Source: an optimization exercise on an open RTL-to-GDS flow (aim: small area and a short achievable clock period). Production flows keep margins and buffers that such runs may drop. RTL that was checked went through simulation tests only; none was proved equivalent to the original. The series may have gaps, and a smaller design here may also do less where the tests do not look. Function not checked in runs 2 to 4, 13 and 14: the RTL went through the layout flow alone.

$ cat flow/config.mk
export PLATFORM = sky130hd
export DESIGN_NAME = color_match
export DESIGN_NICKNAME = color_match
export VERILOG_FILES = /design/flow/design.v
export SDC_FILE = /design/flow/constraint.sdc
export NUM_CORES = 4
export LEC_CHECK = 0
export CAP_MARGIN = 20
export CORE_MARGIN = 2
export CORE_UTILIZATION = 40
export PLACE_DENSITY = 0.6
export SLEW_MARGIN = 20
$ cat flow/constraint.sdc
create_clock -name core_clock -period 28.0 [get_ports {clk}]
set_input_delay 5.6000 -clock core_clock [delete_from_list [all_inputs] [get_ports {clk}]]
set_output_delay 5.6000 -clock core_clock [all_outputs]
set_load 0.01 [all_outputs]
$ cat flow/design.v
module rgb_hsv (
    input            clk,
    input            rst,
    input      [7:0] rgb_r,
    input      [7:0] rgb_g,
    input      [7:0] rgb_b,
    output reg [8:0] hsv_h,
    output reg [7:0] hsv_s,
    output reg [7:0] hsv_v
);
parameter KH = 3;    
parameter KS = 4;    
reg [7:0] r1, g1, b1;
always @(posedge clk or negedge rst)
    if (!rst) begin
        r1 <= 8'd0; g1 <= 8'd0; b1 <= 8'd0;
    end else begin
        r1 <= rgb_r; g1 <= rgb_g; b1 <= rgb_b;
    end
wire c_rg = r1 > g1;
wire c_rb = r1 > b1;
wire c_gb = g1 > b1;
reg [7:0] mx, mn, md;
always @(*) begin
    if (c_rg & c_rb)       mx = r1;
    else if (!c_rg & c_gb) mx = g1;
    else                   mx = b1;
    if (!c_rg & !c_rb)     mn = r1;
    else if (c_rb & c_gb)  mn = b1;
    else                   mn = g1;
    if (c_rg ^ c_rb)       md = r1;    
    else if (c_rg ^ c_gb)  md = b1;    
    else                   md = g1;    
end
wire [7:0]  mm  = mx - mn;
wire [7:0]  x   = md - mn;
wire [13:0] n60 = {x, 6'd0} - {x, 2'd0};
reg [8:0] ph;
reg [7:0] ph2;
reg [KH-1:0] qh2;
integer i;
always @(*) begin
    ph = {1'b0, n60[13:6]};
    for (i = 5; i >= 6 - KH; i = i - 1) begin
        ph = {ph[7:0], n60[i]};
        if (ph >= {1'b0, mm}) begin
            ph = ph - {1'b0, mm};
            qh2[i - 6 + KH] = 1'b1;
        end else
            qh2[i - 6 + KH] = 1'b0;
    end
    ph2 = ph[7:0];
end
reg [8:0] ps;
reg [7:0] ps2;
reg [KS-1:0] qs2;
integer j;
always @(*) begin
    ps = {1'b0, mm};
    for (j = 7; j >= 8 - KS; j = j - 1) begin
        ps = {ps[7:0], 1'b0};
        if (ps >= {1'b0, mx}) begin
            ps = ps - {1'b0, mx};
            qs2[j - 8 + KS] = 1'b1;
        end else
            qs2[j - 8 + KS] = 1'b0;
    end
    ps2 = ps[7:0];
end
reg [7:0]    mm_2, mx_2, ph_2, ps_2;
reg [KH-1:0] qh_2;
reg [KS-1:0] qs_2;
reg [5-KH:2] nl_2;
reg [2:0]    sec_2;
reg          mz_2;
always @(posedge clk or negedge rst)
    if (!rst) begin
        mm_2 <= 8'd0; mx_2 <= 8'd0; ph_2 <= 8'd0; ps_2 <= 8'd0;
        qh_2 <= {KH{1'b0}}; qs_2 <= {KS{1'b0}}; nl_2 <= 0;
        sec_2 <= 3'd0; mz_2 <= 1'b1;
    end else begin
        mm_2 <= mm; mx_2 <= mx; ph_2 <= ph2; ps_2 <= ps2;
        qh_2 <= qh2; qs_2 <= qs2; nl_2 <= n60[5-KH:2];
        sec_2 <= {c_rg, c_rb, c_gb}; mz_2 <= (mn == 8'd0);
    end
reg [8:0] th;
reg [5:0] qh;
integer k;
always @(*) begin
    th = {1'b0, ph_2};
    qh = {qh_2, {(6-KH){1'b0}}};
    for (k = 5 - KH; k >= 0; k = k - 1) begin
        th = {th[7:0], (k >= 2) ? nl_2[k] : 1'b0};
        if (th >= {1'b0, mm_2}) begin
            th = th - {1'b0, mm_2};
            qh[k] = 1'b1;
        end
    end
end
reg [8:0] ts;
reg [7:0] qs;
integer l;
always @(*) begin
    ts = {1'b0, ps_2};
    qs = {qs_2, {(8-KS){1'b0}}};
    for (l = 7 - KS; l >= 0; l = l - 1) begin
        ts = {ts[7:0], 1'b0};
        if (ts >= {1'b0, mx_2}) begin
            ts = ts - {1'b0, mx_2};
            qs[l] = 1'b1;
        end
    end
end
wire       neg = ~(^sec_2);
reg  [8:0] base;
always @(*)
    case (sec_2)
        3'b000, 3'b100: base = 9'd240;
        3'b001, 3'b011: base = 9'd120;
        3'b110:         base = 9'd360;
        default:        base = 9'd0;
    endcase
wire [8:0] h3 = (mm_2 == 8'd0) ? 9'd0 : neg ? base - {3'd0, qh} : base + {3'd0, qh};
wire [7:0] s3 = mz_2 ? ((mx_2 == 8'd0) ? 8'd0 : 8'd255) : qs;
always @(posedge clk or negedge rst)
    if (!rst) begin
        hsv_h <= 9'd0; hsv_s <= 8'd0; hsv_v <= 8'd0;
    end else begin
        hsv_h <= h3; hsv_s <= s3; hsv_v <= mx_2;
    end
endmodule
module HSVComparator (
    input            clk,
    input      [8:0] hsv_get_h,
    input      [7:0] hsv_get_s,
    input      [7:0] hsv_get_v,
    input      [8:0] hsv_set_h,
    input      [7:0] hsv_set_s,
    input      [7:0] hsv_set_v,
    input      [2:0] threshold_level,
    output reg [1:0] similar_flag    
);
wire [9:0] dh  = {1'b0, hsv_get_h} - {1'b0, hsv_set_h};
wire [8:0] adh = dh[9] ? -dh[8:0] : dh[8:0];
wire [8:0] ds  = {1'b0, hsv_get_s} - {1'b0, hsv_set_s};
wire [7:0] ads = ds[8] ? -ds[7:0] : ds[7:0];
wire [8:0] dv  = {1'b0, hsv_get_v} - {1'b0, hsv_set_v};
wire [7:0] adv = dv[8] ? -dv[7:0] : dv[7:0];
reg [8:0] th;
reg [7:0] ts;
reg       ok;
always @(*) begin
    ok = 1'b1;
    th = 9'd0; ts = 8'd0;
    case (threshold_level)
        3'b000: begin th = 9'd60; ts = 8'd32; end
        3'b001: begin th = 9'd15; ts = 8'd8;  end
        3'b010: begin th = 9'd10; ts = 8'd5;  end
        3'b111: begin th = 9'd5;  ts = 8'd3;  end
        default: ok = 1'b0;
    endcase
end
wire hit_h = (adh <= th) | (adh >= 9'd360 - th);
wire hit   = ok & hit_h & (ads <= ts) & (adv <= ts);
wire unset = ~|{hsv_set_h, hsv_set_s, hsv_set_v};
always @(posedge clk)
    similar_flag <= unset ? 2'b10 : {1'b0, hit};
endmodule
module color_match (
    input  wire       clk,
    input  wire       rst_n,
    input  wire [7:0] get_r,
    input  wire [7:0] get_g,
    input  wire [7:0] get_b,
    input  wire [7:0] set_r,
    input  wire [7:0] set_g,
    input  wire [7:0] set_b,
    input  wire [2:0] threshold_level,
    output wire [8:0] get_h,
    output wire [7:0] get_s,
    output wire [7:0] get_v,
    output wire [8:0] set_h,
    output wire [7:0] set_s,
    output wire [7:0] set_v,
    output wire [1:0] similar_flag
);
    rgb_hsv rgb_hsv_get_inst (
        .clk   (clk),
        .rst   (rst_n),
        .rgb_r (get_r),
        .rgb_g (get_g),
        .rgb_b (get_b),
        .hsv_h (get_h),
        .hsv_s (get_s),
        .hsv_v (get_v)
    );
    rgb_hsv rgb_hsv_set_inst (
        .clk   (clk),
        .rst   (rst_n),
        .rgb_r (set_r),
        .rgb_g (set_g),
        .rgb_b (set_b),
        .hsv_h (set_h),
        .hsv_s (set_s),
        .hsv_v (set_v)
    );
    HSVComparator HSVComparator_inst (
        .clk             (clk),
        .hsv_get_h       (get_h),
        .hsv_get_s       (get_s),
        .hsv_get_v       (get_v),
        .hsv_set_h       (set_h),
        .hsv_set_s       (set_s),
        .hsv_set_v       (set_v),
        .threshold_level (threshold_level),
        .similar_flag    (similar_flag)
    );
endmodule
$ cat flow/run.sh
#!/bin/bash
# synth_recipe.tcl (not shown) runs the flow's synth.tcl, then flattens the netlist and writes it again
# the make line also repeats each setting of config.mk as NAME=value (left out here)
make -C /OpenROAD-flow-scripts/flow DESIGN_CONFIG=/design/flow/config.mk WORK_HOME=/design/flow/orfs CLKGATE_MAP_FILE= SYNTH_SCRIPT=/design/flow/synth_recipe.tcl finish
**Run 1: ports around the boundary**

The bar under the picture is 50 µm long. Pins as bars across the die edge, other pins in grey.
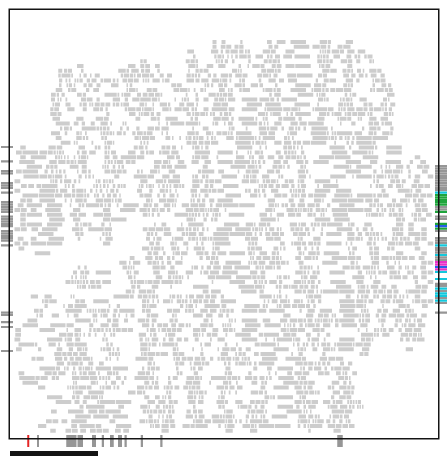
legend:
  set_h:
    colour: cyan
    pins: 9
    direction: output
    edge: east
  similar_flag:
    colour: blue
    pins: 2
    direction: output
    edge: east
  get_s:
    colour: green
    pins: 8
    direction: output
    edge: east
  threshold_level:
    colour: magenta
    pins: 3
    direction: input
    edge: east
  clk:
    colour: red
    pins: 1
    direction: input
    edge: south
all pins by edge: 52 east, 29 west, 24 south
width of the die: 242.5 µm
Port Buf Inserts: 104
Vert. Die Dim: 242.5 µm

**Run 1: logic cells by family**

The bar under the picture is 50 µm long.
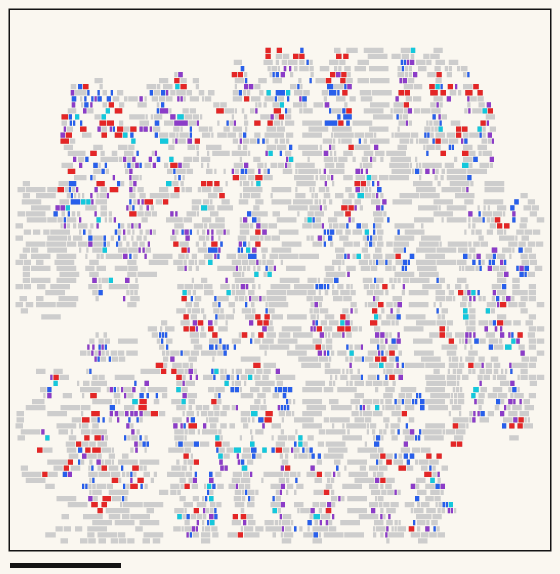
legend:
  nand cells:
    colour: purple
    cells: 316
    where: spread over the die
  nor cells:
    colour: blue
    cells: 327
    where: spread over the die
  non-inverting ao/oa cells:
    colour: red
    cells: 184
    where: spread over the die
  and/or cells:
    colour: cyan
    cells: 78
    where: spread over the die
proportion of cell area occupied by multi-input gates: 66.47%
post-route non-filler standard cell count: 3562

**Run 1: clock network drawn from the DEF**

The bar under the picture is 50 µm long.
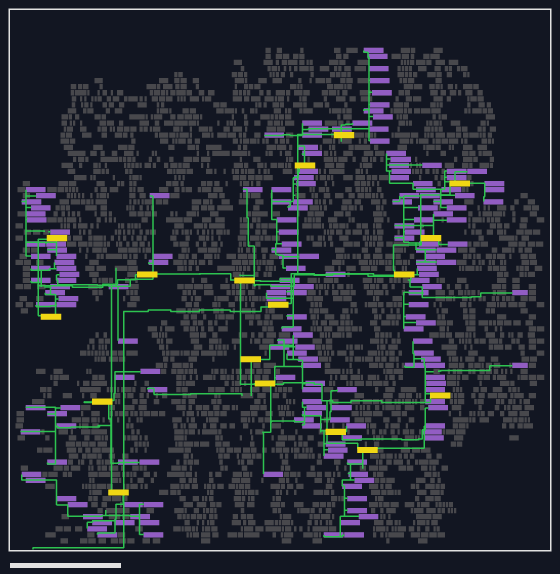
legend:
  flip-flops:
    colour: purple
    count: 188
  clock drivers:
    colour: yellow
    count: 17
  clock wires:
    colour: green
    length: 2780 µm
flops lie: spread over the die
Max Clock Skew: 14.43 ps
insertion delay to the later sink of the worst-skew pair: 480 ps

**Run 1: cell outlines without signal wires**

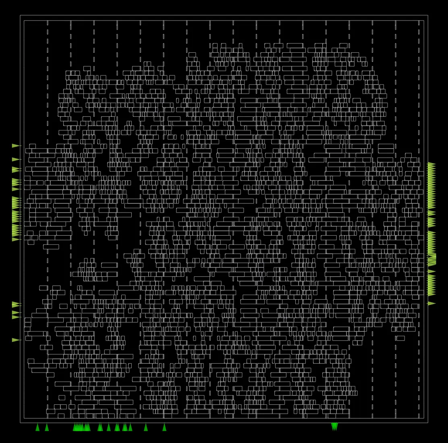
tapcell count: 756
filler cell count: 5447
sequential cell area share: 18.59%

==> tab_implementation.tex, run 1 <==
\begin{tabular}{lr}
\hline
Metric & Value \\
\hline
\multicolumn{2}{l}{\textbf{Critical path}} \\
Worst setup path class & reg -> reg \\
Critical path launch point type & flop \\
Worst Path Required & 28370 ps \\
Path depth of the worst reg2reg path & 53 \\
Data arrival time of the critical path & 14760 ps \\
Category of the worst setup path capture point & flop \\
Origin of the worst setup path & rgb\_hsv\_get\_inst.g1[3]\$\_DFF\_PN0\_ \\
\multicolumn{2}{l}{\textbf{Die}} \\
I/O pin count & 105 \\
\multicolumn{2}{l}{\textbf{Finish}} \\
Largest area class, layout & multi-input gates \\
Total area of multi-input combinational cells & 0.01680 mm² \\
Count of buffers not belonging to the clock network in the layout & 122 \\
Final cell area excluding filler cells & 0.02527 mm² \\
Commonest cells after routing, fill and taps aside & 354 x sky130\_fd\_sc\_hd\_\_ha\_1, 258 x sky130\_fd\_sc\_hd\_\_inv\_1, 205 x sky130\_fd\_sc\_hd\_\_nor2\_1 \\
Count of multi-input combinational gates & 2187 \\
Clock network area share & 2.396\% \\
Num sequential & 188 \\
\multicolumn{2}{l}{\textbf{Synth}} \\
EDFF count, synth & 0 \\
Synthesized instance count & 2698 \\
Simple-Gate Fraction of Synth Area & 15.60\% \\
Syn nets & 3126 \\
\multicolumn{2}{l}{\textbf{CTS}} \\
Number of gates given a new drive strength after cts & 0 \\
Clock tree from TritonCTS & built \\
Number of CTS-inserted buffers & 17 \\
Clk pin slew, worst setup/hold paths & 80 ps \\
Worst-case clock buffer depth & 2 \\
\multicolumn{2}{l}{\textbf{Detailed routing}} \\
Metal1 wirelength & 30.71 mm \\
Detailed-route vias per instance & 5.628 \\
Wirelength, routed & 64.78 mm \\
Total number of vias & 20.05k \\
\multicolumn{2}{l}{\textbf{Global routing}} \\
Global-route wire length before repair & 104.7 mm \\
Number of global-route vias before repair & 19.73k \\
\multicolumn{2}{l}{\textbf{Place}} \\
Worst setup slack before clock tree synthesis & 13810 ps \\
Gpl congestion & 0.9201 \\
\multicolumn{2}{l}{\textbf{Status}} \\
Run status & timing/DRC/antenna clean \\
\hline
\end{tabular}
**Run 1: cell classes on the final placement**

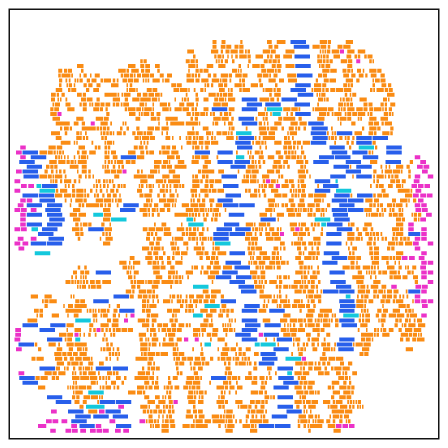

==> run 2: a larger rewrite; changed files in full <==
==> flow/design.v <==
module  rgb_hsv(
	input                         clk,
	input                         rst,	
	input	     [7:0]            rgb_r,
	input	     [7:0]            rgb_g,
	input	     [7:0]            rgb_b,	
	output reg [8:0] 			  hsv_h, 
	output reg [7:0] 			  hsv_s, 
	output reg [7:0] 			  hsv_v  
);
reg [7:0] top; 
reg [13:0] top_60; 
reg [2:0] rgb_se;
reg [2:0] rgb_se_n; 
reg [7:0] max; 
reg [7:0] min; 
reg [7:0] max_min; 
reg [7:0] hsv_s_m;
reg [7:0] max_n;
reg [7:0] division; 
wire r_g, r_b, g_b;
assign r_g = (rgb_r > rgb_g)? 1'b1:1'b0; 
assign r_b = (rgb_r > rgb_b)? 1'b1:1'b0; 
assign g_b = (rgb_g > rgb_b)? 1'b1:1'b0; 
always @ (posedge clk or negedge rst)
begin
	if (!rst)
	begin
		max <= 8'd0;
		min <= 8'd0;
		top <= 8'd0;
		rgb_se <= 3'b010;
	end
	else 
	begin
	case ({r_g,r_b,g_b})
	3'b000:
			begin 
			max <= rgb_b;
			min <= rgb_r;
			top <= rgb_g - rgb_r; 
			rgb_se <= 3'b000;
			end
	3'b001:
			begin 
			max <= rgb_g;
			min <= rgb_r;
			top <= rgb_b - rgb_r; 
			rgb_se <= 3'b001;
			end
	3'b011:
			begin 
			max <= rgb_g;
			min <= rgb_b;
			top <= rgb_r - rgb_b; 
			rgb_se <= 3'b011;
			end
	3'b100:
			begin 
			max <= rgb_b;
			min <= rgb_g;
			top <= rgb_r - rgb_g; 
			rgb_se <= 3'b100;
			end
	3'b110:
			begin 
			max <= rgb_r;
			min <= rgb_g;
			top <= rgb_b - rgb_g; 
			rgb_se <= 3'b110;
			end
	3'b111:
			begin 
			max <= rgb_r;
			min <= rgb_b;
			top <= rgb_g - rgb_b; 
			rgb_se <= 3'b111;
			end
	default
			begin
			max <= 8'd0;
			min <= 8'd0;
			top <= 8'd0;
			rgb_se <= 3'b010;
			end
	endcase
end
end
always @ (posedge clk or negedge rst)
begin
	if (!rst)
		begin
		top_60 <= 14'd0;
		rgb_se_n <= 3'b010;
		max_min <= 8'd0;
		max_n <= 8'd0;
		end
	else
		begin
		top_60 <= {top,6'b000000} - {top,2'b00}; 
		rgb_se_n <= rgb_se;
		max_min <= max - min;
		max_n <= max;
		end
end
always @ (*)
begin
	division = (max_min > 8'd0) ? top_60 / max_min : 8'd240; 
end
always @ (posedge clk or negedge rst)
begin
	if (!rst)
		hsv_h <= 9'd0;
	else 
	begin
	case (rgb_se_n)
	3'b000:
			hsv_h <= 9'd240 - division; 
	3'b001:
			hsv_h <= 9'd120 + division; 
	3'b011:
			hsv_h <= 9'd120 - division; 
	3'b100:
			hsv_h <= 9'd240 + division; 
	3'b110:
			hsv_h <= 9'd360 - division; 
	3'b111:
			hsv_h <= division; 
	default
			hsv_h <= 9'd0;
	endcase
end
end
always @ (*)
begin
	hsv_s_m = (max_n > 8'd0)? ((max_min == max_n) ? 8'd255 : {max_min[7:0],8'b00000000} / max_n) : 8'd0;
end
always@(posedge clk or negedge rst)
begin
	if (!rst)
      hsv_s <= 8'd0;
	else
	hsv_s <= hsv_s_m;
end
always@(posedge clk or negedge rst)
begin
  if (!rst)
  hsv_v <= 8'd0;
  else
  hsv_v <= max_n;
 end
endmodule
module HSVComparator (
    input   clk,
    input wire [8:0] hsv_get_h, hsv_get_s, hsv_get_v,
    input wire [8:0] hsv_set_h, hsv_set_s, hsv_set_v,
    input wire [2:0] threshold_level,
    output reg [1:0] similar_flag  
);
parameter THRESHOLD1_H = 60, THRESHOLD1_S = 32, THRESHOLD1_V = 32;   
parameter THRESHOLD2_H = 15, THRESHOLD2_S = 8,  THRESHOLD2_V = 8;  
parameter THRESHOLD3_H = 10, THRESHOLD3_S = 5,  THRESHOLD3_V = 5;  
parameter THRESHOLD4_H = 5,  THRESHOLD4_S = 3,  THRESHOLD4_V = 3;   
reg [8:0] h_diff, s_diff, v_diff;
function [8:0] abs_diff;
    input [8:0] a, b;
    if (a > b) begin
        abs_diff = a - b;
    end else begin
        abs_diff = b - a;
    end
endfunction
always @(posedge clk) begin
    similar_flag <= 2'b0;  
    h_diff = abs_diff(hsv_get_h, hsv_set_h);
    s_diff = abs_diff(hsv_get_s, hsv_set_s);
    v_diff = abs_diff(hsv_get_v, hsv_set_v);
    if (h_diff > 180) begin
        h_diff = 360 - h_diff;
    end
    if ({hsv_set_h,hsv_set_s,hsv_set_v} == 24'b0)begin
        similar_flag <= 2'b10;
    end
    else begin
    case(threshold_level)
        3'b000: begin  
            if (h_diff <= THRESHOLD1_H && s_diff <= THRESHOLD1_S && v_diff <= THRESHOLD1_V) begin
                similar_flag <= 2'b01;  
            end
        end
        3'b001: begin  
            if (h_diff <= THRESHOLD2_H && s_diff <= THRESHOLD2_S && v_diff <= THRESHOLD2_V) begin
                similar_flag <= 2'b01;  
            end
        end
        3'b010: begin  
            if (h_diff <= THRESHOLD3_H && s_diff <= THRESHOLD3_S && v_diff <= THRESHOLD3_V) begin
                similar_flag <= 2'b01;  
            end
        end
        3'b111: begin  
            if (h_diff <= THRESHOLD4_H && s_diff <= THRESHOLD4_S && v_diff <= THRESHOLD4_V) begin
                similar_flag <= 2'b01;  
            end
        end
        default: ;  
    endcase 
    end
end
endmodule
module color_match (
    input  wire       clk,
    input  wire       rst_n,
    input  wire [7:0] get_r,
    input  wire [7:0] get_g,
    input  wire [7:0] get_b,
    input  wire [7:0] set_r,
    input  wire [7:0] set_g,
    input  wire [7:0] set_b,
    input  wire [2:0] threshold_level,
    output wire [8:0] get_h,
    output wire [7:0] get_s,
    output wire [7:0] get_v,
    output wire [8:0] set_h,
    output wire [7:0] set_s,
    output wire [7:0] set_v,
    output wire [1:0] similar_flag
);
    rgb_hsv rgb_hsv_get_inst (
        .clk   (clk),
        .rst   (rst_n),
        .rgb_r (get_r),
        .rgb_g (get_g),
        .rgb_b (get_b),
        .hsv_h (get_h),
        .hsv_s (get_s),
        .hsv_v (get_v)
    );
    rgb_hsv rgb_hsv_set_inst (
        .clk   (clk),
        .rst   (rst_n),
        .rgb_r (set_r),
        .rgb_g (set_g),
        .rgb_b (set_b),
        .hsv_h (set_h),
        .hsv_s (set_s),
        .hsv_v (set_v)
    );
    HSVComparator HSVComparator_inst (
        .clk             (clk),
        .hsv_get_h       (get_h),
        .hsv_get_s       ({1'b0, get_s}),
        .hsv_get_v       ({1'b0, get_v}),
        .hsv_set_h       (set_h),
        .hsv_set_s       ({1'b0, set_s}),
        .hsv_set_v       ({1'b0, set_v}),
        .threshold_level (threshold_level),
        .similar_flag    (similar_flag)
    );
endmodule
**Run 2: cell classes on the final placement**

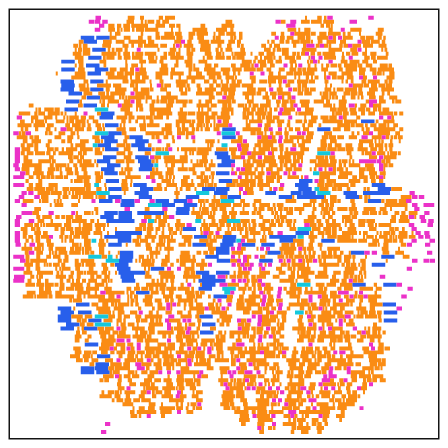
legend:
  sequential cells:
    colour: blue
    cells: 168
    share_of_their_area: 11%
  combinational and other logic:
    colour: orange
    cells: 4025
    share_of_their_area: 78%
  remaining buffers and delay cells:
    colour: magenta
    cells: 408
    share_of_their_area: 8.9%
  clock drivers and dummy loads:
    colour: cyan
    cells: 32
    share_of_their_area: 1.6%
core occupancy in the finished layout: 47.97%
count of standard-cell rows: 105
sequential cell area share: 10.64%
placeable core area: 0.08224 mm²

**Run 2: ports around the boundary**

The bar under the picture is 100 µm long. Pins as bars across the die edge, other pins in grey.
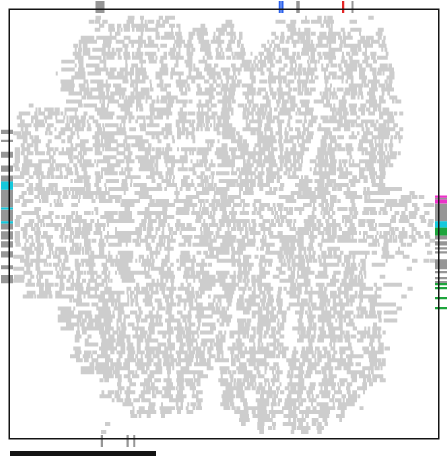
legend:
  set_h:
    colour: cyan
    pins: 9
    direction: output
    edge: 6 west, 3 east
  similar_flag:
    colour: blue
    pins: 2
    direction: output
    edge: north
  threshold_level:
    colour: magenta
    pins: 3
    direction: input
    edge: east
  get_s:
    colour: green
    pins: 8
    direction: output
    edge: east
  clk:
    colour: red
    pins: 1
    direction: input
    edge: north
all pins by edge: 52 west, 38 east, 12 north, 3 south
Vert. Die Dim: 292.3 µm
width of the die: 292.3 µm

==> run 2 against run 1 <==
Compared with the run above: hold slack lost 45 ps; setup slack got worse by 12000 ps; sequential share of layout area decreased by 7.9 points; synthesized cell count grew 60%; non-clock buffer count rose by 286; via count grew 65%.
==> tab_implementation.tex, run 2 <==
\begin{tabular}{lr}
\hline
Metric & Value \\
\hline
\multicolumn{2}{l}{\textbf{Synth}} \\
Synthesized instance count & 4320 \\
Synth unique cells & 120 \\
Simple-Gate Fraction of Synth Area & 20.36\% \\
EDFF count, synth & 0 \\
\multicolumn{2}{l}{\textbf{Status}} \\
Run status & timing/DRC/antenna clean \\
\multicolumn{2}{l}{\textbf{Critical path}} \\
Data arrival time of the critical path & 27070 ps \\
Worst setup path class & reg -> reg \\
Origin of the worst setup path & rgb\_hsv\_get\_inst.max\_n[6]\$\_DFF\_PN0\_ \\
Category of the worst setup path capture point & flop \\
Critical path launch point type & flop \\
Worst Path Required & 28360 ps \\
Path depth of the worst reg2reg path & 136 \\
\multicolumn{2}{l}{\textbf{Finish}} \\
Final cell area excluding filler cells & 0.03945 mm² \\
Count of buffers not belonging to the clock network in the layout & 408 \\
Commonest cells after routing, fill and taps aside & 494 x sky130\_fd\_sc\_hd\_\_ha\_1, 343 x sky130\_fd\_sc\_hd\_\_nor2\_1, 314 x sky130\_fd\_sc\_hd\_\_inv\_1 \\
Clock network area share & 1.519\% \\
Post-route non-filler standard cell count & 5704 \\
Total area of multi-input combinational cells & 0.02872 mm² \\
Largest area class, layout & multi-input gates \\
Num sequential & 168 \\
Count of multi-input combinational gates & 3709 \\
Proportion of cell area occupied by multi-input gates & 72.80\% \\
Filler cell count & 8072 \\
\multicolumn{2}{l}{\textbf{CTS}} \\
Clock tree from TritonCTS & built \\
Worst-case clock buffer depth & 2 \\
Insertion delay to the later sink of the worst-skew pair & 480 ps \\
Clk pin slew, worst setup/hold paths & 80 ps \\
Number of gates given a new drive strength after cts & 17 \\
Number of CTS-inserted buffers & 17 \\
\multicolumn{2}{l}{\textbf{Global routing}} \\
Global-route wire length before repair & 159.4 mm \\
Number of global-route vias before repair & 30.45k \\
\multicolumn{2}{l}{\textbf{Place}} \\
Gpl congestion & 0.9092 \\
Worst setup slack before clock tree synthesis & -856.1 ps \\
Port Buf Inserts & 104 \\
\multicolumn{2}{l}{\textbf{STA}} \\
Max Clock Skew & 18.42 ps \\
\multicolumn{2}{l}{\textbf{Detailed routing}} \\
Metal1 wirelength & 49.02 mm \\
Total number of vias & 33.12k \\
Wirelength, routed & 102.0 mm \\
Detailed-route vias per instance & 5.806 \\
\multicolumn{2}{l}{\textbf{Die}} \\
Tapcell count & 1070 \\
I/O pin count & 105 \\
\multicolumn{2}{l}{\textbf{Flow run}} \\
MaxCap Viol Count & 0 \\
\hline
\end{tabular}
**Run 2: logic cells by family**

The bar under the picture is 100 µm long.
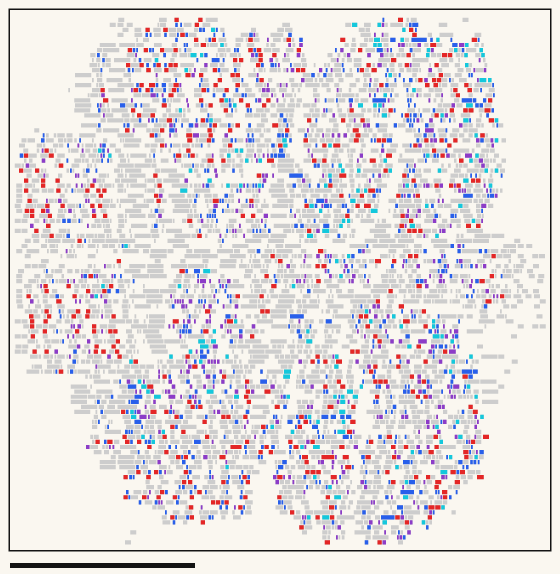

==> run 3: a larger rewrite; changed files in full <==
removed: flow/run.sh
==> flow/design.v <==
module rgb_hsv (
    input            clk,
    input            rst,
    input            vld,    
    input      [7:0] rgb_r,
    input      [7:0] rgb_g,
    input      [7:0] rgb_b,
    output reg [8:0] hsv_h,
    output reg [7:0] hsv_s,
    output reg [7:0] hsv_v
);
parameter KH = 2;    
parameter KS = 3;    
function gt8;
    input [7:0] a, b;
    reg   [7:0] g, t;
    integer     m, n;
    begin
        g = a & ~b;
        t = a | ~b;
        for (m = 1; m < 8; m = m * 2)
            for (n = 0; n < 8; n = n + 2 * m) begin
                g[n + 2 * m - 1] = g[n + 2 * m - 1] | (t[n + 2 * m - 1] & g[n + m - 1]);
                t[n + 2 * m - 1] = t[n + 2 * m - 1] & t[n + m - 1];
            end
        gt8 = g[7];
    end
endfunction
function [11:0] add12;
    input [11:0] a, b;
    input        ci;
    reg   [11:0] g, t;
    integer      m, n;
    begin
        g = a & b;
        t = a | b;
        g[0] = g[0] | (t[0] & ci);
        for (m = 1; m < 12; m = m * 2)
            for (n = 11; n >= 0; n = n - 1)
                if ((n / m) % 2 == 1) begin
                    g[n] = g[n] | (t[n] & g[(n / m) * m - 1]);
                    t[n] = t[n] & t[(n / m) * m - 1];
                end
        add12 = a ^ b ^ {g[10:0], ci};
    end
endfunction
function [8:0] dstep;
    input [8:0] p;
    input [7:0] d;
    reg   [8:0] b;
    integer     i;
    begin
        b[0] = 1'b0;
        for (i = 0; i < 8; i = i + 1)
            b[i+1] = (~p[i] & d[i]) | ((~p[i] | d[i]) & b[i]);
        dstep[8]   = p[8] | ~b[8];
        dstep[7:0] = p[7:0] ^ ({8{dstep[8]}} & (d ^ b[7:0]));
    end
endfunction
wire c_rg = gt8(rgb_r, rgb_g);
wire c_rb = gt8(rgb_r, rgb_b);
wire c_gb = gt8(rgb_g, rgb_b);
reg [7:0] r1, g1, b1;
reg       xr1, xg1, xb1;    
reg       nr1, ng1, nb1;    
reg       dr1, dg1, db1;    
always @(posedge clk) begin
    r1  <= rgb_r; g1 <= rgb_g; b1 <= rgb_b;
    xr1 <= c_rg & c_rb;
    xg1 <= ~c_rg & c_gb;
    xb1 <= ~(c_rg & c_rb) & ~(~c_rg & c_gb);
    nr1 <= ~c_rg & ~c_rb;
    nb1 <= c_rb & c_gb;
    ng1 <= ~(~c_rg & ~c_rb) & ~(c_rb & c_gb);
    dr1 <= c_rg ^ c_rb;
    db1 <= ~(c_rg ^ c_rb) & (c_rg ^ c_gb);
    dg1 <= ~(c_rg ^ c_rb) & ~(c_rg ^ c_gb);
end
wire [7:0] mx = ({8{xr1}} & r1) | ({8{xg1}} & g1) | ({8{xb1}} & b1);
wire [7:0] mn = ({8{nr1}} & r1) | ({8{ng1}} & g1) | ({8{nb1}} & b1);
wire [7:0] md = ({8{dr1}} & r1) | ({8{dg1}} & g1) | ({8{db1}} & b1);
wire neg = (xb1 & nr1) | (xg1 & nb1) | (xr1 & ng1);
wire [11:0] mm12 = add12({4'd0, mx}, ~{4'd0, mn}, 1'b1);
wire [7:0]  mm   = mm12[7:0];
wire [11:0] ca = {md, 4'd0};
wire [11:0] cb = ~{4'd0, md};
wire [11:0] cc = ~{mn, 4'd0};
wire [11:0] cd = {4'd0, mn};
wire [11:0] s1 = ca ^ cb ^ cc;
wire [11:0] k1 = {(ca[10:0] & cb[10:0]) | (ca[10:0] & cc[10:0]) | (cb[10:0] & cc[10:0]), 1'b1};
wire [11:0] s2 = s1 ^ k1 ^ cd;
wire [11:0] k2 = {(s1[10:0] & k1[10:0]) | (s1[10:0] & cd[10:0]) | (k1[10:0] & cd[10:0]), 1'b1};
wire [11:0] x15  = add12(s2, k2, 1'b0);
wire [13:0] n60  = {x15, 2'd0};
reg [8:0]    ph;
reg [KH-1:0] qh2;
integer i;
always @(*) begin
    ph = {1'b0, n60[13:6]};
    for (i = 5; i >= 6 - KH; i = i - 1) begin
        ph = dstep({ph[7:0], n60[i]}, mm);
        qh2[i - 6 + KH] = ph[8];
    end
end
reg [8:0]    ps;
reg [KS-1:0] qs2;
integer j;
always @(*) begin
    ps = {1'b0, mm};
    for (j = 7; j >= 8 - KS; j = j - 1) begin
        ps = dstep({ps[7:0], 1'b0}, mx);
        qs2[j - 8 + KS] = ps[8];
    end
end
reg [7:0]    mm_2, mx_2, ph_2, ps_2;
reg [KH-1:0] qh_2;
reg [KS-1:0] qs_2;
reg [5-KH:2] nl_2;
reg          xr_2, xg_2, neg_2;
always @(posedge clk) begin
    mm_2 <= mm; mx_2 <= mx & {8{vld}}; ph_2 <= ph[7:0]; ps_2 <= ps[7:0];
    qh_2 <= qh2; qs_2 <= qs2; nl_2 <= n60[5-KH:2];
    xr_2 <= xr1; xg_2 <= xg1; neg_2 <= neg;
end
reg [8:0] th;
reg [5:0] qh;
integer k;
always @(*) begin
    th = {1'b0, ph_2};
    qh = {qh_2, {(6-KH){1'b0}}};
    for (k = 5 - KH; k >= 0; k = k - 1) begin
        th = dstep({th[7:0], (k >= 2) ? nl_2[k] : 1'b0}, mm_2);
        qh[k] = th[8];
    end
end
reg [8:0] ts;
reg [7:0] qs;
integer l;
always @(*) begin
    ts = {1'b0, ps_2};
    qs = {qs_2, {(8-KS){1'b0}}};
    for (l = 7 - KS; l >= 0; l = l - 1) begin
        ts = dstep({ts[7:0], 1'b0}, mx_2);
        qs[l] = ts[8];
    end
end
wire [5:0] q53 = {3'd0, qh[5:3]};
reg  [5:0] up, dn0, dn1;
always @(*)
    case ({xr_2, xg_2, neg_2})
        3'b100:  begin up = q53;          dn0 = 6'd0;        dn1 = 6'd0;            end
        3'b101:  begin up = 6'd0;         dn0 = 6'd45 - q53; dn1 = 6'd44 - q53;     end
        3'b010:  begin up = 6'd15 + q53;  dn0 = 6'd0;        dn1 = 6'd0;            end
        3'b011:  begin up = 6'd0;         dn0 = 6'd15 - q53; dn1 = 6'd14 - q53;     end
        3'b000:  begin up = 6'd30 + q53;  dn0 = 6'd0;        dn1 = 6'd0;            end
        default: begin up = 6'd0;         dn0 = 6'd30 - q53; dn1 = 6'd29 - q53;     end
    endcase
wire [2:0] nlo = {qh[2] ^ (qh[1] | qh[0]), qh[1] ^ qh[0], qh[0]};
wire       bw  = qh[2] | qh[1] | qh[0];
wire [8:0] hq  = neg_2 ? {bw ? dn1 : dn0, nlo} : {up, qh[2:0]};
wire       grey = ~|mm_2;
wire       nz   = |mx_2;
wire [8:0] h3   = hq & {9{~grey & nz}};
wire [7:0] s3   = qs & {8{nz}};
always @(posedge clk or negedge rst)
    if (!rst) begin
        hsv_h <= 9'd0; hsv_s <= 8'd0; hsv_v <= 8'd0;
    end else begin
        hsv_h <= h3; hsv_s <= s3; hsv_v <= mx_2;
    end
endmodule
module HSVComparator (
    input            clk,
    input      [8:0] hsv_get_h,
    input      [7:0] hsv_get_s,
    input      [7:0] hsv_get_v,
    input      [8:0] hsv_set_h,
    input      [7:0] hsv_set_s,
    input      [7:0] hsv_set_v,
    input      [2:0] threshold_level,
    output reg [1:0] similar_flag    
);
function [9:0] sub9;
    input [8:0] a, b;
    reg         c;
    integer     i;
    begin
        c = 1'b0;
        for (i = 0; i < 9; i = i + 1) begin
            sub9[i] = a[i] ^ b[i] ^ c;
            c = (~a[i] & b[i]) | ((~a[i] | b[i]) & c);
        end
        sub9[9] = c;
    end
endfunction
wire [9:0] dh = sub9(hsv_get_h, hsv_set_h);
wire [9:0] ds = sub9({1'b0, hsv_get_s}, {1'b0, hsv_set_s});
wire [9:0] dv = sub9({1'b0, hsv_get_v}, {1'b0, hsv_set_v});
wire [8:0] ah = dh[8:0] ^ {9{dh[9]}};
wire [7:0] as = ds[7:0] ^ {8{ds[9]}};
wire [7:0] av = dv[7:0] ^ {8{dv[9]}};
wire       nh = dh[9], ns = ds[9], nv = dv[9];
function gt9;
    input [8:0] a, b;
    reg         c;
    integer     i;
    begin
        c = 1'b0;
        for (i = 0; i < 9; i = i + 1)
            c = (a[i] & ~b[i]) | ((a[i] | ~b[i]) & c);
        gt9 = c;
    end
endfunction
wire h0 = nh ? (~gt9(ah, 9'd59) | ~gt9(9'd299, ah)) : (~gt9(ah, 9'd60) | ~gt9(9'd300, ah));
wire h1 = nh ? (~gt9(ah, 9'd14) | ~gt9(9'd344, ah)) : (~gt9(ah, 9'd15) | ~gt9(9'd345, ah));
wire h2 = nh ? (~gt9(ah, 9'd9)  | ~gt9(9'd349, ah)) : (~gt9(ah, 9'd10) | ~gt9(9'd350, ah));
wire h3 = nh ? (~gt9(ah, 9'd4)  | ~gt9(9'd354, ah)) : (~gt9(ah, 9'd5)  | ~gt9(9'd355, ah));
wire s0 = ~gt9({1'b0, as}, ns ? 9'd31 : 9'd32);
wire s1 = ~gt9({1'b0, as}, ns ? 9'd7  : 9'd8);
wire s2 = ~gt9({1'b0, as}, ns ? 9'd4  : 9'd5);
wire s3 = ~gt9({1'b0, as}, ns ? 9'd2  : 9'd3);
wire v0 = ~gt9({1'b0, av}, nv ? 9'd31 : 9'd32);
wire v1 = ~gt9({1'b0, av}, nv ? 9'd7  : 9'd8);
wire v2 = ~gt9({1'b0, av}, nv ? 9'd4  : 9'd5);
wire v3 = ~gt9({1'b0, av}, nv ? 9'd2  : 9'd3);
reg hit;
always @(*)
    case (threshold_level)
        3'b000:  hit = h0 & s0 & v0;
        3'b001:  hit = h1 & s1 & v1;
        3'b010:  hit = h2 & s2 & v2;
        3'b111:  hit = h3 & s3 & v3;
        default: hit = 1'b0;
    endcase
wire unset = ~|hsv_set_v;
always @(posedge clk)
    similar_flag <= unset ? 2'b10 : {1'b0, hit};
endmodule
module color_match (
    input  wire       clk,
    input  wire       rst_n,
    input  wire [7:0] get_r,
    input  wire [7:0] get_g,
    input  wire [7:0] get_b,
    input  wire [7:0] set_r,
    input  wire [7:0] set_g,
    input  wire [7:0] set_b,
    input  wire [2:0] threshold_level,
    output wire [8:0] get_h,
    output wire [7:0] get_s,
    output wire [7:0] get_v,
    output wire [8:0] set_h,
    output wire [7:0] set_s,
    output wire [7:0] set_v,
    output wire [1:0] similar_flag
);
    reg vld;
    always @(posedge clk or negedge rst_n)
        if (!rst_n) vld <= 1'b0;
        else        vld <= 1'b1;
    rgb_hsv rgb_hsv_get_inst (
        .clk   (clk),
        .rst   (rst_n),
        .vld   (vld),
        .rgb_r (get_r),
        .rgb_g (get_g),
        .rgb_b (get_b),
        .hsv_h (get_h),
        .hsv_s (get_s),
        .hsv_v (get_v)
    );
    rgb_hsv rgb_hsv_set_inst (
        .clk   (clk),
        .rst   (rst_n),
        .vld   (vld),
        .rgb_r (set_r),
        .rgb_g (set_g),
        .rgb_b (set_b),
        .hsv_h (set_h),
        .hsv_s (set_s),
        .hsv_v (set_v)
    );
    HSVComparator HSVComparator_inst (
        .clk             (clk),
        .hsv_get_h       (get_h),
        .hsv_get_s       (get_s),
        .hsv_get_v       (get_v),
        .hsv_set_h       (set_h),
        .hsv_set_s       (set_s),
        .hsv_set_v       (set_v),
        .threshold_level (threshold_level),
        .similar_flag    (similar_flag)
    );
endmodule
==> flow/flow/run.sh <==
#!/bin/bash
# The standard layout, with plain buffers (not delay cells) on the ports.
# Placement runs as standard; from clock tree synthesis on, timing repair is
# asked to leave 21 ns of setup slack at the 28 ns clock.
set -euo pipefail
export BUFFER_PORTS_ARGS="-buffer_cell sky130_fd_sc_hd__buf_2"
bash standard.sh place > standard_place.log 2>&1
export SETUP_SLACK_MARGIN=21
bash standard.sh > standard_finish.log 2>&1
==> flow/standard.sh <==
#!/bin/bash
# synth_recipe.tcl (not shown) runs the flow's synth.tcl, then flattens the netlist and writes it again
# the make line also repeats each setting of config.mk as NAME=value (left out here)
make -C /OpenROAD-flow-scripts/flow DESIGN_CONFIG=/design/flow/config.mk WORK_HOME=/design/flow/orfs CLKGATE_MAP_FILE= SYNTH_SCRIPT=/design/flow/synth_recipe.tcl "${@:-finish}"
==> flow/config.mk <==
export PLATFORM = sky130hd
export DESIGN_NAME = color_match
export DESIGN_NICKNAME = color_match
export VERILOG_FILES = /design/flow/design.v
export SDC_FILE = /design/flow/constraint.sdc
export NUM_CORES = 4
export LEC_CHECK = 0
export ABC_AREA = 1
export CAP_MARGIN = 20
export CORE_MARGIN = 2
export CORE_UTILIZATION = 40
export PLACE_DENSITY = 0.6
export SLEW_MARGIN = 20
**Run 3: logic cells by family**

The bar under the picture is 50 µm long.
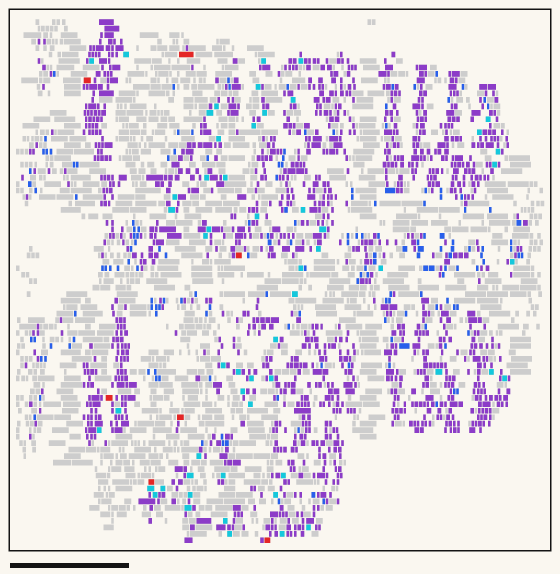
legend:
  nor cells:
    colour: blue
    cells: 164
  nand cells:
    colour: purple
    cells: 1263
    where: spread over the die
  and/or cells:
    colour: cyan
    cells: 55
    where: spread over the die
  non-inverting ao/oa cells:
    colour: red
    cells: 7
proportion of cell area occupied by multi-input gates: 60.71%
post-route non-filler standard cell count: 3734

**Run 3: clock network drawn from the DEF**

The bar under the picture is 50 µm long.
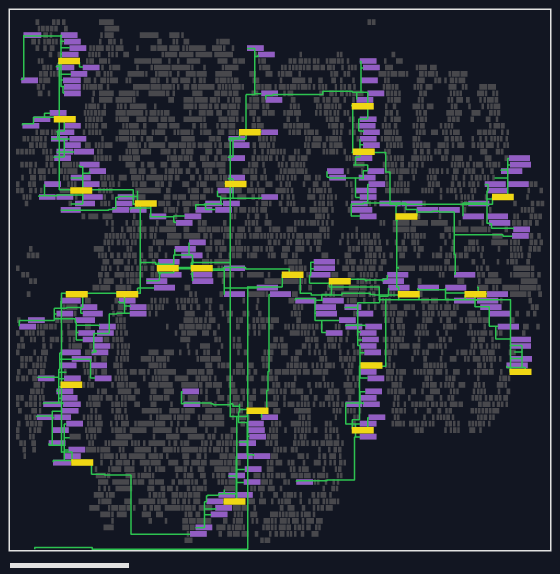
legend:
  clock wires:
    colour: green
    length: 2920 µm
  clock drivers:
    colour: yellow
    count: 25
  flip-flops:
    colour: purple
    count: 203
routed clock nets: 26
flops lie: spread over the die
insertion delay to the later sink of the worst-skew pair: 560 ps
Max Clock Skew: 24.42 ps

==> run 3 against run 2 <==
Compared with the run above: non-clock buffer count down 253; utilization down 2.1 points; setup slack better by 20000 ps; via count down 45%; largest cell class unchanged; highest routed layer unchanged.
==> tab_implementation.tex, run 3 <==
\begin{tabular}{lr}
\hline
Metric & Value \\
\hline
\multicolumn{2}{l}{\textbf{Finish}} \\
Final cell area excluding filler cells & 0.02246 mm² \\
Core occupancy in the finished layout & 45.87\% \\
Largest area class, layout & multi-input gates \\
Count of multi-input combinational gates & 2167 \\
Count of buffers not belonging to the clock network in the layout & 155 \\
Clock network area share & 3.683\% \\
Filler cell count & 4965 \\
Sequential cell area share & 19.47\% \\
Commonest cells after routing, fill and taps aside & 801 x sky130\_fd\_sc\_hd\_\_nand2\_1, 472 x sky130\_fd\_sc\_hd\_\_inv\_1, 239 x sky130\_fd\_sc\_hd\_\_nand3\_1 \\
Total area of multi-input combinational cells & 0.01363 mm² \\
\multicolumn{2}{l}{\textbf{Critical path}} \\
Path depth of the worst reg2reg path & 43 \\
Worst setup path class & in -> reg \\
Data arrival time of the critical path & 7310 ps \\
Origin of the worst setup path & set\_g[2] \\
Category of the worst setup path capture point & flop \\
\multicolumn{2}{l}{\textbf{Die}} \\
Placeable core area & 0.04895 mm² \\
Vert. Die Dim & 226.8 µm \\
Tapcell count & 664 \\
I/O pin count & 105 \\
Width of the die & 226.8 µm \\
Count of standard-cell rows & 81 \\
\multicolumn{2}{l}{\textbf{Detailed routing}} \\
Metal1 wirelength & 24.85 mm \\
Total number of vias & 18.36k \\
Detailed-route vias per instance & 4.917 \\
\multicolumn{2}{l}{\textbf{Place}} \\
Port Buf Inserts & 104 \\
Gpl congestion & 0.8894 \\
\multicolumn{2}{l}{\textbf{CTS}} \\
Number of gates given a new drive strength after cts & 15 \\
Worst-case clock buffer depth & 3 \\
Clk pin slew, worst setup/hold paths & 60 ps \\
Clock tree from TritonCTS & built \\
Number of CTS-inserted buffers & 25 \\
\multicolumn{2}{l}{\textbf{Synth}} \\
Synth unique cells & 68 \\
EDFF count, synth & 0 \\
Simple-Gate Fraction of Synth Area & 34.60\% \\
\multicolumn{2}{l}{\textbf{Flow run}} \\
MaxCap Viol Count & 0 \\
\multicolumn{2}{l}{\textbf{Global routing}} \\
Number of global-route vias before repair & 16.67k \\
\multicolumn{2}{l}{\textbf{Status}} \\
Run status & timing/DRC/antenna clean \\
\hline
\end{tabular}
**Run 3: cell classes on the final placement**

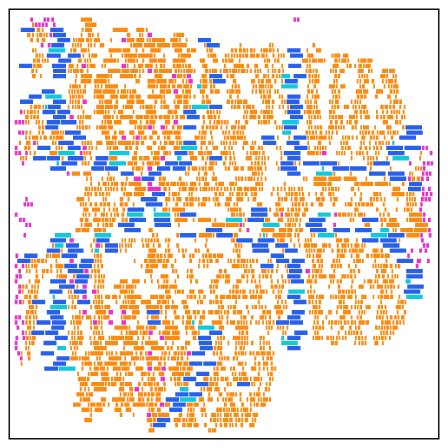

==> run 4: changes to the inputs <==
--- a/flow/design.v
+++ b/flow/design.v
@@ -11,5 +11,5 @@
 );
 parameter KH = 2;    
-parameter KS = 3;    
+parameter KS = 2;    
 function gt8;
     input [7:0] a, b;
@@ -82,14 +82,8 @@
 wire neg = (xb1 & nr1) | (xg1 & nb1) | (xr1 & ng1);
 wire [11:0] mm12 = add12({4'd0, mx}, ~{4'd0, mn}, 1'b1);
+wire [11:0] x12  = add12({4'd0, md}, ~{4'd0, mn}, 1'b1);
 wire [7:0]  mm   = mm12[7:0];
-wire [11:0] ca = {md, 4'd0};
-wire [11:0] cb = ~{4'd0, md};
-wire [11:0] cc = ~{mn, 4'd0};
-wire [11:0] cd = {4'd0, mn};
-wire [11:0] s1 = ca ^ cb ^ cc;
-wire [11:0] k1 = {(ca[10:0] & cb[10:0]) | (ca[10:0] & cc[10:0]) | (cb[10:0] & cc[10:0]), 1'b1};
-wire [11:0] s2 = s1 ^ k1 ^ cd;
-wire [11:0] k2 = {(s1[10:0] & k1[10:0]) | (s1[10:0] & cd[10:0]) | (k1[10:0] & cd[10:0]), 1'b1};
-wire [11:0] x15  = add12(s2, k2, 1'b0);
+wire [7:0]  x    = x12[7:0];
+wire [11:0] x15  = add12({x, 4'd0}, ~{4'd0, x}, 1'b1);    
 wire [13:0] n60  = {x15, 2'd0};
 reg [8:0]    ph;
**Run 4: cell classes on the final placement**

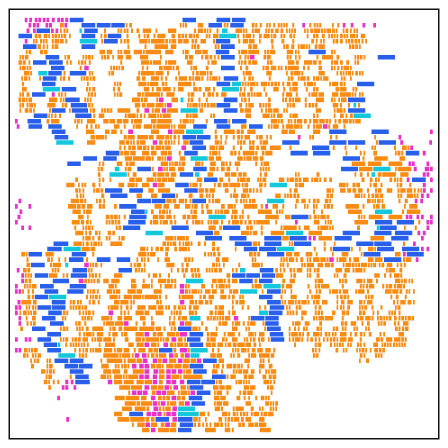
legend:
  clock drivers and dummy loads:
    colour: cyan
    cells: 44
    share_of_their_area: 4.0%
  combinational and other logic:
    colour: orange
    cells: 2436
    share_of_their_area: 70%
  sequential cells:
    colour: blue
    cells: 201
    share_of_their_area: 21%
  remaining buffers and delay cells:
    colour: magenta
    cells: 186
    share_of_their_area: 5.5%
count of standard-cell rows: 78
placeable core area: 0.04538 mm²

==> run 4 against run 3 <==
Compared with the run above: setup slack worse by 490 ps; synthesized cell count is 8.1% lower; count of clock-buffer cells in the layout is 3 lower; cell area is 4.6% lower; still clean; non-clock buffer count is 31 higher; clock skew is 3.5 ps lower; critical path type is now reg -> reg.
==> tab_implementation.tex, run 4 <==
\begin{tabular}{lr}
\hline
Metric & Value \\
\hline
\multicolumn{2}{l}{\textbf{Finish}} \\
Commonest cells after routing, fill and taps aside & 733 x sky130\_fd\_sc\_hd\_\_nand2\_1, 362 x sky130\_fd\_sc\_hd\_\_inv\_1, 222 x sky130\_fd\_sc\_hd\_\_nand3\_1 \\
Core occupancy in the finished layout & 47.20\% \\
Proportion of cell area occupied by multi-input gates & 60.09\% \\
Sequential cell area share & 20.19\% \\
Total area of multi-input combinational cells & 0.01287 mm² \\
Most common library cell in the layout ignoring fill and taps & sky130\_fd\_sc\_hd\_\_nand2\_1 \\
Non-clock buffer area fraction after layout & 5.339\% \\
Final cell area excluding filler cells & 0.02142 mm² \\
Post-route non-filler standard cell count & 3467 \\
Count of buffers not belonging to the clock network in the layout & 186 \\
Clock network area share & 3.832\% \\
Num sequential & 201 \\
Count of multi-input combinational gates & 2040 \\
Largest area class, layout & multi-input gates \\
\multicolumn{2}{l}{\textbf{Detailed routing}} \\
Detailed-route vias per instance & 5.004 \\
Total number of vias & 17.35k \\
Count of unresolved DRC violations after routing & 0 \\
Metal1 wirelength & 24.54 mm \\
Detail Route Antenna Nets & 0 \\
\multicolumn{2}{l}{\textbf{Critical path}} \\
Kind of cell with the highest combined delay on the critical path & adder cells \\
Critical path launch point type & flop \\
Worst Path Required & 28420 ps \\
Instance count on the critical path & 42 \\
Category of the worst setup path capture point & flop \\
Worst setup path class & reg -> reg \\
\multicolumn{2}{l}{\textbf{Place}} \\
Worst setup slack before clock tree synthesis & 20130 ps \\
Gpl congestion & 0.8809 \\
Port Buf Inserts & 104 \\
\multicolumn{2}{l}{\textbf{Synth}} \\
Compound-cell area share of the yosys netlist & 9.404\% \\
EDFF count, synth & 0 \\
Synth unique cells & 66 \\
Synthesized instance count & 2690 \\
Syn nets & 2876 \\
\multicolumn{2}{l}{\textbf{CTS}} \\
Insertion delay to the later sink of the worst-skew pair & 550 ps \\
Worst-case clock buffer depth & 3 \\
Clk pin slew, worst setup/hold paths & 60 ps \\
Number of CTS-inserted buffers & 24 \\
Number of gates given a new drive strength after cts & 71 \\
Clock tree from TritonCTS & built \\
CTS H-tree depth & 1 \\
\multicolumn{2}{l}{\textbf{Die}} \\
I/O pin count & 105 \\
Vert. Die Dim & 218.6 µm \\
Width of the die & 218.6 µm \\
\multicolumn{2}{l}{\textbf{Status}} \\
Run status & timing/DRC/antenna clean \\
\multicolumn{2}{l}{\textbf{STA}} \\
Fin crit share & 26.24\% \\
Final critical path time including I/O delays and setup & 7346 ps \\
Max Clock Skew & 20.91 ps \\
\multicolumn{2}{l}{\textbf{Global routing}} \\
Number of global-route vias before repair & 16.32k \\
Global-route wire length before repair & 81.11 mm \\
\multicolumn{2}{l}{\textbf{Flow run}} \\
MaxCap Viol Count & 0 \\
\hline
\end{tabular}
**Run 4: cell outlines without signal wires**

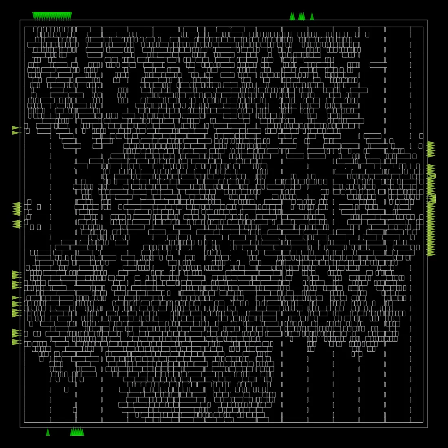
tapcell count: 600
filler cell count: 4519

**Run 4: logic cells by family**

The bar under the picture is 50 µm long.
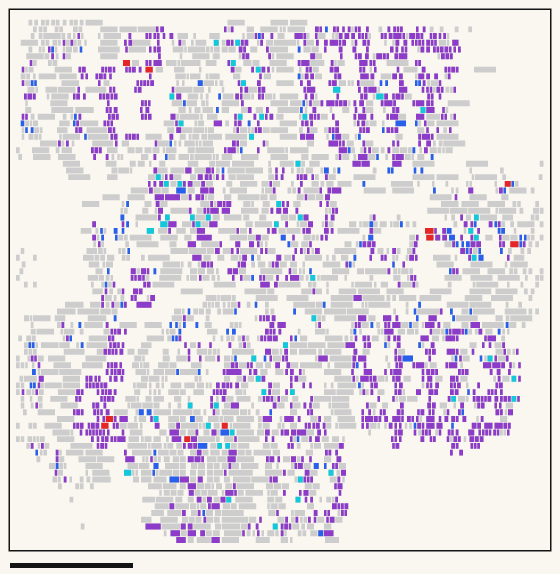

==> run 5: changes to the inputs <==
--- a/flow/design.v
+++ b/flow/design.v
@@ -11,5 +11,5 @@
 );
 parameter KH = 2;    
-parameter KS = 2;    
+parameter KS = 3;    
 function gt8;
     input [7:0] a, b;
--- a/flow/config.mk
+++ b/flow/config.mk
@@ -10,4 +10,5 @@
 export CORE_MARGIN = 2
 export CORE_UTILIZATION = 40
+export CTS_BUF_LIST = sky130_fd_sc_hd__clkbuf_4
 export PLACE_DENSITY = 0.6
 export SLEW_MARGIN = 20
**Run 5: logic cells by family**

The bar under the picture is 50 µm long.
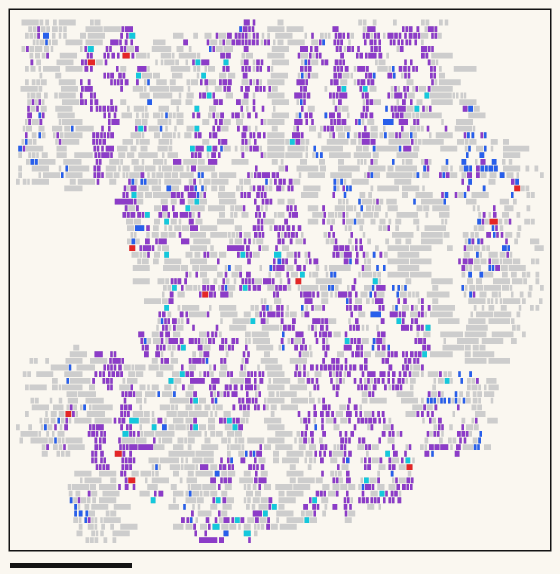
legend:
  nor cells:
    colour: blue
    cells: 181
    where: spread over the die
  and/or cells:
    colour: cyan
    cells: 59
  non-inverting ao/oa cells:
    colour: red
    cells: 11
    where: spread over the die
  nand cells:
    colour: purple
    cells: 1265
post-route non-filler standard cell count: 3656
proportion of cell area occupied by multi-input gates: 60.32%
most common library cell in the layout ignoring fill and taps: sky130_fd_sc_hd__nand2_1

**Run 5: cell outlines without signal wires**

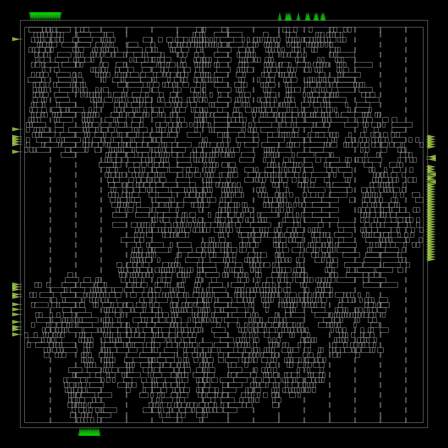
num sequential: 203
placeable core area: 0.04656 mm²
count of standard-cell rows: 79
tapcell count: 607
sequential cell area share: 20.41%

==> run 5 against run 4 <==
Compared with the run above: global-route usage shrank 1.3 points; largest cell class unchanged; critical path type is now reg -> out; first-iteration DRC count grew 21%; utilization shrank 1.3 points; register-to-register slack gained 450 ps; routed wire length shrank 2.7%; clock skew grew 7.0 ps; fmax grew 5.7%; non-clock buffer count shrank 29; critical path depth shrank 41.
==> tab_implementation.tex, run 5 <==
\begin{tabular}{lr}
\hline
Metric & Value \\
\hline
\multicolumn{2}{l}{\textbf{Place}} \\
Port Buf Inserts & 104 \\
Worst setup slack before clock tree synthesis & 20590 ps \\
Gpl congestion & 0.9066 \\
\multicolumn{2}{l}{\textbf{Detailed routing}} \\
Total number of vias & 18.05k \\
Detail Route Antenna Nets & 0 \\
Count of unresolved DRC violations after routing & 0 \\
Wirelength, routed & 48.54 mm \\
\multicolumn{2}{l}{\textbf{Synth}} \\
Syn nets & 3047 \\
Synthesized instance count & 2861 \\
Compound-cell area share of the yosys netlist & 9.355\% \\
\multicolumn{2}{l}{\textbf{CTS}} \\
Number of CTS-inserted buffers & 54 \\
Number of gates given a new drive strength after cts & 25 \\
Insertion delay to the later sink of the worst-skew pair & 760 ps \\
Clk pin slew, worst setup/hold paths & 70 ps \\
\multicolumn{2}{l}{\textbf{Global routing}} \\
Number of global-route vias before repair & 16.48k \\
\multicolumn{2}{l}{\textbf{Critical path}} \\
Critical path launch point type & flop \\
Instance count on the critical path & 1 \\
Kind of cell with the highest combined delay on the critical path & flip-flops \\
Worst Path Required & 22400 ps \\
\multicolumn{2}{l}{\textbf{Flow run}} \\
MaxCap Viol Count & 0 \\
\multicolumn{2}{l}{\textbf{Finish}} \\
Total area of multi-input combinational cells & 0.01288 mm² \\
Commonest cells after routing, fill and taps aside & 839 x sky130\_fd\_sc\_hd\_\_nand2\_1, 407 x sky130\_fd\_sc\_hd\_\_inv\_1, 256 x sky130\_fd\_sc\_hd\_\_nand3\_1 \\
Count of multi-input combinational gates & 2159 \\
Non-clock buffer area fraction after layout & 4.506\% \\
Filler cell count & 4728 \\
Final cell area excluding filler cells & 0.02135 mm² \\
Clock network area share & 3.557\% \\
\multicolumn{2}{l}{\textbf{Status}} \\
Run status & timing/DRC/antenna clean \\
\multicolumn{2}{l}{\textbf{Die}} \\
Vert. Die Dim & 221.4 µm \\
\hline
\end{tabular}
**Run 5: clock network drawn from the DEF**

The bar under the picture is 50 µm long.
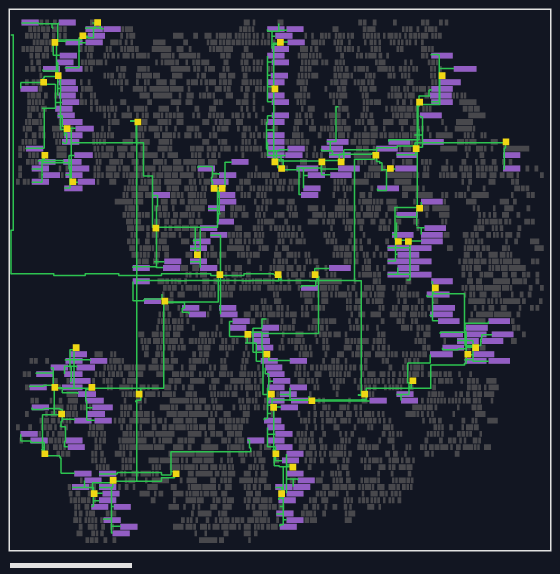

==> run 6: changes to the inputs <==
--- a/flow/config.mk
+++ b/flow/config.mk
@@ -10,5 +10,4 @@
 export CORE_MARGIN = 2
 export CORE_UTILIZATION = 40
-export CTS_BUF_LIST = sky130_fd_sc_hd__clkbuf_4
 export PLACE_DENSITY = 0.6
 export SLEW_MARGIN = 20
**Run 6: clock network drawn from the DEF**

The bar under the picture is 50 µm long.
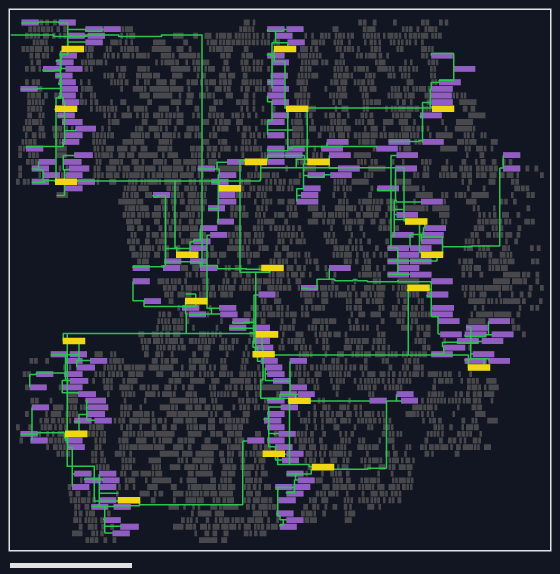
legend:
  clock drivers:
    colour: yellow
    count: 24
  flip-flops:
    colour: purple
    count: 203
  clock wires:
    colour: green
    length: 2910 µm
routed clock nets: 25
insertion delay to the later sink of the worst-skew pair: 530 ps
Max Clock Skew: 15.61 ps

==> run 6 against run 5 <==
Compared with the run above: hold slack gained 6.1 ps; fmax grew 0.33%; global-route usage shrank 0.38 points; via count shrank 2.1%; first-iteration DRC count grew 1.9%; routed wire length shrank 0.65%; cell area shrank 0.61%; critical path type is now reg -> reg; highest routed layer unchanged.
==> tab_implementation.tex, run 6 <==
\begin{tabular}{lr}
\hline
Metric & Value \\
\hline
\multicolumn{2}{l}{\textbf{Status}} \\
Run status & timing/DRC/antenna clean \\
\multicolumn{2}{l}{\textbf{Detailed routing}} \\
Detail Route Antenna Nets & 0 \\
Count of unresolved DRC violations after routing & 0 \\
Metal1 wirelength & 23.41 mm \\
Total number of vias & 17.67k \\
\multicolumn{2}{l}{\textbf{Finish}} \\
Commonest cells after routing, fill and taps aside & 833 x sky130\_fd\_sc\_hd\_\_nand2\_1, 406 x sky130\_fd\_sc\_hd\_\_inv\_1, 255 x sky130\_fd\_sc\_hd\_\_nand3\_1 \\
Sequential cell area share & 20.52\% \\
Proportion of cell area occupied by multi-input gates & 60.94\% \\
Total area of multi-input combinational cells & 0.01293 mm² \\
Largest area class, layout & multi-input gates \\
Num sequential & 203 \\
Filler cell count & 4682 \\
Clock network area share & 3.814\% \\
Non-clock buffer area fraction after layout & 3.478\% \\
\multicolumn{2}{l}{\textbf{CTS}} \\
Worst-case clock buffer depth & 3 \\
Number of gates given a new drive strength after cts & 11 \\
Clk pin slew, worst setup/hold paths & 60 ps \\
\multicolumn{2}{l}{\textbf{Critical path}} \\
Worst setup path class & reg -> reg \\
Worst Path Required & 28410 ps \\
Path depth of the worst reg2reg path & 45 \\
Origin of the worst setup path & rgb\_hsv\_set\_inst.dr1\$\_DFF\_P\_ \\
Kind of cell with the highest combined delay on the critical path & simple AND/OR/NAND/NOR gates \\
\multicolumn{2}{l}{\textbf{Synth}} \\
Synth unique cells & 62 \\
Synthesized instance count & 2861 \\
\multicolumn{2}{l}{\textbf{Global routing}} \\
Number of global-route vias before repair & 16.07k \\
\multicolumn{2}{l}{\textbf{Die}} \\
Placeable core area & 0.04656 mm² \\
Tapcell count & 607 \\
I/O pin count & 105 \\
Vert. Die Dim & 221.4 µm \\
\multicolumn{2}{l}{\textbf{Flow run}} \\
MaxCap Viol Count & 0 \\
\multicolumn{2}{l}{\textbf{Place}} \\
Port Buf Inserts & 104 \\
\hline
\end{tabular}
**Run 6: cell classes on the final placement**

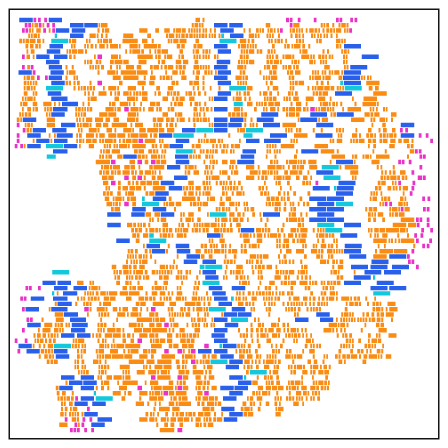
legend:
  clock drivers and dummy loads:
    colour: cyan
    cells: 44
    share_of_their_area: 4.0%
  combinational and other logic:
    colour: orange
    cells: 2589
    share_of_their_area: 71%
  sequential cells:
    colour: blue
    cells: 203
    share_of_their_area: 21%
  remaining buffers and delay cells:
    colour: magenta
    cells: 133
    share_of_their_area: 3.6%
final cell area excluding filler cells: 0.02122 mm²
core occupancy in the finished layout: 45.59%

**Run 6: cell outlines without signal wires**

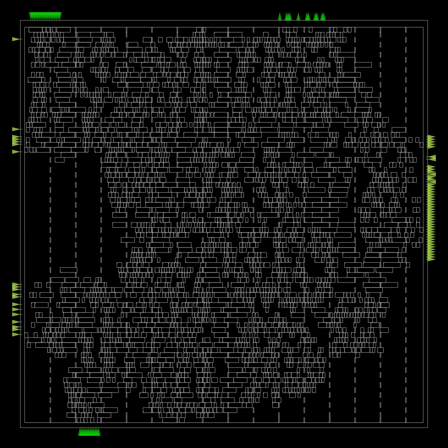

==> run 7: changes to the inputs <==
--- a/flow/config.mk
+++ b/flow/config.mk
@@ -10,4 +10,5 @@
 export CORE_MARGIN = 2
 export CORE_UTILIZATION = 40
+export CTS_BUF_LIST = sky130_fd_sc_hd__clkbuf_8
 export PLACE_DENSITY = 0.6
 export SLEW_MARGIN = 20
**Run 7: cell outlines without signal wires**

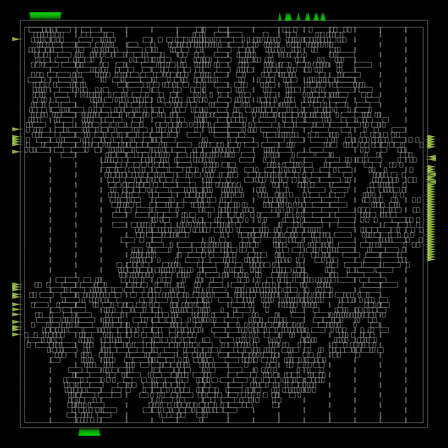
filler cell count: 4697
sequential cell area share: 20.49%
core occupancy in the finished layout: 45.57%
post-route non-filler standard cell count: 3598

**Run 7: logic cells by family**

The bar under the picture is 50 µm long.
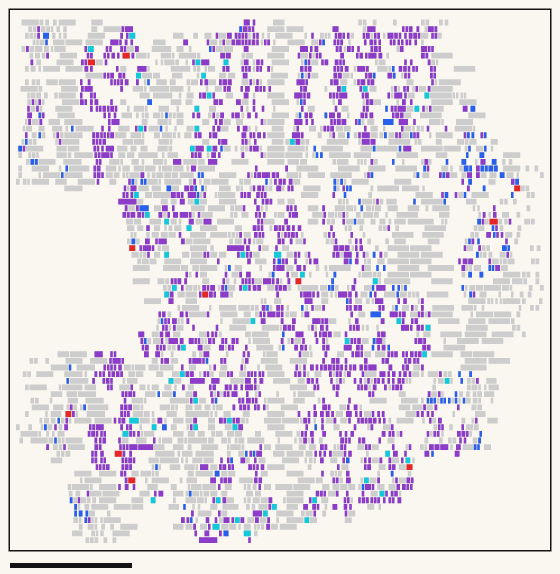
legend:
  nand cells:
    colour: purple
    cells: 1265
  non-inverting ao/oa cells:
    colour: red
    cells: 11
    where: spread over the die
  nor cells:
    colour: blue
    cells: 181
    where: spread over the die
  and/or cells:
    colour: cyan
    cells: 59
proportion of cell area occupied by multi-input gates: 60.74%

==> run 7 against run 6 <==
Compared with the run above: still clean; sequential share of layout area hardly changed; cell area about the same; routed wire length rose by 0.39%; first-iteration DRC count fell by 0.65%; hold slack about the same; register-to-register slack lost 90 ps; via count rose by 0.84%; setup slack lost 88 ps; utilization about the same; sequential cell count unchanged; cell count up 0.62%; critical path type unchanged; critical endpoint unchanged.
==> tab_implementation.tex, run 7 <==
\begin{tabular}{lr}
\hline
Metric & Value \\
\hline
\multicolumn{2}{l}{\textbf{Detailed routing}} \\
Wirelength, routed & 48.42 mm \\
Total number of vias & 17.81k \\
Detailed-route vias per instance & 4.951 \\
Detail Route Antenna Nets & 0 \\
\multicolumn{2}{l}{\textbf{CTS}} \\
Number of CTS-inserted buffers & 37 \\
Clock tree from TritonCTS & built \\
CTS H-tree depth & 2 \\
Clk pin slew, worst setup/hold paths & 60 ps \\
\multicolumn{2}{l}{\textbf{Critical path}} \\
Data arrival time of the critical path & 7470 ps \\
Critical path launch point type & flop \\
Kind of cell with the highest combined delay on the critical path & simple AND/OR/NAND/NOR gates \\
Category of the worst setup path capture point & flop \\
Worst Path Required & 28450 ps \\
Instance count on the critical path & 45 \\
\multicolumn{2}{l}{\textbf{Place}} \\
Worst setup slack before clock tree synthesis & 20590 ps \\
Port Buf Inserts & 104 \\
\multicolumn{2}{l}{\textbf{Die}} \\
Tapcell count & 607 \\
Vert. Die Dim & 221.4 µm \\
I/O pin count & 105 \\
\multicolumn{2}{l}{\textbf{Synth}} \\
Compound-cell area share of the yosys netlist & 9.355\% \\
Simple-Gate Fraction of Synth Area & 35.94\% \\
EDFF count, synth & 0 \\
Synth unique cells & 62 \\
\multicolumn{2}{l}{\textbf{Finish}} \\
Final cell area excluding filler cells & 0.02122 mm² \\
Num sequential & 203 \\
Largest area class, layout & multi-input gates \\
Non-clock buffer area fraction after layout & 3.444\% \\
Total area of multi-input combinational cells & 0.01289 mm² \\
Clock network area share & 4.081\% \\
\multicolumn{2}{l}{\textbf{STA}} \\
Max Clock Skew & 30.92 ps \\
\multicolumn{2}{l}{\textbf{Status}} \\
Run status & timing/DRC/antenna clean \\
\hline
\end{tabular}
**Run 7: clock network drawn from the DEF**

The bar under the picture is 50 µm long.
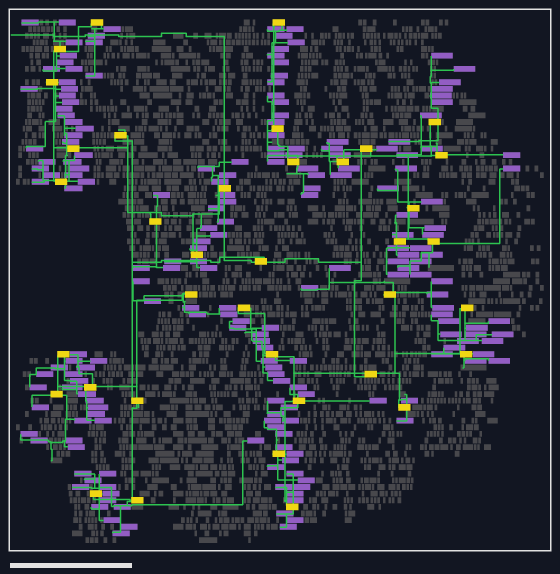

==> run 8: changes to the inputs <==
--- a/flow/config.mk
+++ b/flow/config.mk
@@ -9,6 +9,5 @@
 export CAP_MARGIN = 20
 export CORE_MARGIN = 2
-export CORE_UTILIZATION = 40
-export CTS_BUF_LIST = sky130_fd_sc_hd__clkbuf_8
-export PLACE_DENSITY = 0.6
+export CORE_UTILIZATION = 60
+export PLACE_DENSITY = 0.75
 export SLEW_MARGIN = 20
**Run 8: clock network drawn from the DEF**

The bar under the picture is 50 µm long.
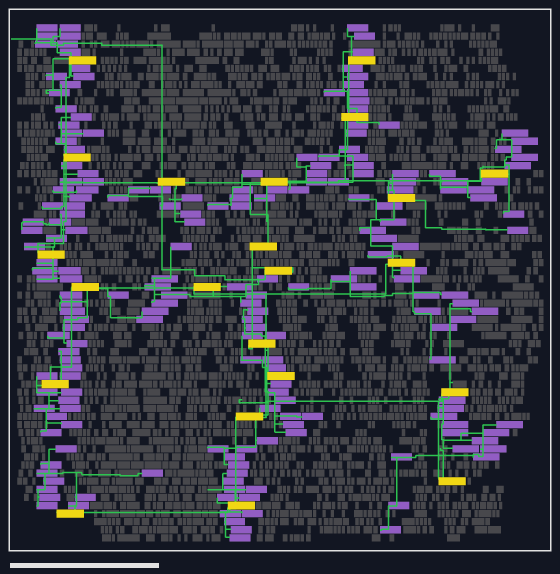
legend:
  clock wires:
    colour: green
    length: 2490 µm
  flip-flops:
    colour: purple
    count: 203
  clock drivers:
    colour: yellow
    count: 22
routed clock nets: 23
flops lie: spread over the die
Max Clock Skew: 23.78 ps
insertion delay to the later sink of the worst-skew pair: 520 ps

**Run 8: cell outlines without signal wires**

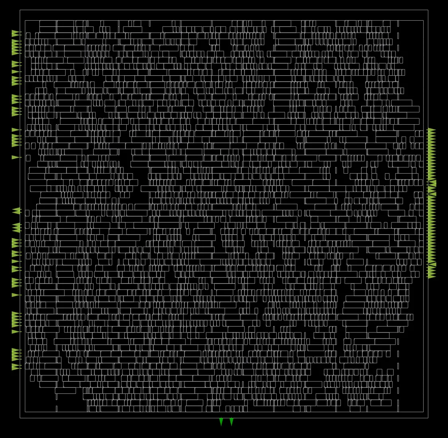
filler cell count: 2637
post-route non-filler standard cell count: 3359
placeable core area: 0.03083 mm²
count of standard-cell rows: 64

==> run 8 against run 7 <==
Compared with the run above: critical path depth is 31 lower; cell area is 1.5% lower; count of clock-buffer cells in the layout is 20 lower; largest cell class unchanged; cell count is 6.6% lower; still clean; non-clock buffer count is 1 lower; global-route usage is 8.1 points higher; utilization is 22 points higher; clock skew is 7.1 ps lower.
==> tab_implementation.tex, run 8 <==
\begin{tabular}{lr}
\hline
Metric & Value \\
\hline
\multicolumn{2}{l}{\textbf{CTS}} \\
Number of CTS-inserted buffers & 22 \\
Clk pin slew, worst setup/hold paths & 70 ps \\
Clock tree from TritonCTS & built \\
Number of gates given a new drive strength after cts & 16 \\
\multicolumn{2}{l}{\textbf{Detailed routing}} \\
Count of unresolved DRC violations after routing & 0 \\
Detailed-route vias per instance & 5.383 \\
Wirelength, routed & 46.16 mm \\
Detail Route Antenna Nets & 0 \\
\multicolumn{2}{l}{\textbf{Die}} \\
I/O pin count & 105 \\
Tapcell count & 396 \\
Width of the die & 181.5 µm \\
Vert. Die Dim & 181.5 µm \\
\multicolumn{2}{l}{\textbf{Critical path}} \\
Data arrival time of the critical path & 7250 ps \\
Worst setup path class & in -> reg \\
Origin of the worst setup path & get\_r[1] \\
Path depth of the worst reg2reg path & 43 \\
Critical path launch point type & input pin \\
\multicolumn{2}{l}{\textbf{Synth}} \\
EDFF count, synth & 0 \\
Synthesized instance count & 2861 \\
Simple-Gate Fraction of Synth Area & 35.94\% \\
Compound-cell area share of the yosys netlist & 9.355\% \\
\multicolumn{2}{l}{\textbf{Finish}} \\
Count of buffers not belonging to the clock network in the layout & 131 \\
Commonest cells after routing, fill and taps aside & 833 x sky130\_fd\_sc\_hd\_\_nand2\_1, 407 x sky130\_fd\_sc\_hd\_\_inv\_1, 259 x sky130\_fd\_sc\_hd\_\_nand3\_1 \\
Num sequential & 203 \\
Sequential cell area share & 20.80\% \\
Proportion of cell area occupied by multi-input gates & 61.83\% \\
Final cell area excluding filler cells & 0.02090 mm² \\
Largest area class, layout & multi-input gates \\
Most common library cell in the layout ignoring fill and taps & sky130\_fd\_sc\_hd\_\_nand2\_1 \\
Total area of multi-input combinational cells & 0.01292 mm² \\
Count of multi-input combinational gates & 2159 \\
\multicolumn{2}{l}{\textbf{STA}} \\
Final critical path time including I/O delays and setup & 6852 ps \\
Fin crit share & 24.47\% \\
\multicolumn{2}{l}{\textbf{Global routing}} \\
Number of global-route vias before repair & 16.45k \\
\multicolumn{2}{l}{\textbf{Flow run}} \\
MaxCap Viol Count & 0 \\
\multicolumn{2}{l}{\textbf{Place}} \\
Worst setup slack before clock tree synthesis & 20580 ps \\
Port Buf Inserts & 104 \\
\multicolumn{2}{l}{\textbf{Status}} \\
Run status & timing/DRC/antenna clean \\
\hline
\end{tabular}
**Run 8: cell classes on the final placement**

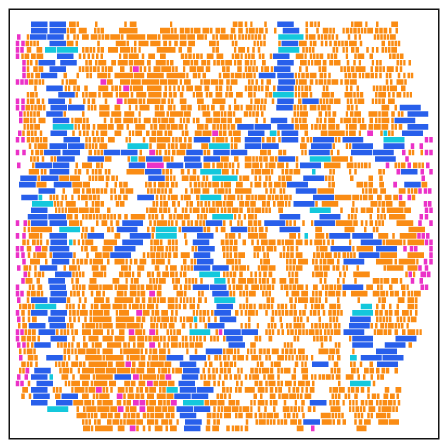

==> run 9: changes to the inputs <==
--- a/flow/config.mk
+++ b/flow/config.mk
@@ -9,5 +9,5 @@
 export CAP_MARGIN = 20
 export CORE_MARGIN = 2
-export CORE_UTILIZATION = 60
-export PLACE_DENSITY = 0.75
+export CORE_UTILIZATION = 70
+export PLACE_DENSITY = 0.85
 export SLEW_MARGIN = 20
**Run 9: cell classes on the final placement**

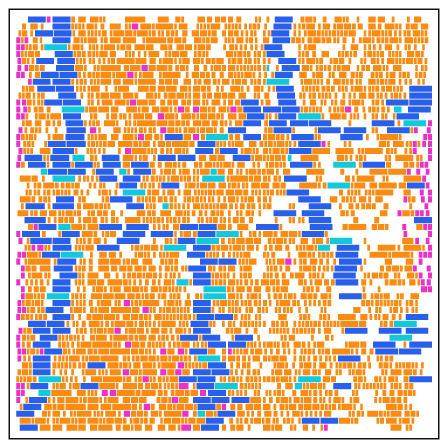
legend:
  sequential cells:
    colour: blue
    cells: 203
    share_of_their_area: 21%
  combinational and other logic:
    colour: orange
    cells: 2589
    share_of_their_area: 71%
  remaining buffers and delay cells:
    colour: magenta
    cells: 140
    share_of_their_area: 3.9%
  clock drivers and dummy loads:
    colour: cyan
    cells: 39
    share_of_their_area: 3.7%
sequential cell area share: 20.76%
count of standard-cell rows: 60
placeable core area: 0.02673 mm²

==> run 9 against run 8 <==
Compared with the run above: critical path depth up 24; via count up 5.3%; area after synthesis stayed put; cell count is 1.4% lower; setup slack lost 560 ps; non-clock buffer count up 9.
==> tab_implementation.tex, run 9 <==
\begin{tabular}{lr}
\hline
Metric & Value \\
\hline
\multicolumn{2}{l}{\textbf{Detailed routing}} \\
Count of unresolved DRC violations after routing & 0 \\
Total number of vias & 19.05k \\
Detail Route Antenna Nets & 0 \\
Wirelength, routed & 50.30 mm \\
\multicolumn{2}{l}{\textbf{Critical path}} \\
Worst setup path class & reg -> reg \\
Instance count on the critical path & 38 \\
Worst Path Required & 28410 ps \\
Critical path launch point type & flop \\
Path depth of the worst reg2reg path & 38 \\
\multicolumn{2}{l}{\textbf{Global routing}} \\
Global-route wire length before repair & 78.27 mm \\
\multicolumn{2}{l}{\textbf{Finish}} \\
Proportion of cell area occupied by multi-input gates & 62.00\% \\
Non-clock buffer area fraction after layout & 3.825\% \\
Core occupancy in the finished layout & 78.32\% \\
Commonest cells after routing, fill and taps aside & 832 x sky130\_fd\_sc\_hd\_\_nand2\_1, 405 x sky130\_fd\_sc\_hd\_\_inv\_1, 253 x sky130\_fd\_sc\_hd\_\_nand3\_1 \\
Clock network area share & 3.634\% \\
Count of multi-input combinational gates & 2159 \\
Largest area class, layout & multi-input gates \\
Total area of multi-input combinational cells & 0.01298 mm² \\
Final cell area excluding filler cells & 0.02093 mm² \\
\multicolumn{2}{l}{\textbf{Synth}} \\
Synth unique cells & 62 \\
EDFF count, synth & 0 \\
Simple-Gate Fraction of Synth Area & 35.94\% \\
Synthesized instance count & 2861 \\
\multicolumn{2}{l}{\textbf{CTS}} \\
Number of gates given a new drive strength after cts & 24 \\
Clk pin slew, worst setup/hold paths & 60 ps \\
CTS H-tree depth & 1 \\
Clock tree from TritonCTS & built \\
\multicolumn{2}{l}{\textbf{STA}} \\
Final critical path time including I/O delays and setup & 7412 ps \\
\multicolumn{2}{l}{\textbf{Place}} \\
Gpl congestion & 0.9580 \\
Worst setup slack before clock tree synthesis & 20570 ps \\
Port Buf Inserts & 104 \\
\multicolumn{2}{l}{\textbf{Status}} \\
Run status & timing/DRC/antenna clean \\
\multicolumn{2}{l}{\textbf{Die}} \\
Vert. Die Dim & 168.3 µm \\
\hline
\end{tabular}
**Run 9: cell outlines without signal wires**

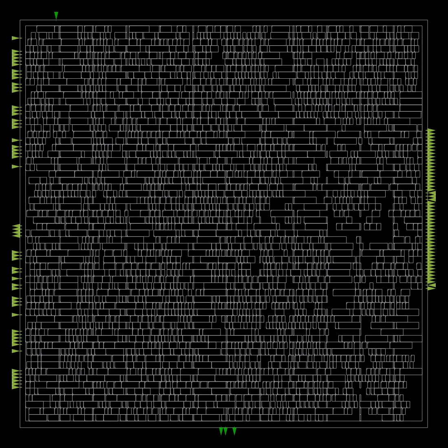
post-route non-filler standard cell count: 3312
tapcell count: 341

**Run 9: ports around the boundary**

The bar under the picture is 50 µm long. Pins as bars across the die edge, other pins in grey.
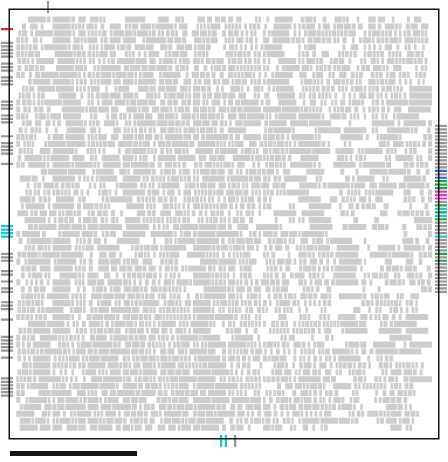

==> run 10: changes to the inputs <==
==> flow/flow/run.sh (replaced) <==
#!/bin/bash
# The standard layout, with plain buffers (not delay cells) on the ports.
# Placement runs as standard; from clock tree synthesis on, timing repair is
# asked to leave 21.3 ns of setup slack at the 28 ns clock.
set -euo pipefail
export BUFFER_PORTS_ARGS="-buffer_cell sky130_fd_sc_hd__buf_2"
bash standard.sh place > standard_place.log 2>&1
export SETUP_SLACK_MARGIN=21.3
bash standard.sh > standard_finish.log 2>&1
--- a/flow/config.mk
+++ b/flow/config.mk
@@ -9,5 +9,5 @@
 export CAP_MARGIN = 20
 export CORE_MARGIN = 2
-export CORE_UTILIZATION = 70
-export PLACE_DENSITY = 0.85
+export CORE_UTILIZATION = 40
+export PLACE_DENSITY = 0.6
 export SLEW_MARGIN = 20
**Run 10: ports around the boundary**

The bar under the picture is 50 µm long. Pins as bars across the die edge, other pins in grey.
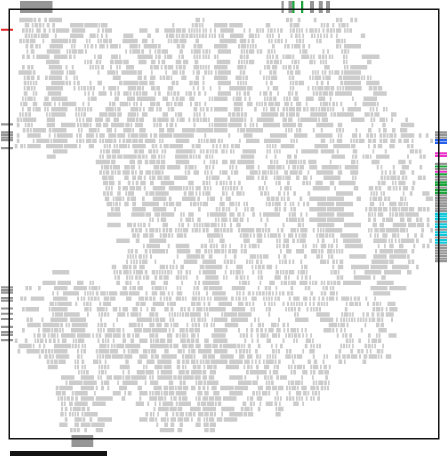
legend:
  clk:
    colour: red
    pins: 1
    direction: input
    edge: west
  set_h:
    colour: cyan
    pins: 9
    direction: output
    edge: east
  threshold_level:
    colour: magenta
    pins: 3
    direction: input
    edge: east
  similar_flag:
    colour: blue
    pins: 2
    direction: output
    edge: east
  get_s:
    colour: green
    pins: 8
    direction: output
    edge: 6 east, 2 north
all pins by edge: 45 east, 29 north, 19 west, 12 south
width of the die: 221.4 µm
Vert. Die Dim: 221.4 µm

**Run 10: logic cells by family**

The bar under the picture is 50 µm long.
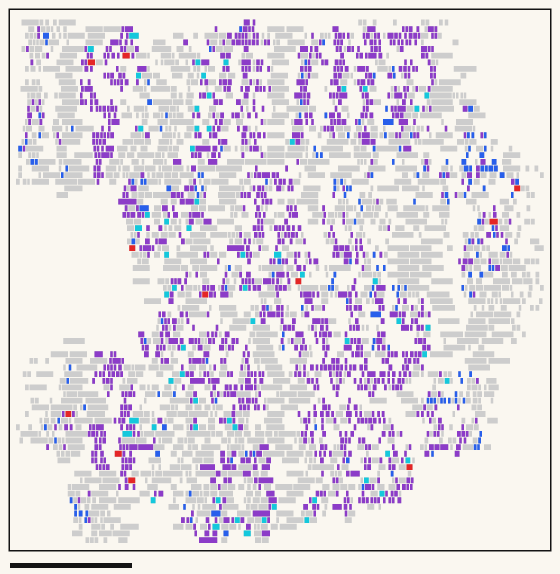
legend:
  non-inverting ao/oa cells:
    colour: red
    cells: 11
    where: spread over the die
  nor cells:
    colour: blue
    cells: 181
    where: spread over the die
  nand cells:
    colour: purple
    cells: 1266
  and/or cells:
    colour: cyan
    cells: 59
post-route non-filler standard cell count: 3641
proportion of cell area occupied by multi-input gates: 59.66%

==> run 10 against run 9 <==
Compared with the run above: setup slack better by 620 ps; count of clock-buffer cells in the layout is 5 higher; utilization is 31 points lower; register-to-register slack better by 620 ps; critical endpoint is now rgb_hsv_set_inst.ph_2[6]$_DFF_P_.
==> tab_implementation.tex, run 10 <==
\begin{tabular}{lr}
\hline
Metric & Value \\
\hline
\multicolumn{2}{l}{\textbf{Status}} \\
Run status & timing/DRC/antenna clean \\
\multicolumn{2}{l}{\textbf{Finish}} \\
Num sequential & 203 \\
Total area of multi-input combinational cells & 0.01316 mm² \\
Commonest cells after routing, fill and taps aside & 827 x sky130\_fd\_sc\_hd\_\_nand2\_1, 401 x sky130\_fd\_sc\_hd\_\_inv\_1, 251 x sky130\_fd\_sc\_hd\_\_nand3\_1 \\
Most common library cell in the layout ignoring fill and taps & sky130\_fd\_sc\_hd\_\_nand2\_1 \\
Count of buffers not belonging to the clock network in the layout & 197 \\
Core occupancy in the finished layout & 47.37\% \\
Filler cell count & 4598 \\
Sequential cell area share & 19.83\% \\
Final cell area excluding filler cells & 0.02205 mm² \\
Non-clock buffer area fraction after layout & 5.968\% \\
\multicolumn{2}{l}{\textbf{Critical path}} \\
Critical path launch point type & flop \\
Instance count on the critical path & 45 \\
Path depth of the worst reg2reg path & 45 \\
Kind of cell with the highest combined delay on the critical path & simple AND/OR/NAND/NOR gates \\
\multicolumn{2}{l}{\textbf{Place}} \\
Port Buf Inserts & 104 \\
Worst setup slack before clock tree synthesis & 20590 ps \\
\multicolumn{2}{l}{\textbf{CTS}} \\
Clk pin slew, worst setup/hold paths & 60 ps \\
Insertion delay to the later sink of the worst-skew pair & 530 ps \\
Number of CTS-inserted buffers & 24 \\
Clock tree from TritonCTS & built \\
Number of gates given a new drive strength after cts & 60 \\
\multicolumn{2}{l}{\textbf{STA}} \\
Final critical path time including I/O delays and setup & 6794 ps \\
Fin crit share & 24.26\% \\
\multicolumn{2}{l}{\textbf{Flow run}} \\
MaxCap Viol Count & 0 \\
\multicolumn{2}{l}{\textbf{Synth}} \\
Synth unique cells & 62 \\
\multicolumn{2}{l}{\textbf{Die}} \\
Count of standard-cell rows & 79 \\
\multicolumn{2}{l}{\textbf{Detailed routing}} \\
Detail Route Antenna Nets & 0 \\
Metal1 wirelength & 23.68 mm \\
\hline
\end{tabular}
**Run 10: cell classes on the final placement**

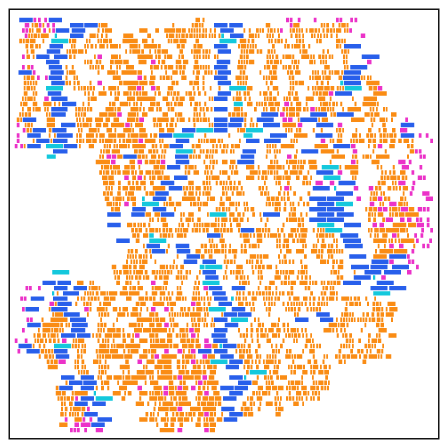

==> run 11: changes to the inputs <==
==> flow/flow/run.sh (replaced) <==
#!/bin/bash
# The standard layout, with plain buffers (not delay cells) on the ports.
# Placement runs as standard; from clock tree synthesis on, timing repair is
# asked to leave 20.8 ns of setup slack at the 28 ns clock.
set -euo pipefail
export BUFFER_PORTS_ARGS="-buffer_cell sky130_fd_sc_hd__buf_2"
bash standard.sh place > standard_place.log 2>&1
export SETUP_SLACK_MARGIN=20.8
bash standard.sh > standard_finish.log 2>&1
--- a/flow/config.mk
+++ b/flow/config.mk
@@ -9,5 +9,5 @@
 export CAP_MARGIN = 20
 export CORE_MARGIN = 2
-export CORE_UTILIZATION = 40
-export PLACE_DENSITY = 0.6
+export CORE_UTILIZATION = 60
+export PLACE_DENSITY = 0.75
 export SLEW_MARGIN = 20
**Run 11: cell classes on the final placement**

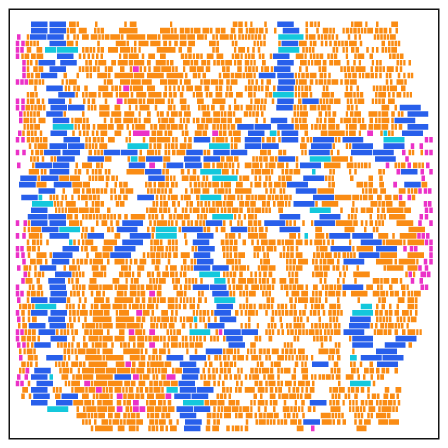
legend:
  sequential cells:
    colour: blue
    cells: 203
    share_of_their_area: 21%
  combinational and other logic:
    colour: orange
    cells: 2589
    share_of_their_area: 71%
  remaining buffers and delay cells:
    colour: magenta
    cells: 128
    share_of_their_area: 3.5%
  clock drivers and dummy loads:
    colour: cyan
    cells: 40
    share_of_their_area: 3.8%
core occupancy in the finished layout: 67.26%
final cell area excluding filler cells: 0.02074 mm²
sequential cell area share: 20.94%
count of standard-cell rows: 64
placeable core area: 0.03083 mm²

==> run 11 against run 10 <==
Compared with the run above: clock skew is 9.8 ps higher; register-to-register slack worse by 40 ps; sequential share of layout area is 1.1 points higher; critical endpoint is now rgb_hsv_get_inst.db1$_DFF_P_.
==> tab_implementation.tex, run 11 <==
\begin{tabular}{lr}
\hline
Metric & Value \\
\hline
\multicolumn{2}{l}{\textbf{Place}} \\
Worst setup slack before clock tree synthesis & 20580 ps \\
Gpl congestion & 0.9565 \\
\multicolumn{2}{l}{\textbf{Detailed routing}} \\
Metal1 wirelength & 21.16 mm \\
Total number of vias & 18.02k \\
Detailed-route vias per instance & 5.370 \\
Wirelength, routed & 45.69 mm \\
Detail Route Antenna Nets & 0 \\
Count of unresolved DRC violations after routing & 0 \\
\multicolumn{2}{l}{\textbf{Synth}} \\
Simple-Gate Fraction of Synth Area & 35.94\% \\
Syn nets & 3047 \\
EDFF count, synth & 0 \\
Compound-cell area share of the yosys netlist & 9.355\% \\
Synthesized instance count & 2861 \\
\multicolumn{2}{l}{\textbf{Critical path}} \\
Data arrival time of the critical path & 7370 ps \\
Category of the worst setup path capture point & flop \\
Critical path launch point type & input pin \\
Path depth of the worst reg2reg path & 45 \\
\multicolumn{2}{l}{\textbf{Die}} \\
Vert. Die Dim & 181.5 µm \\
\multicolumn{2}{l}{\textbf{Status}} \\
Run status & timing/DRC/antenna clean \\
\multicolumn{2}{l}{\textbf{CTS}} \\
Clock tree from TritonCTS & built \\
CTS H-tree depth & 1 \\
Insertion delay to the later sink of the worst-skew pair & 520 ps \\
\multicolumn{2}{l}{\textbf{Finish}} \\
Largest area class, layout & multi-input gates \\
Proportion of cell area occupied by multi-input gates & 61.64\% \\
Count of multi-input combinational gates & 2159 \\
Count of buffers not belonging to the clock network in the layout & 128 \\
\multicolumn{2}{l}{\textbf{STA}} \\
Final critical path time including I/O delays and setup & 6941 ps \\
\multicolumn{2}{l}{\textbf{Global routing}} \\
Number of global-route vias before repair & 16.39k \\
\hline
\end{tabular}
**Run 11: cell outlines without signal wires**

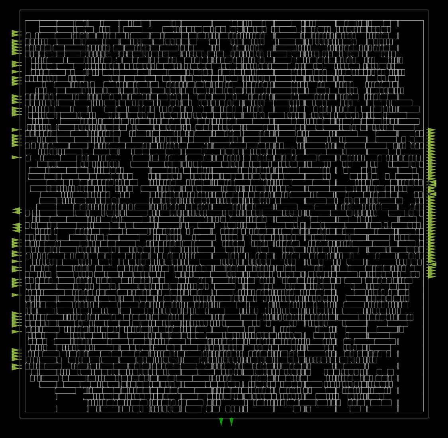
tapcell count: 396
post-route non-filler standard cell count: 3356
filler cell count: 2658

**Run 11: clock network drawn from the DEF**

The bar under the picture is 50 µm long.
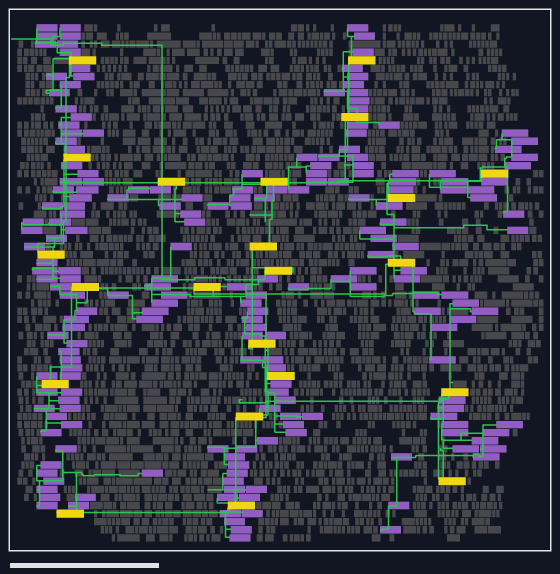

==> run 12: changes to the inputs <==
==> flow/run.sh (new file) <==
#!/bin/bash
# synth_recipe.tcl (not shown) runs the flow's synth.tcl, then flattens the netlist and writes it again
# the make line also repeats each setting of config.mk as NAME=value (left out here)
make -C /OpenROAD-flow-scripts/flow DESIGN_CONFIG=/design/flow/config.mk WORK_HOME=/design/flow/orfs CLKGATE_MAP_FILE= SYNTH_SCRIPT=/design/flow/synth_recipe.tcl finish
removed: flow/flow/run.sh
removed: flow/standard.sh
**Run 12: clock network drawn from the DEF**

The bar under the picture is 50 µm long.
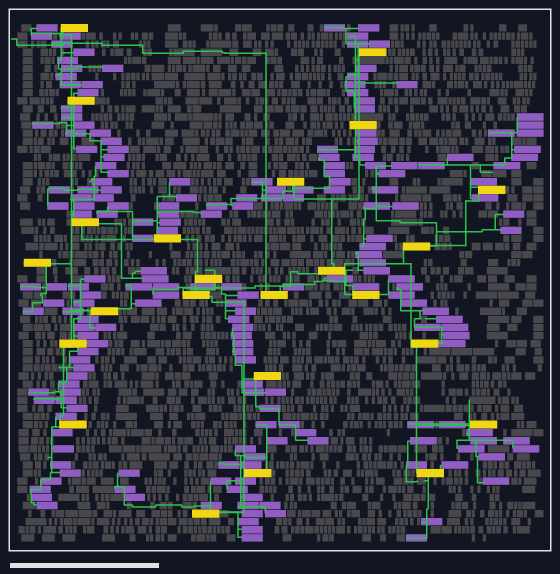
legend:
  clock drivers:
    colour: yellow
    count: 24
  flip-flops:
    colour: purple
    count: 203
  clock wires:
    colour: green
    length: 2390 µm
flops lie: spread over the die

==> run 12 against run 11 <==
Compared with the run above: global-route usage is 1.0 points higher; die area is the same; cell count decreased by 0.60%; area after synthesis unchanged; setup slack got worse by 590 ps; utilization increased by 0.34 points; via count barely moved; clock skew fell by 4.5 ps; sequential cell count unchanged; hold slack got worse by 18 ps.
==> tab_implementation.tex, run 12 <==
\begin{tabular}{lr}
\hline
Metric & Value \\
\hline
\multicolumn{2}{l}{\textbf{Critical path}} \\
Path depth of the worst reg2reg path & 44 \\
Critical path launch point type & flop \\
Origin of the worst setup path & rgb\_hsv\_get\_inst.ng1\$\_DFF\_P\_ \\
Kind of cell with the highest combined delay on the critical path & simple AND/OR/NAND/NOR gates \\
Data arrival time of the critical path & 7950 ps \\
Category of the worst setup path capture point & flop \\
Worst Path Required & 28410 ps \\
\multicolumn{2}{l}{\textbf{Finish}} \\
Sequential cell area share & 20.72\% \\
Core occupancy in the finished layout & 67.60\% \\
Num sequential & 203 \\
Total area of multi-input combinational cells & 0.01252 mm² \\
Filler cell count & 2715 \\
Most common library cell in the layout ignoring fill and taps & sky130\_fd\_sc\_hd\_\_nand2\_1 \\
Non-clock buffer area fraction after layout & 5.043\% \\
Final cell area excluding filler cells & 0.02084 mm² \\
Largest area class, layout & multi-input gates \\
Commonest cells after routing, fill and taps aside & 849 x sky130\_fd\_sc\_hd\_\_nand2\_1, 410 x sky130\_fd\_sc\_hd\_\_inv\_1, 268 x sky130\_fd\_sc\_hd\_\_nand3\_1 \\
Count of buffers not belonging to the clock network in the layout & 106 \\
Clock network area share & 4.004\% \\
\multicolumn{2}{l}{\textbf{Detailed routing}} \\
Detailed-route vias per instance & 5.399 \\
Wirelength, routed & 46.07 mm \\
Metal1 wirelength & 21.79 mm \\
Detail Route Antenna Nets & 0 \\
Total number of vias & 18.01k \\
\multicolumn{2}{l}{\textbf{Status}} \\
Run status & timing/DRC/antenna clean \\
\multicolumn{2}{l}{\textbf{CTS}} \\
Number of gates given a new drive strength after cts & 0 \\
Clk pin slew, worst setup/hold paths & 60 ps \\
Number of CTS-inserted buffers & 24 \\
Worst-case clock buffer depth & 3 \\
\multicolumn{2}{l}{\textbf{Place}} \\
Gpl congestion & 0.9222 \\
Worst setup slack before clock tree synthesis & 20260 ps \\
\multicolumn{2}{l}{\textbf{Global routing}} \\
Number of global-route vias before repair & 16.81k \\
\multicolumn{2}{l}{\textbf{Die}} \\
Placeable core area & 0.03083 mm² \\
Width of the die & 181.5 µm \\
Count of standard-cell rows & 64 \\
\multicolumn{2}{l}{\textbf{Flow run}} \\
MaxCap Viol Count & 0 \\
\multicolumn{2}{l}{\textbf{Synth}} \\
Syn nets & 3047 \\
Compound-cell area share of the yosys netlist & 9.355\% \\
Simple-Gate Fraction of Synth Area & 35.94\% \\
\multicolumn{2}{l}{\textbf{STA}} \\
Final critical path time including I/O delays and setup & 7536 ps \\
Fin crit share & 26.91\% \\
\hline
\end{tabular}
**Run 12: logic cells by family**

The bar under the picture is 50 µm long.
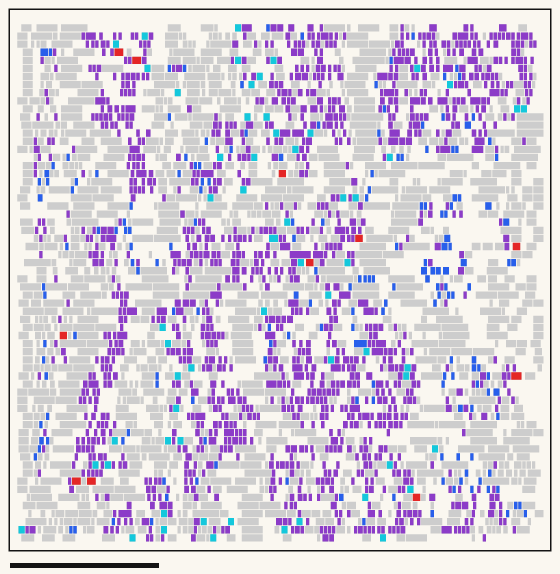
legend:
  and/or cells:
    colour: cyan
    cells: 59
  non-inverting ao/oa cells:
    colour: red
    cells: 11
    where: spread over the die
  nor cells:
    colour: blue
    cells: 181
    where: spread over the die
  nand cells:
    colour: purple
    cells: 1265
    where: spread over the die
proportion of cell area occupied by multi-input gates: 60.07%
post-route non-filler standard cell count: 3336

**Run 12: cell classes on the final placement**

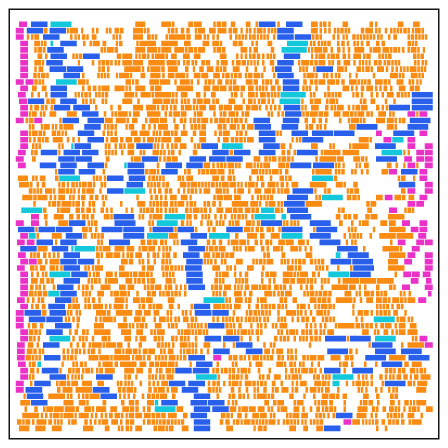

==> run 13: changes to the inputs <==
--- a/flow/design.v
+++ b/flow/design.v
@@ -82,8 +82,14 @@
 wire neg = (xb1 & nr1) | (xg1 & nb1) | (xr1 & ng1);
 wire [11:0] mm12 = add12({4'd0, mx}, ~{4'd0, mn}, 1'b1);
-wire [11:0] x12  = add12({4'd0, md}, ~{4'd0, mn}, 1'b1);
 wire [7:0]  mm   = mm12[7:0];
-wire [7:0]  x    = x12[7:0];
-wire [11:0] x15  = add12({x, 4'd0}, ~{4'd0, x}, 1'b1);    
+wire [11:0] ca = {md, 4'd0};
+wire [11:0] cb = ~{4'd0, md};
+wire [11:0] cc = ~{mn, 4'd0};
+wire [11:0] cd = {4'd0, mn};
+wire [11:0] s1 = ca ^ cb ^ cc;
+wire [11:0] k1 = {(ca[10:0] & cb[10:0]) | (ca[10:0] & cc[10:0]) | (cb[10:0] & cc[10:0]), 1'b1};
+wire [11:0] s2 = s1 ^ k1 ^ cd;
+wire [11:0] k2 = {(s1[10:0] & k1[10:0]) | (s1[10:0] & cd[10:0]) | (k1[10:0] & cd[10:0]), 1'b1};
+wire [11:0] x15  = add12(s2, k2, 1'b0);
 wire [13:0] n60  = {x15, 2'd0};
 reg [8:0]    ph;
==> flow/flow/run.sh (new file) <==
#!/bin/bash
# The standard layout, with plain buffers (not delay cells) on the ports
set -euo pipefail
export BUFFER_PORTS_ARGS="-buffer_cell sky130_fd_sc_hd__buf_2"
bash standard.sh > standard.log 2>&1
==> flow/standard.sh (new file) <==
#!/bin/bash
# synth_recipe.tcl (not shown) runs the flow's synth.tcl, then flattens the netlist and writes it again
# the make line also repeats each setting of config.mk as NAME=value (left out here)
make -C /OpenROAD-flow-scripts/flow DESIGN_CONFIG=/design/flow/config.mk WORK_HOME=/design/flow/orfs CLKGATE_MAP_FILE= SYNTH_SCRIPT=/design/flow/synth_recipe.tcl "${@:-finish}"
--- a/flow/config.mk
+++ b/flow/config.mk
@@ -9,5 +9,5 @@
 export CAP_MARGIN = 20
 export CORE_MARGIN = 2
-export CORE_UTILIZATION = 60
-export PLACE_DENSITY = 0.75
+export CORE_UTILIZATION = 40
+export PLACE_DENSITY = 0.6
 export SLEW_MARGIN = 20
removed: flow/run.sh
**Run 13: cell classes on the final placement**

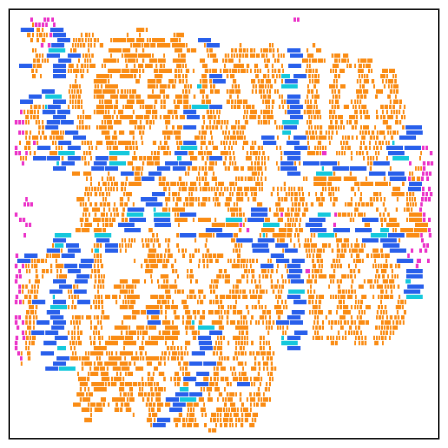
legend:
  remaining buffers and delay cells:
    colour: magenta
    cells: 107
    share_of_their_area: 2.6%
  clock drivers and dummy loads:
    colour: cyan
    cells: 46
    share_of_their_area: 4.0%
  sequential cells:
    colour: blue
    cells: 203
    share_of_their_area: 21%
  combinational and other logic:
    colour: orange
    cells: 2666
    share_of_their_area: 73%
final cell area excluding filler cells: 0.02162 mm²
count of standard-cell rows: 81
sequential cell area share: 19.98%

**Run 13: ports around the boundary**

The bar under the picture is 50 µm long. Pins as bars across the die edge, other pins in grey.
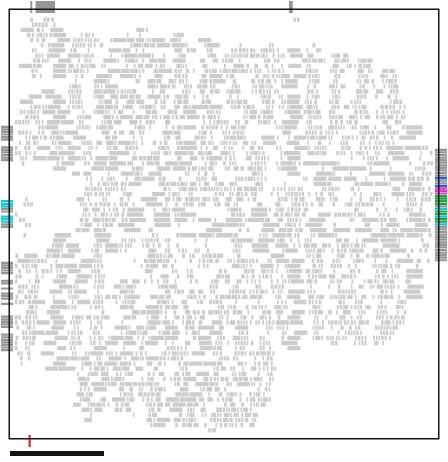
legend:
  similar_flag:
    colour: blue
    pins: 2
    direction: output
    edge: east
  clk:
    colour: red
    pins: 1
    direction: input
    edge: south
  set_h:
    colour: cyan
    pins: 9
    direction: output
    edge: 6 west, 3 east
  get_s:
    colour: green
    pins: 8
    direction: output
    edge: east
  threshold_level:
    colour: magenta
    pins: 3
    direction: input
    edge: east
Vert. Die Dim: 226.8 µm
width of the die: 226.8 µm

==> run 13 against run 12 <==
Compared with the run above: via count is 0.30% higher; sequential share of layout area is 0.74 points lower; clock skew is 1.7 ps higher; cell count is 10% higher; setup slack better by 410 ps; critical path type unchanged; critical endpoint unchanged; synthesized cell count is 2.3% higher; highest routed layer unchanged; critical path depth is 3 lower; non-clock buffer count is 1 higher; register-to-register slack better by 410 ps; global-route usage is 9.1 points lower.
==> tab_implementation.tex, run 13 <==
\begin{tabular}{lr}
\hline
Metric & Value \\
\hline
\multicolumn{2}{l}{\textbf{Synth}} \\
Synth unique cells & 68 \\
Syn nets & 3144 \\
Compound-cell area share of the yosys netlist & 8.805\% \\
Simple-Gate Fraction of Synth Area & 34.60\% \\
EDFF count, synth & 0 \\
Synthesized instance count & 2928 \\
\multicolumn{2}{l}{\textbf{Die}} \\
Placeable core area & 0.04895 mm² \\
I/O pin count & 105 \\
Tapcell count & 664 \\
\multicolumn{2}{l}{\textbf{Finish}} \\
Commonest cells after routing, fill and taps aside & 823 x sky130\_fd\_sc\_hd\_\_nand2\_1, 483 x sky130\_fd\_sc\_hd\_\_inv\_1, 266 x sky130\_fd\_sc\_hd\_\_nand3\_1 \\
Clock network area share & 3.826\% \\
Non-clock buffer area fraction after layout & 2.512\% \\
Num sequential & 203 \\
Post-route non-filler standard cell count & 3686 \\
Proportion of cell area occupied by multi-input gates & 61.16\% \\
Count of buffers not belonging to the clock network in the layout & 107 \\
Most common library cell in the layout ignoring fill and taps & sky130\_fd\_sc\_hd\_\_nand2\_1 \\
\multicolumn{2}{l}{\textbf{CTS}} \\
Clock tree from TritonCTS & built \\
Number of CTS-inserted buffers & 25 \\
Number of gates given a new drive strength after cts & 0 \\
Insertion delay to the later sink of the worst-skew pair & 560 ps \\
Worst-case clock buffer depth & 3 \\
CTS H-tree depth & 1 \\
Clk pin slew, worst setup/hold paths & 60 ps \\
\multicolumn{2}{l}{\textbf{Critical path}} \\
Origin of the worst setup path & rgb\_hsv\_get\_inst.nr1\$\_DFF\_P\_ \\
Critical path launch point type & flop \\
Instance count on the critical path & 41 \\
Data arrival time of the critical path & 7580 ps \\
Worst setup path class & reg -> reg \\
Kind of cell with the highest combined delay on the critical path & simple AND/OR/NAND/NOR gates \\
Worst Path Required & 28460 ps \\
Path depth of the worst reg2reg path & 41 \\
\multicolumn{2}{l}{\textbf{Detailed routing}} \\
Metal1 wirelength & 24.68 mm \\
Wirelength, routed & 49.11 mm \\
Detailed-route vias per instance & 4.901 \\
\multicolumn{2}{l}{\textbf{STA}} \\
Fin crit share & 25.45\% \\
Max Clock Skew & 20.59 ps \\
Final critical path time including I/O delays and setup & 7125 ps \\
\multicolumn{2}{l}{\textbf{Global routing}} \\
Global-route wire length before repair & 80.96 mm \\
\multicolumn{2}{l}{\textbf{Place}} \\
Worst setup slack before clock tree synthesis & 20600 ps \\
\multicolumn{2}{l}{\textbf{Flow run}} \\
MaxCap Viol Count & 0 \\
\multicolumn{2}{l}{\textbf{Status}} \\
Run status & timing/DRC/antenna clean \\
\hline
\end{tabular}
**Run 13: cell outlines without signal wires**

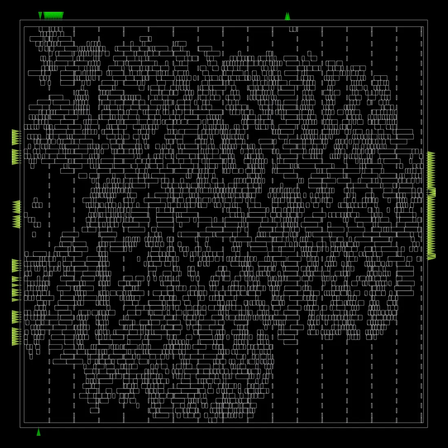

==> run 14: changes to the inputs <==
--- a/flow/design.v
+++ b/flow/design.v
@@ -14,15 +14,11 @@
 function gt8;
     input [7:0] a, b;
-    reg   [7:0] g, t;
-    integer     m, n;
-    begin
-        g = a & ~b;
-        t = a | ~b;
-        for (m = 1; m < 8; m = m * 2)
-            for (n = 0; n < 8; n = n + 2 * m) begin
-                g[n + 2 * m - 1] = g[n + 2 * m - 1] | (t[n + 2 * m - 1] & g[n + m - 1]);
-                t[n + 2 * m - 1] = t[n + 2 * m - 1] & t[n + m - 1];
-            end
-        gt8 = g[7];
+    reg         c;
+    integer     i;
+    begin
+        c = 1'b0;
+        for (i = 0; i < 8; i = i + 1)
+            c = (a[i] & ~b[i]) | ((a[i] | ~b[i]) & c);
+        gt8 = c;
     end
 endfunction
@@ -62,19 +58,17 @@
 wire c_gb = gt8(rgb_g, rgb_b);
 reg [7:0] r1, g1, b1;
-reg       xr1, xg1, xb1;    
-reg       nr1, ng1, nb1;    
-reg       dr1, dg1, db1;    
+reg       xr1, xg1, nr1, nb1;
 always @(posedge clk) begin
     r1  <= rgb_r; g1 <= rgb_g; b1 <= rgb_b;
     xr1 <= c_rg & c_rb;
     xg1 <= ~c_rg & c_gb;
-    xb1 <= ~(c_rg & c_rb) & ~(~c_rg & c_gb);
     nr1 <= ~c_rg & ~c_rb;
     nb1 <= c_rb & c_gb;
-    ng1 <= ~(~c_rg & ~c_rb) & ~(c_rb & c_gb);
-    dr1 <= c_rg ^ c_rb;
-    db1 <= ~(c_rg ^ c_rb) & (c_rg ^ c_gb);
-    dg1 <= ~(c_rg ^ c_rb) & ~(c_rg ^ c_gb);
-end
+end
+wire xb1 = ~xr1 & ~xg1;
+wire ng1 = ~nr1 & ~nb1;
+wire dr1 = ~xr1 & ~nr1;           
+wire db1 = ~xb1 & ~nb1;           
+wire dg1 = ~dr1 & ~db1;
 wire [7:0] mx = ({8{xr1}} & r1) | ({8{xg1}} & g1) | ({8{xb1}} & b1);
 wire [7:0] mn = ({8{nr1}} & r1) | ({8{ng1}} & g1) | ({8{nb1}} & b1);
@@ -82,14 +76,8 @@
 wire neg = (xb1 & nr1) | (xg1 & nb1) | (xr1 & ng1);
 wire [11:0] mm12 = add12({4'd0, mx}, ~{4'd0, mn}, 1'b1);
+wire [11:0] x12  = add12({4'd0, md}, ~{4'd0, mn}, 1'b1);
 wire [7:0]  mm   = mm12[7:0];
-wire [11:0] ca = {md, 4'd0};
-wire [11:0] cb = ~{4'd0, md};
-wire [11:0] cc = ~{mn, 4'd0};
-wire [11:0] cd = {4'd0, mn};
-wire [11:0] s1 = ca ^ cb ^ cc;
-wire [11:0] k1 = {(ca[10:0] & cb[10:0]) | (ca[10:0] & cc[10:0]) | (cb[10:0] & cc[10:0]), 1'b1};
-wire [11:0] s2 = s1 ^ k1 ^ cd;
-wire [11:0] k2 = {(s1[10:0] & k1[10:0]) | (s1[10:0] & cd[10:0]) | (k1[10:0] & cd[10:0]), 1'b1};
-wire [11:0] x15  = add12(s2, k2, 1'b0);
+wire [7:0]  x    = x12[7:0];
+wire [11:0] x15  = add12({x, 4'd0}, ~{4'd0, x}, 1'b1);    
 wire [13:0] n60  = {x15, 2'd0};
 reg [8:0]    ph;
@@ -145,18 +133,10 @@
     end
 end
-wire [5:0] q53 = {3'd0, qh[5:3]};
-reg  [5:0] up, dn0, dn1;
-always @(*)
-    case ({xr_2, xg_2, neg_2})
-        3'b100:  begin up = q53;          dn0 = 6'd0;        dn1 = 6'd0;            end
-        3'b101:  begin up = 6'd0;         dn0 = 6'd45 - q53; dn1 = 6'd44 - q53;     end
-        3'b010:  begin up = 6'd15 + q53;  dn0 = 6'd0;        dn1 = 6'd0;            end
-        3'b011:  begin up = 6'd0;         dn0 = 6'd15 - q53; dn1 = 6'd14 - q53;     end
-        3'b000:  begin up = 6'd30 + q53;  dn0 = 6'd0;        dn1 = 6'd0;            end
-        default: begin up = 6'd0;         dn0 = 6'd30 - q53; dn1 = 6'd29 - q53;     end
-    endcase
-wire [2:0] nlo = {qh[2] ^ (qh[1] | qh[0]), qh[1] ^ qh[0], qh[0]};
-wire       bw  = qh[2] | qh[1] | qh[0];
-wire [8:0] hq  = neg_2 ? {bw ? dn1 : dn0, nlo} : {up, qh[2:0]};
+wire [5:0] bhi = xr_2 ? (neg_2 ? 6'd45 : 6'd0) : xg_2 ? 6'd15 : 6'd30;
+wire [5:0] up  = bhi + {3'd0, qh[5:3]};
+wire [5:0] dn0 = bhi - {3'd0, qh[5:3]};
+wire [5:0] dn1 = bhi + ~{3'd0, qh[5:3]};               
+wire       bw  = |qh[2:0];
+wire [8:0] hq  = neg_2 ? {bw ? dn1 : dn0, 3'd0 - qh[2:0]} : {up, qh[2:0]};
 wire       grey = ~|mm_2;
 wire       nz   = |mx_2;
**Run 14: cell outlines without signal wires**

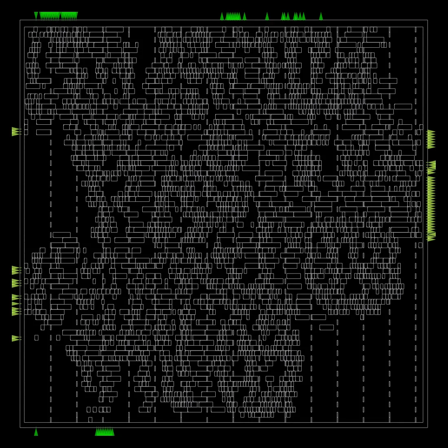
post-route non-filler standard cell count: 3419
placeable core area: 0.04422 mm²

==> run 14 against run 13 <==
Compared with the run above: register-to-register slack got worse by 890 ps; area after synthesis shrank 9.6%; die area shrank 9.4%; cell count fell by 7.2%; critical path depth rose by 4; cell area down 9.2%; count of clock-buffer cells in the layout is 14 lower; routed wire length down 6.5%; sequential cell count down 10; highest routed layer unchanged.
==> tab_implementation.tex, run 14 <==
\begin{tabular}{lr}
\hline
Metric & Value \\
\hline
\multicolumn{2}{l}{\textbf{Detailed routing}} \\
Total number of vias & 16.86k \\
Metal1 wirelength & 22.31 mm \\
Wirelength, routed & 45.93 mm \\
Detailed-route vias per instance & 4.932 \\
\multicolumn{2}{l}{\textbf{Die}} \\
Count of standard-cell rows & 77 \\
Tapcell count & 592 \\
I/O pin count & 105 \\
\multicolumn{2}{l}{\textbf{Synth}} \\
Synthesized instance count & 2730 \\
Simple-Gate Fraction of Synth Area & 33.93\% \\
Syn nets & 2910 \\
Synth unique cells & 62 \\
Compound-cell area share of the yosys netlist & 11.04\% \\
EDFF count, synth & 0 \\
\multicolumn{2}{l}{\textbf{Place}} \\
Gpl congestion & 0.9065 \\
Port Buf Inserts & 104 \\
Worst setup slack before clock tree synthesis & 20050 ps \\
\multicolumn{2}{l}{\textbf{Status}} \\
Run status & timing/DRC/antenna clean \\
\multicolumn{2}{l}{\textbf{Global routing}} \\
Global-route wire length before repair & 77.06 mm \\
\multicolumn{2}{l}{\textbf{Critical path}} \\
Path depth of the worst reg2reg path & 45 \\
Worst setup path class & reg -> reg \\
Data arrival time of the critical path & 8410 ps \\
Category of the worst setup path capture point & flop \\
Instance count on the critical path & 45 \\
\multicolumn{2}{l}{\textbf{CTS}} \\
Number of gates given a new drive strength after cts & 0 \\
Number of CTS-inserted buffers & 17 \\
\multicolumn{2}{l}{\textbf{Finish}} \\
Core occupancy in the finished layout & 44.39\% \\
Count of multi-input combinational gates & 2020 \\
Largest area class, layout & multi-input gates \\
Count of buffers not belonging to the clock network in the layout & 107 \\
Clock network area share & 3.314\% \\
Num sequential & 193 \\
Most common library cell in the layout ignoring fill and taps & sky130\_fd\_sc\_hd\_\_nand2\_1 \\
Total area of multi-input combinational cells & 0.01179 mm² \\
Non-clock buffer area fraction after layout & 2.766\% \\
\multicolumn{2}{l}{\textbf{STA}} \\
Max Clock Skew & 13.74 ps \\
Fin crit share & 28.63\% \\
\multicolumn{2}{l}{\textbf{Flow run}} \\
MaxCap Viol Count & 0 \\
\hline
\end{tabular}
**Run 14: ports around the boundary**

The bar under the picture is 50 µm long. Pins as bars across the die edge, other pins in grey.
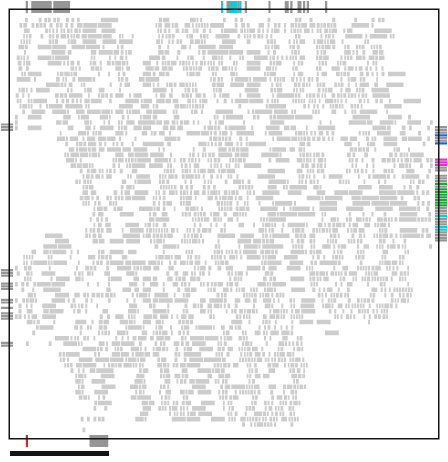
legend:
  get_s:
    colour: green
    pins: 8
    direction: output
    edge: east
  similar_flag:
    colour: blue
    pins: 2
    direction: output
    edge: east
  clk:
    colour: red
    pins: 1
    direction: input
    edge: south
  set_h:
    colour: cyan
    pins: 9
    direction: output
    edge: 6 north, 3 east
  threshold_level:
    colour: magenta
    pins: 3
    direction: input
    edge: east
width of the die: 215.9 µm
Vert. Die Dim: 215.9 µm


==> screenshots <==
Logic cells by family.
The bar under the picture is 50 µm long.
picture 1
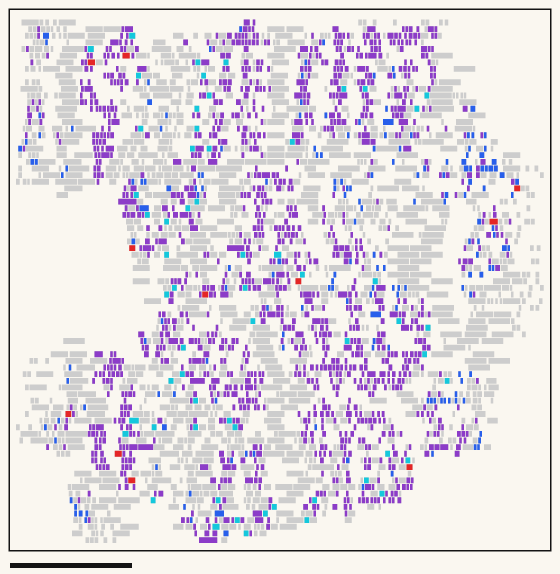
picture 2
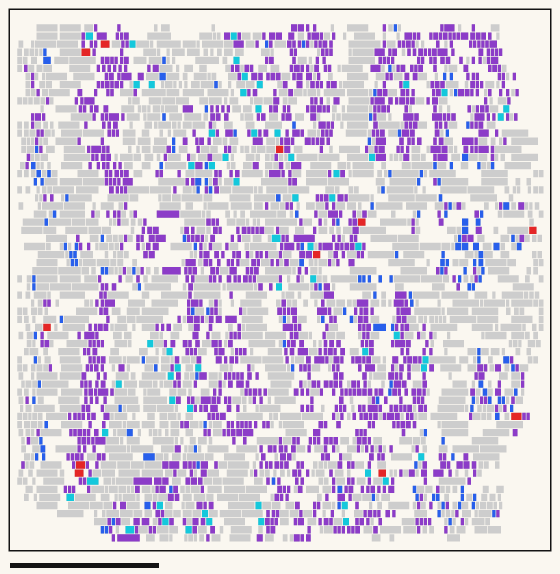
picture 3
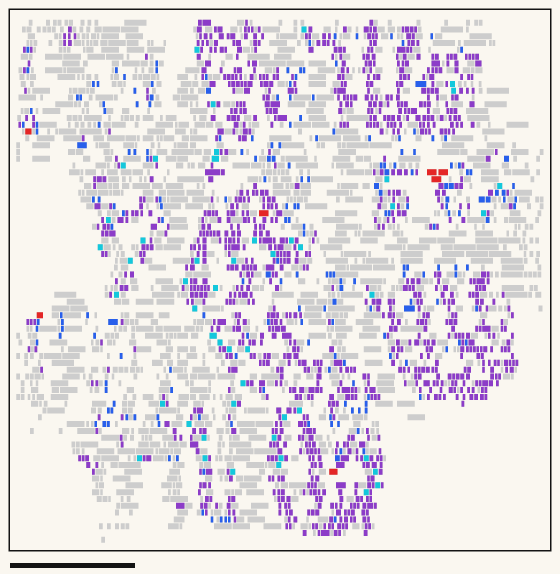
The one with the smallest die is picture 2.
Picture 2 is run 11.
Picture 1 is run 6.
Picture 3 is run 14.


==> screenshots <==
Cell outlines without signal wires.
image #1
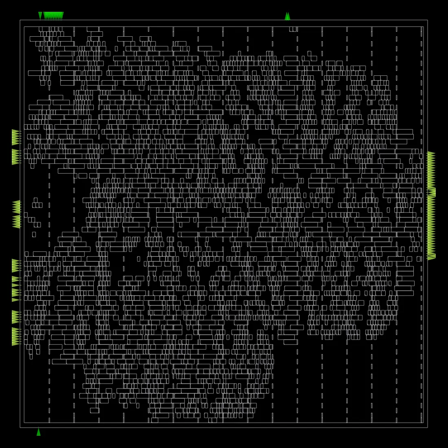
image #2
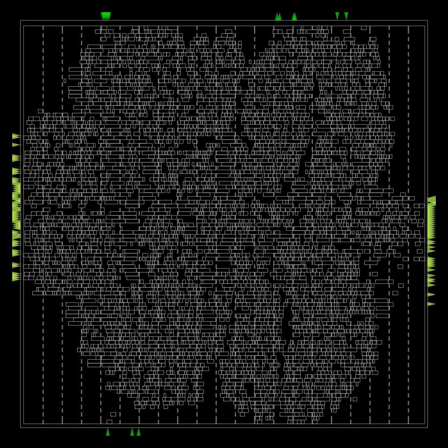
image #3
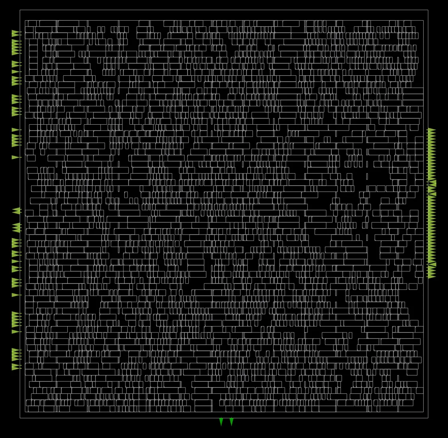
image #4
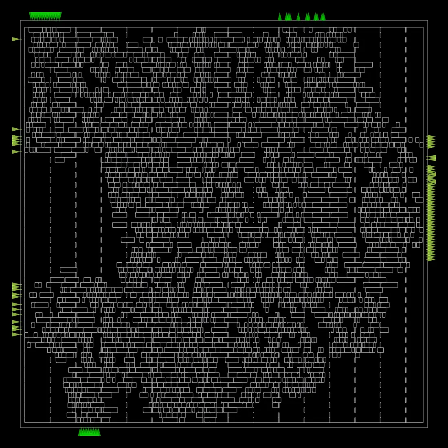
The one with the fewest sequential cells is image #2.
| from | picture |
|---|---|
| run 3 | image #1 |
| run 2 | image #2 |
| run 12 | image #3 |
| run 10 | image #4 |

## afterwards: timing with drivers on the ports
The flow's constraints put no driver on any port. The routed layouts listed below were extracted and timed again, unchanged, in two steps. Step 1 (the two cells are an assumption about what drives the block):
set clk [get_ports {clk}]
set_driving_cell -lib_cell sky130_fd_sc_hd__clkbuf_16 $clk
set_driving_cell -lib_cell sky130_fd_sc_hd__buf_2 [delete_from_list [all_inputs] $clk]
Step 2 also shifts input and output timing later by t, the mid clock arrival at the registers, as if the neighbouring blocks saw the same clock. a / b / c = ideal / step 1 / step 2; a / b = the first two.
run	shift t [ns]	slack for setup (ns)	worst slew at a driven data input, ns
run 1	0.536	13.610 / 13.610 / 13.610	0.06
run 2	0.528	1.289 / 1.289 / 1.289	0.08
run 3	0.596	21.141 / 21.159 / 20.567	0.04
run 4	0.589	20.654 / 20.654 / 20.637	0.05
run 5	0.796	21.048 / 21.001 / 20.525	0.06
run 6	0.582	21.071 / 21.071 / 20.684	0.05
run 7	0.625	20.983 / 20.983 / 20.659	0.05
run 8	0.564	21.148 / 21.125 / 20.622	0.03
run 9	0.566	20.588 / 20.588 / 20.588	0.04
run 10	0.585	21.206 / 21.206 / 20.703	0.05
run 11	0.564	21.059 / 21.096 / 20.532	0.03
run 12	0.572	20.464 / 20.464 / 20.262	0.03
run 13	0.596	20.875 / 20.875 / 20.579	0.04
run 14	0.522	19.983 / 19.983 / 19.983	0.04
After both steps setup and hold are still met in every run listed. For run 3, which loses most, drivers alone change the setup slack by +0.018 ns; drivers and shift together by -0.574 ns.
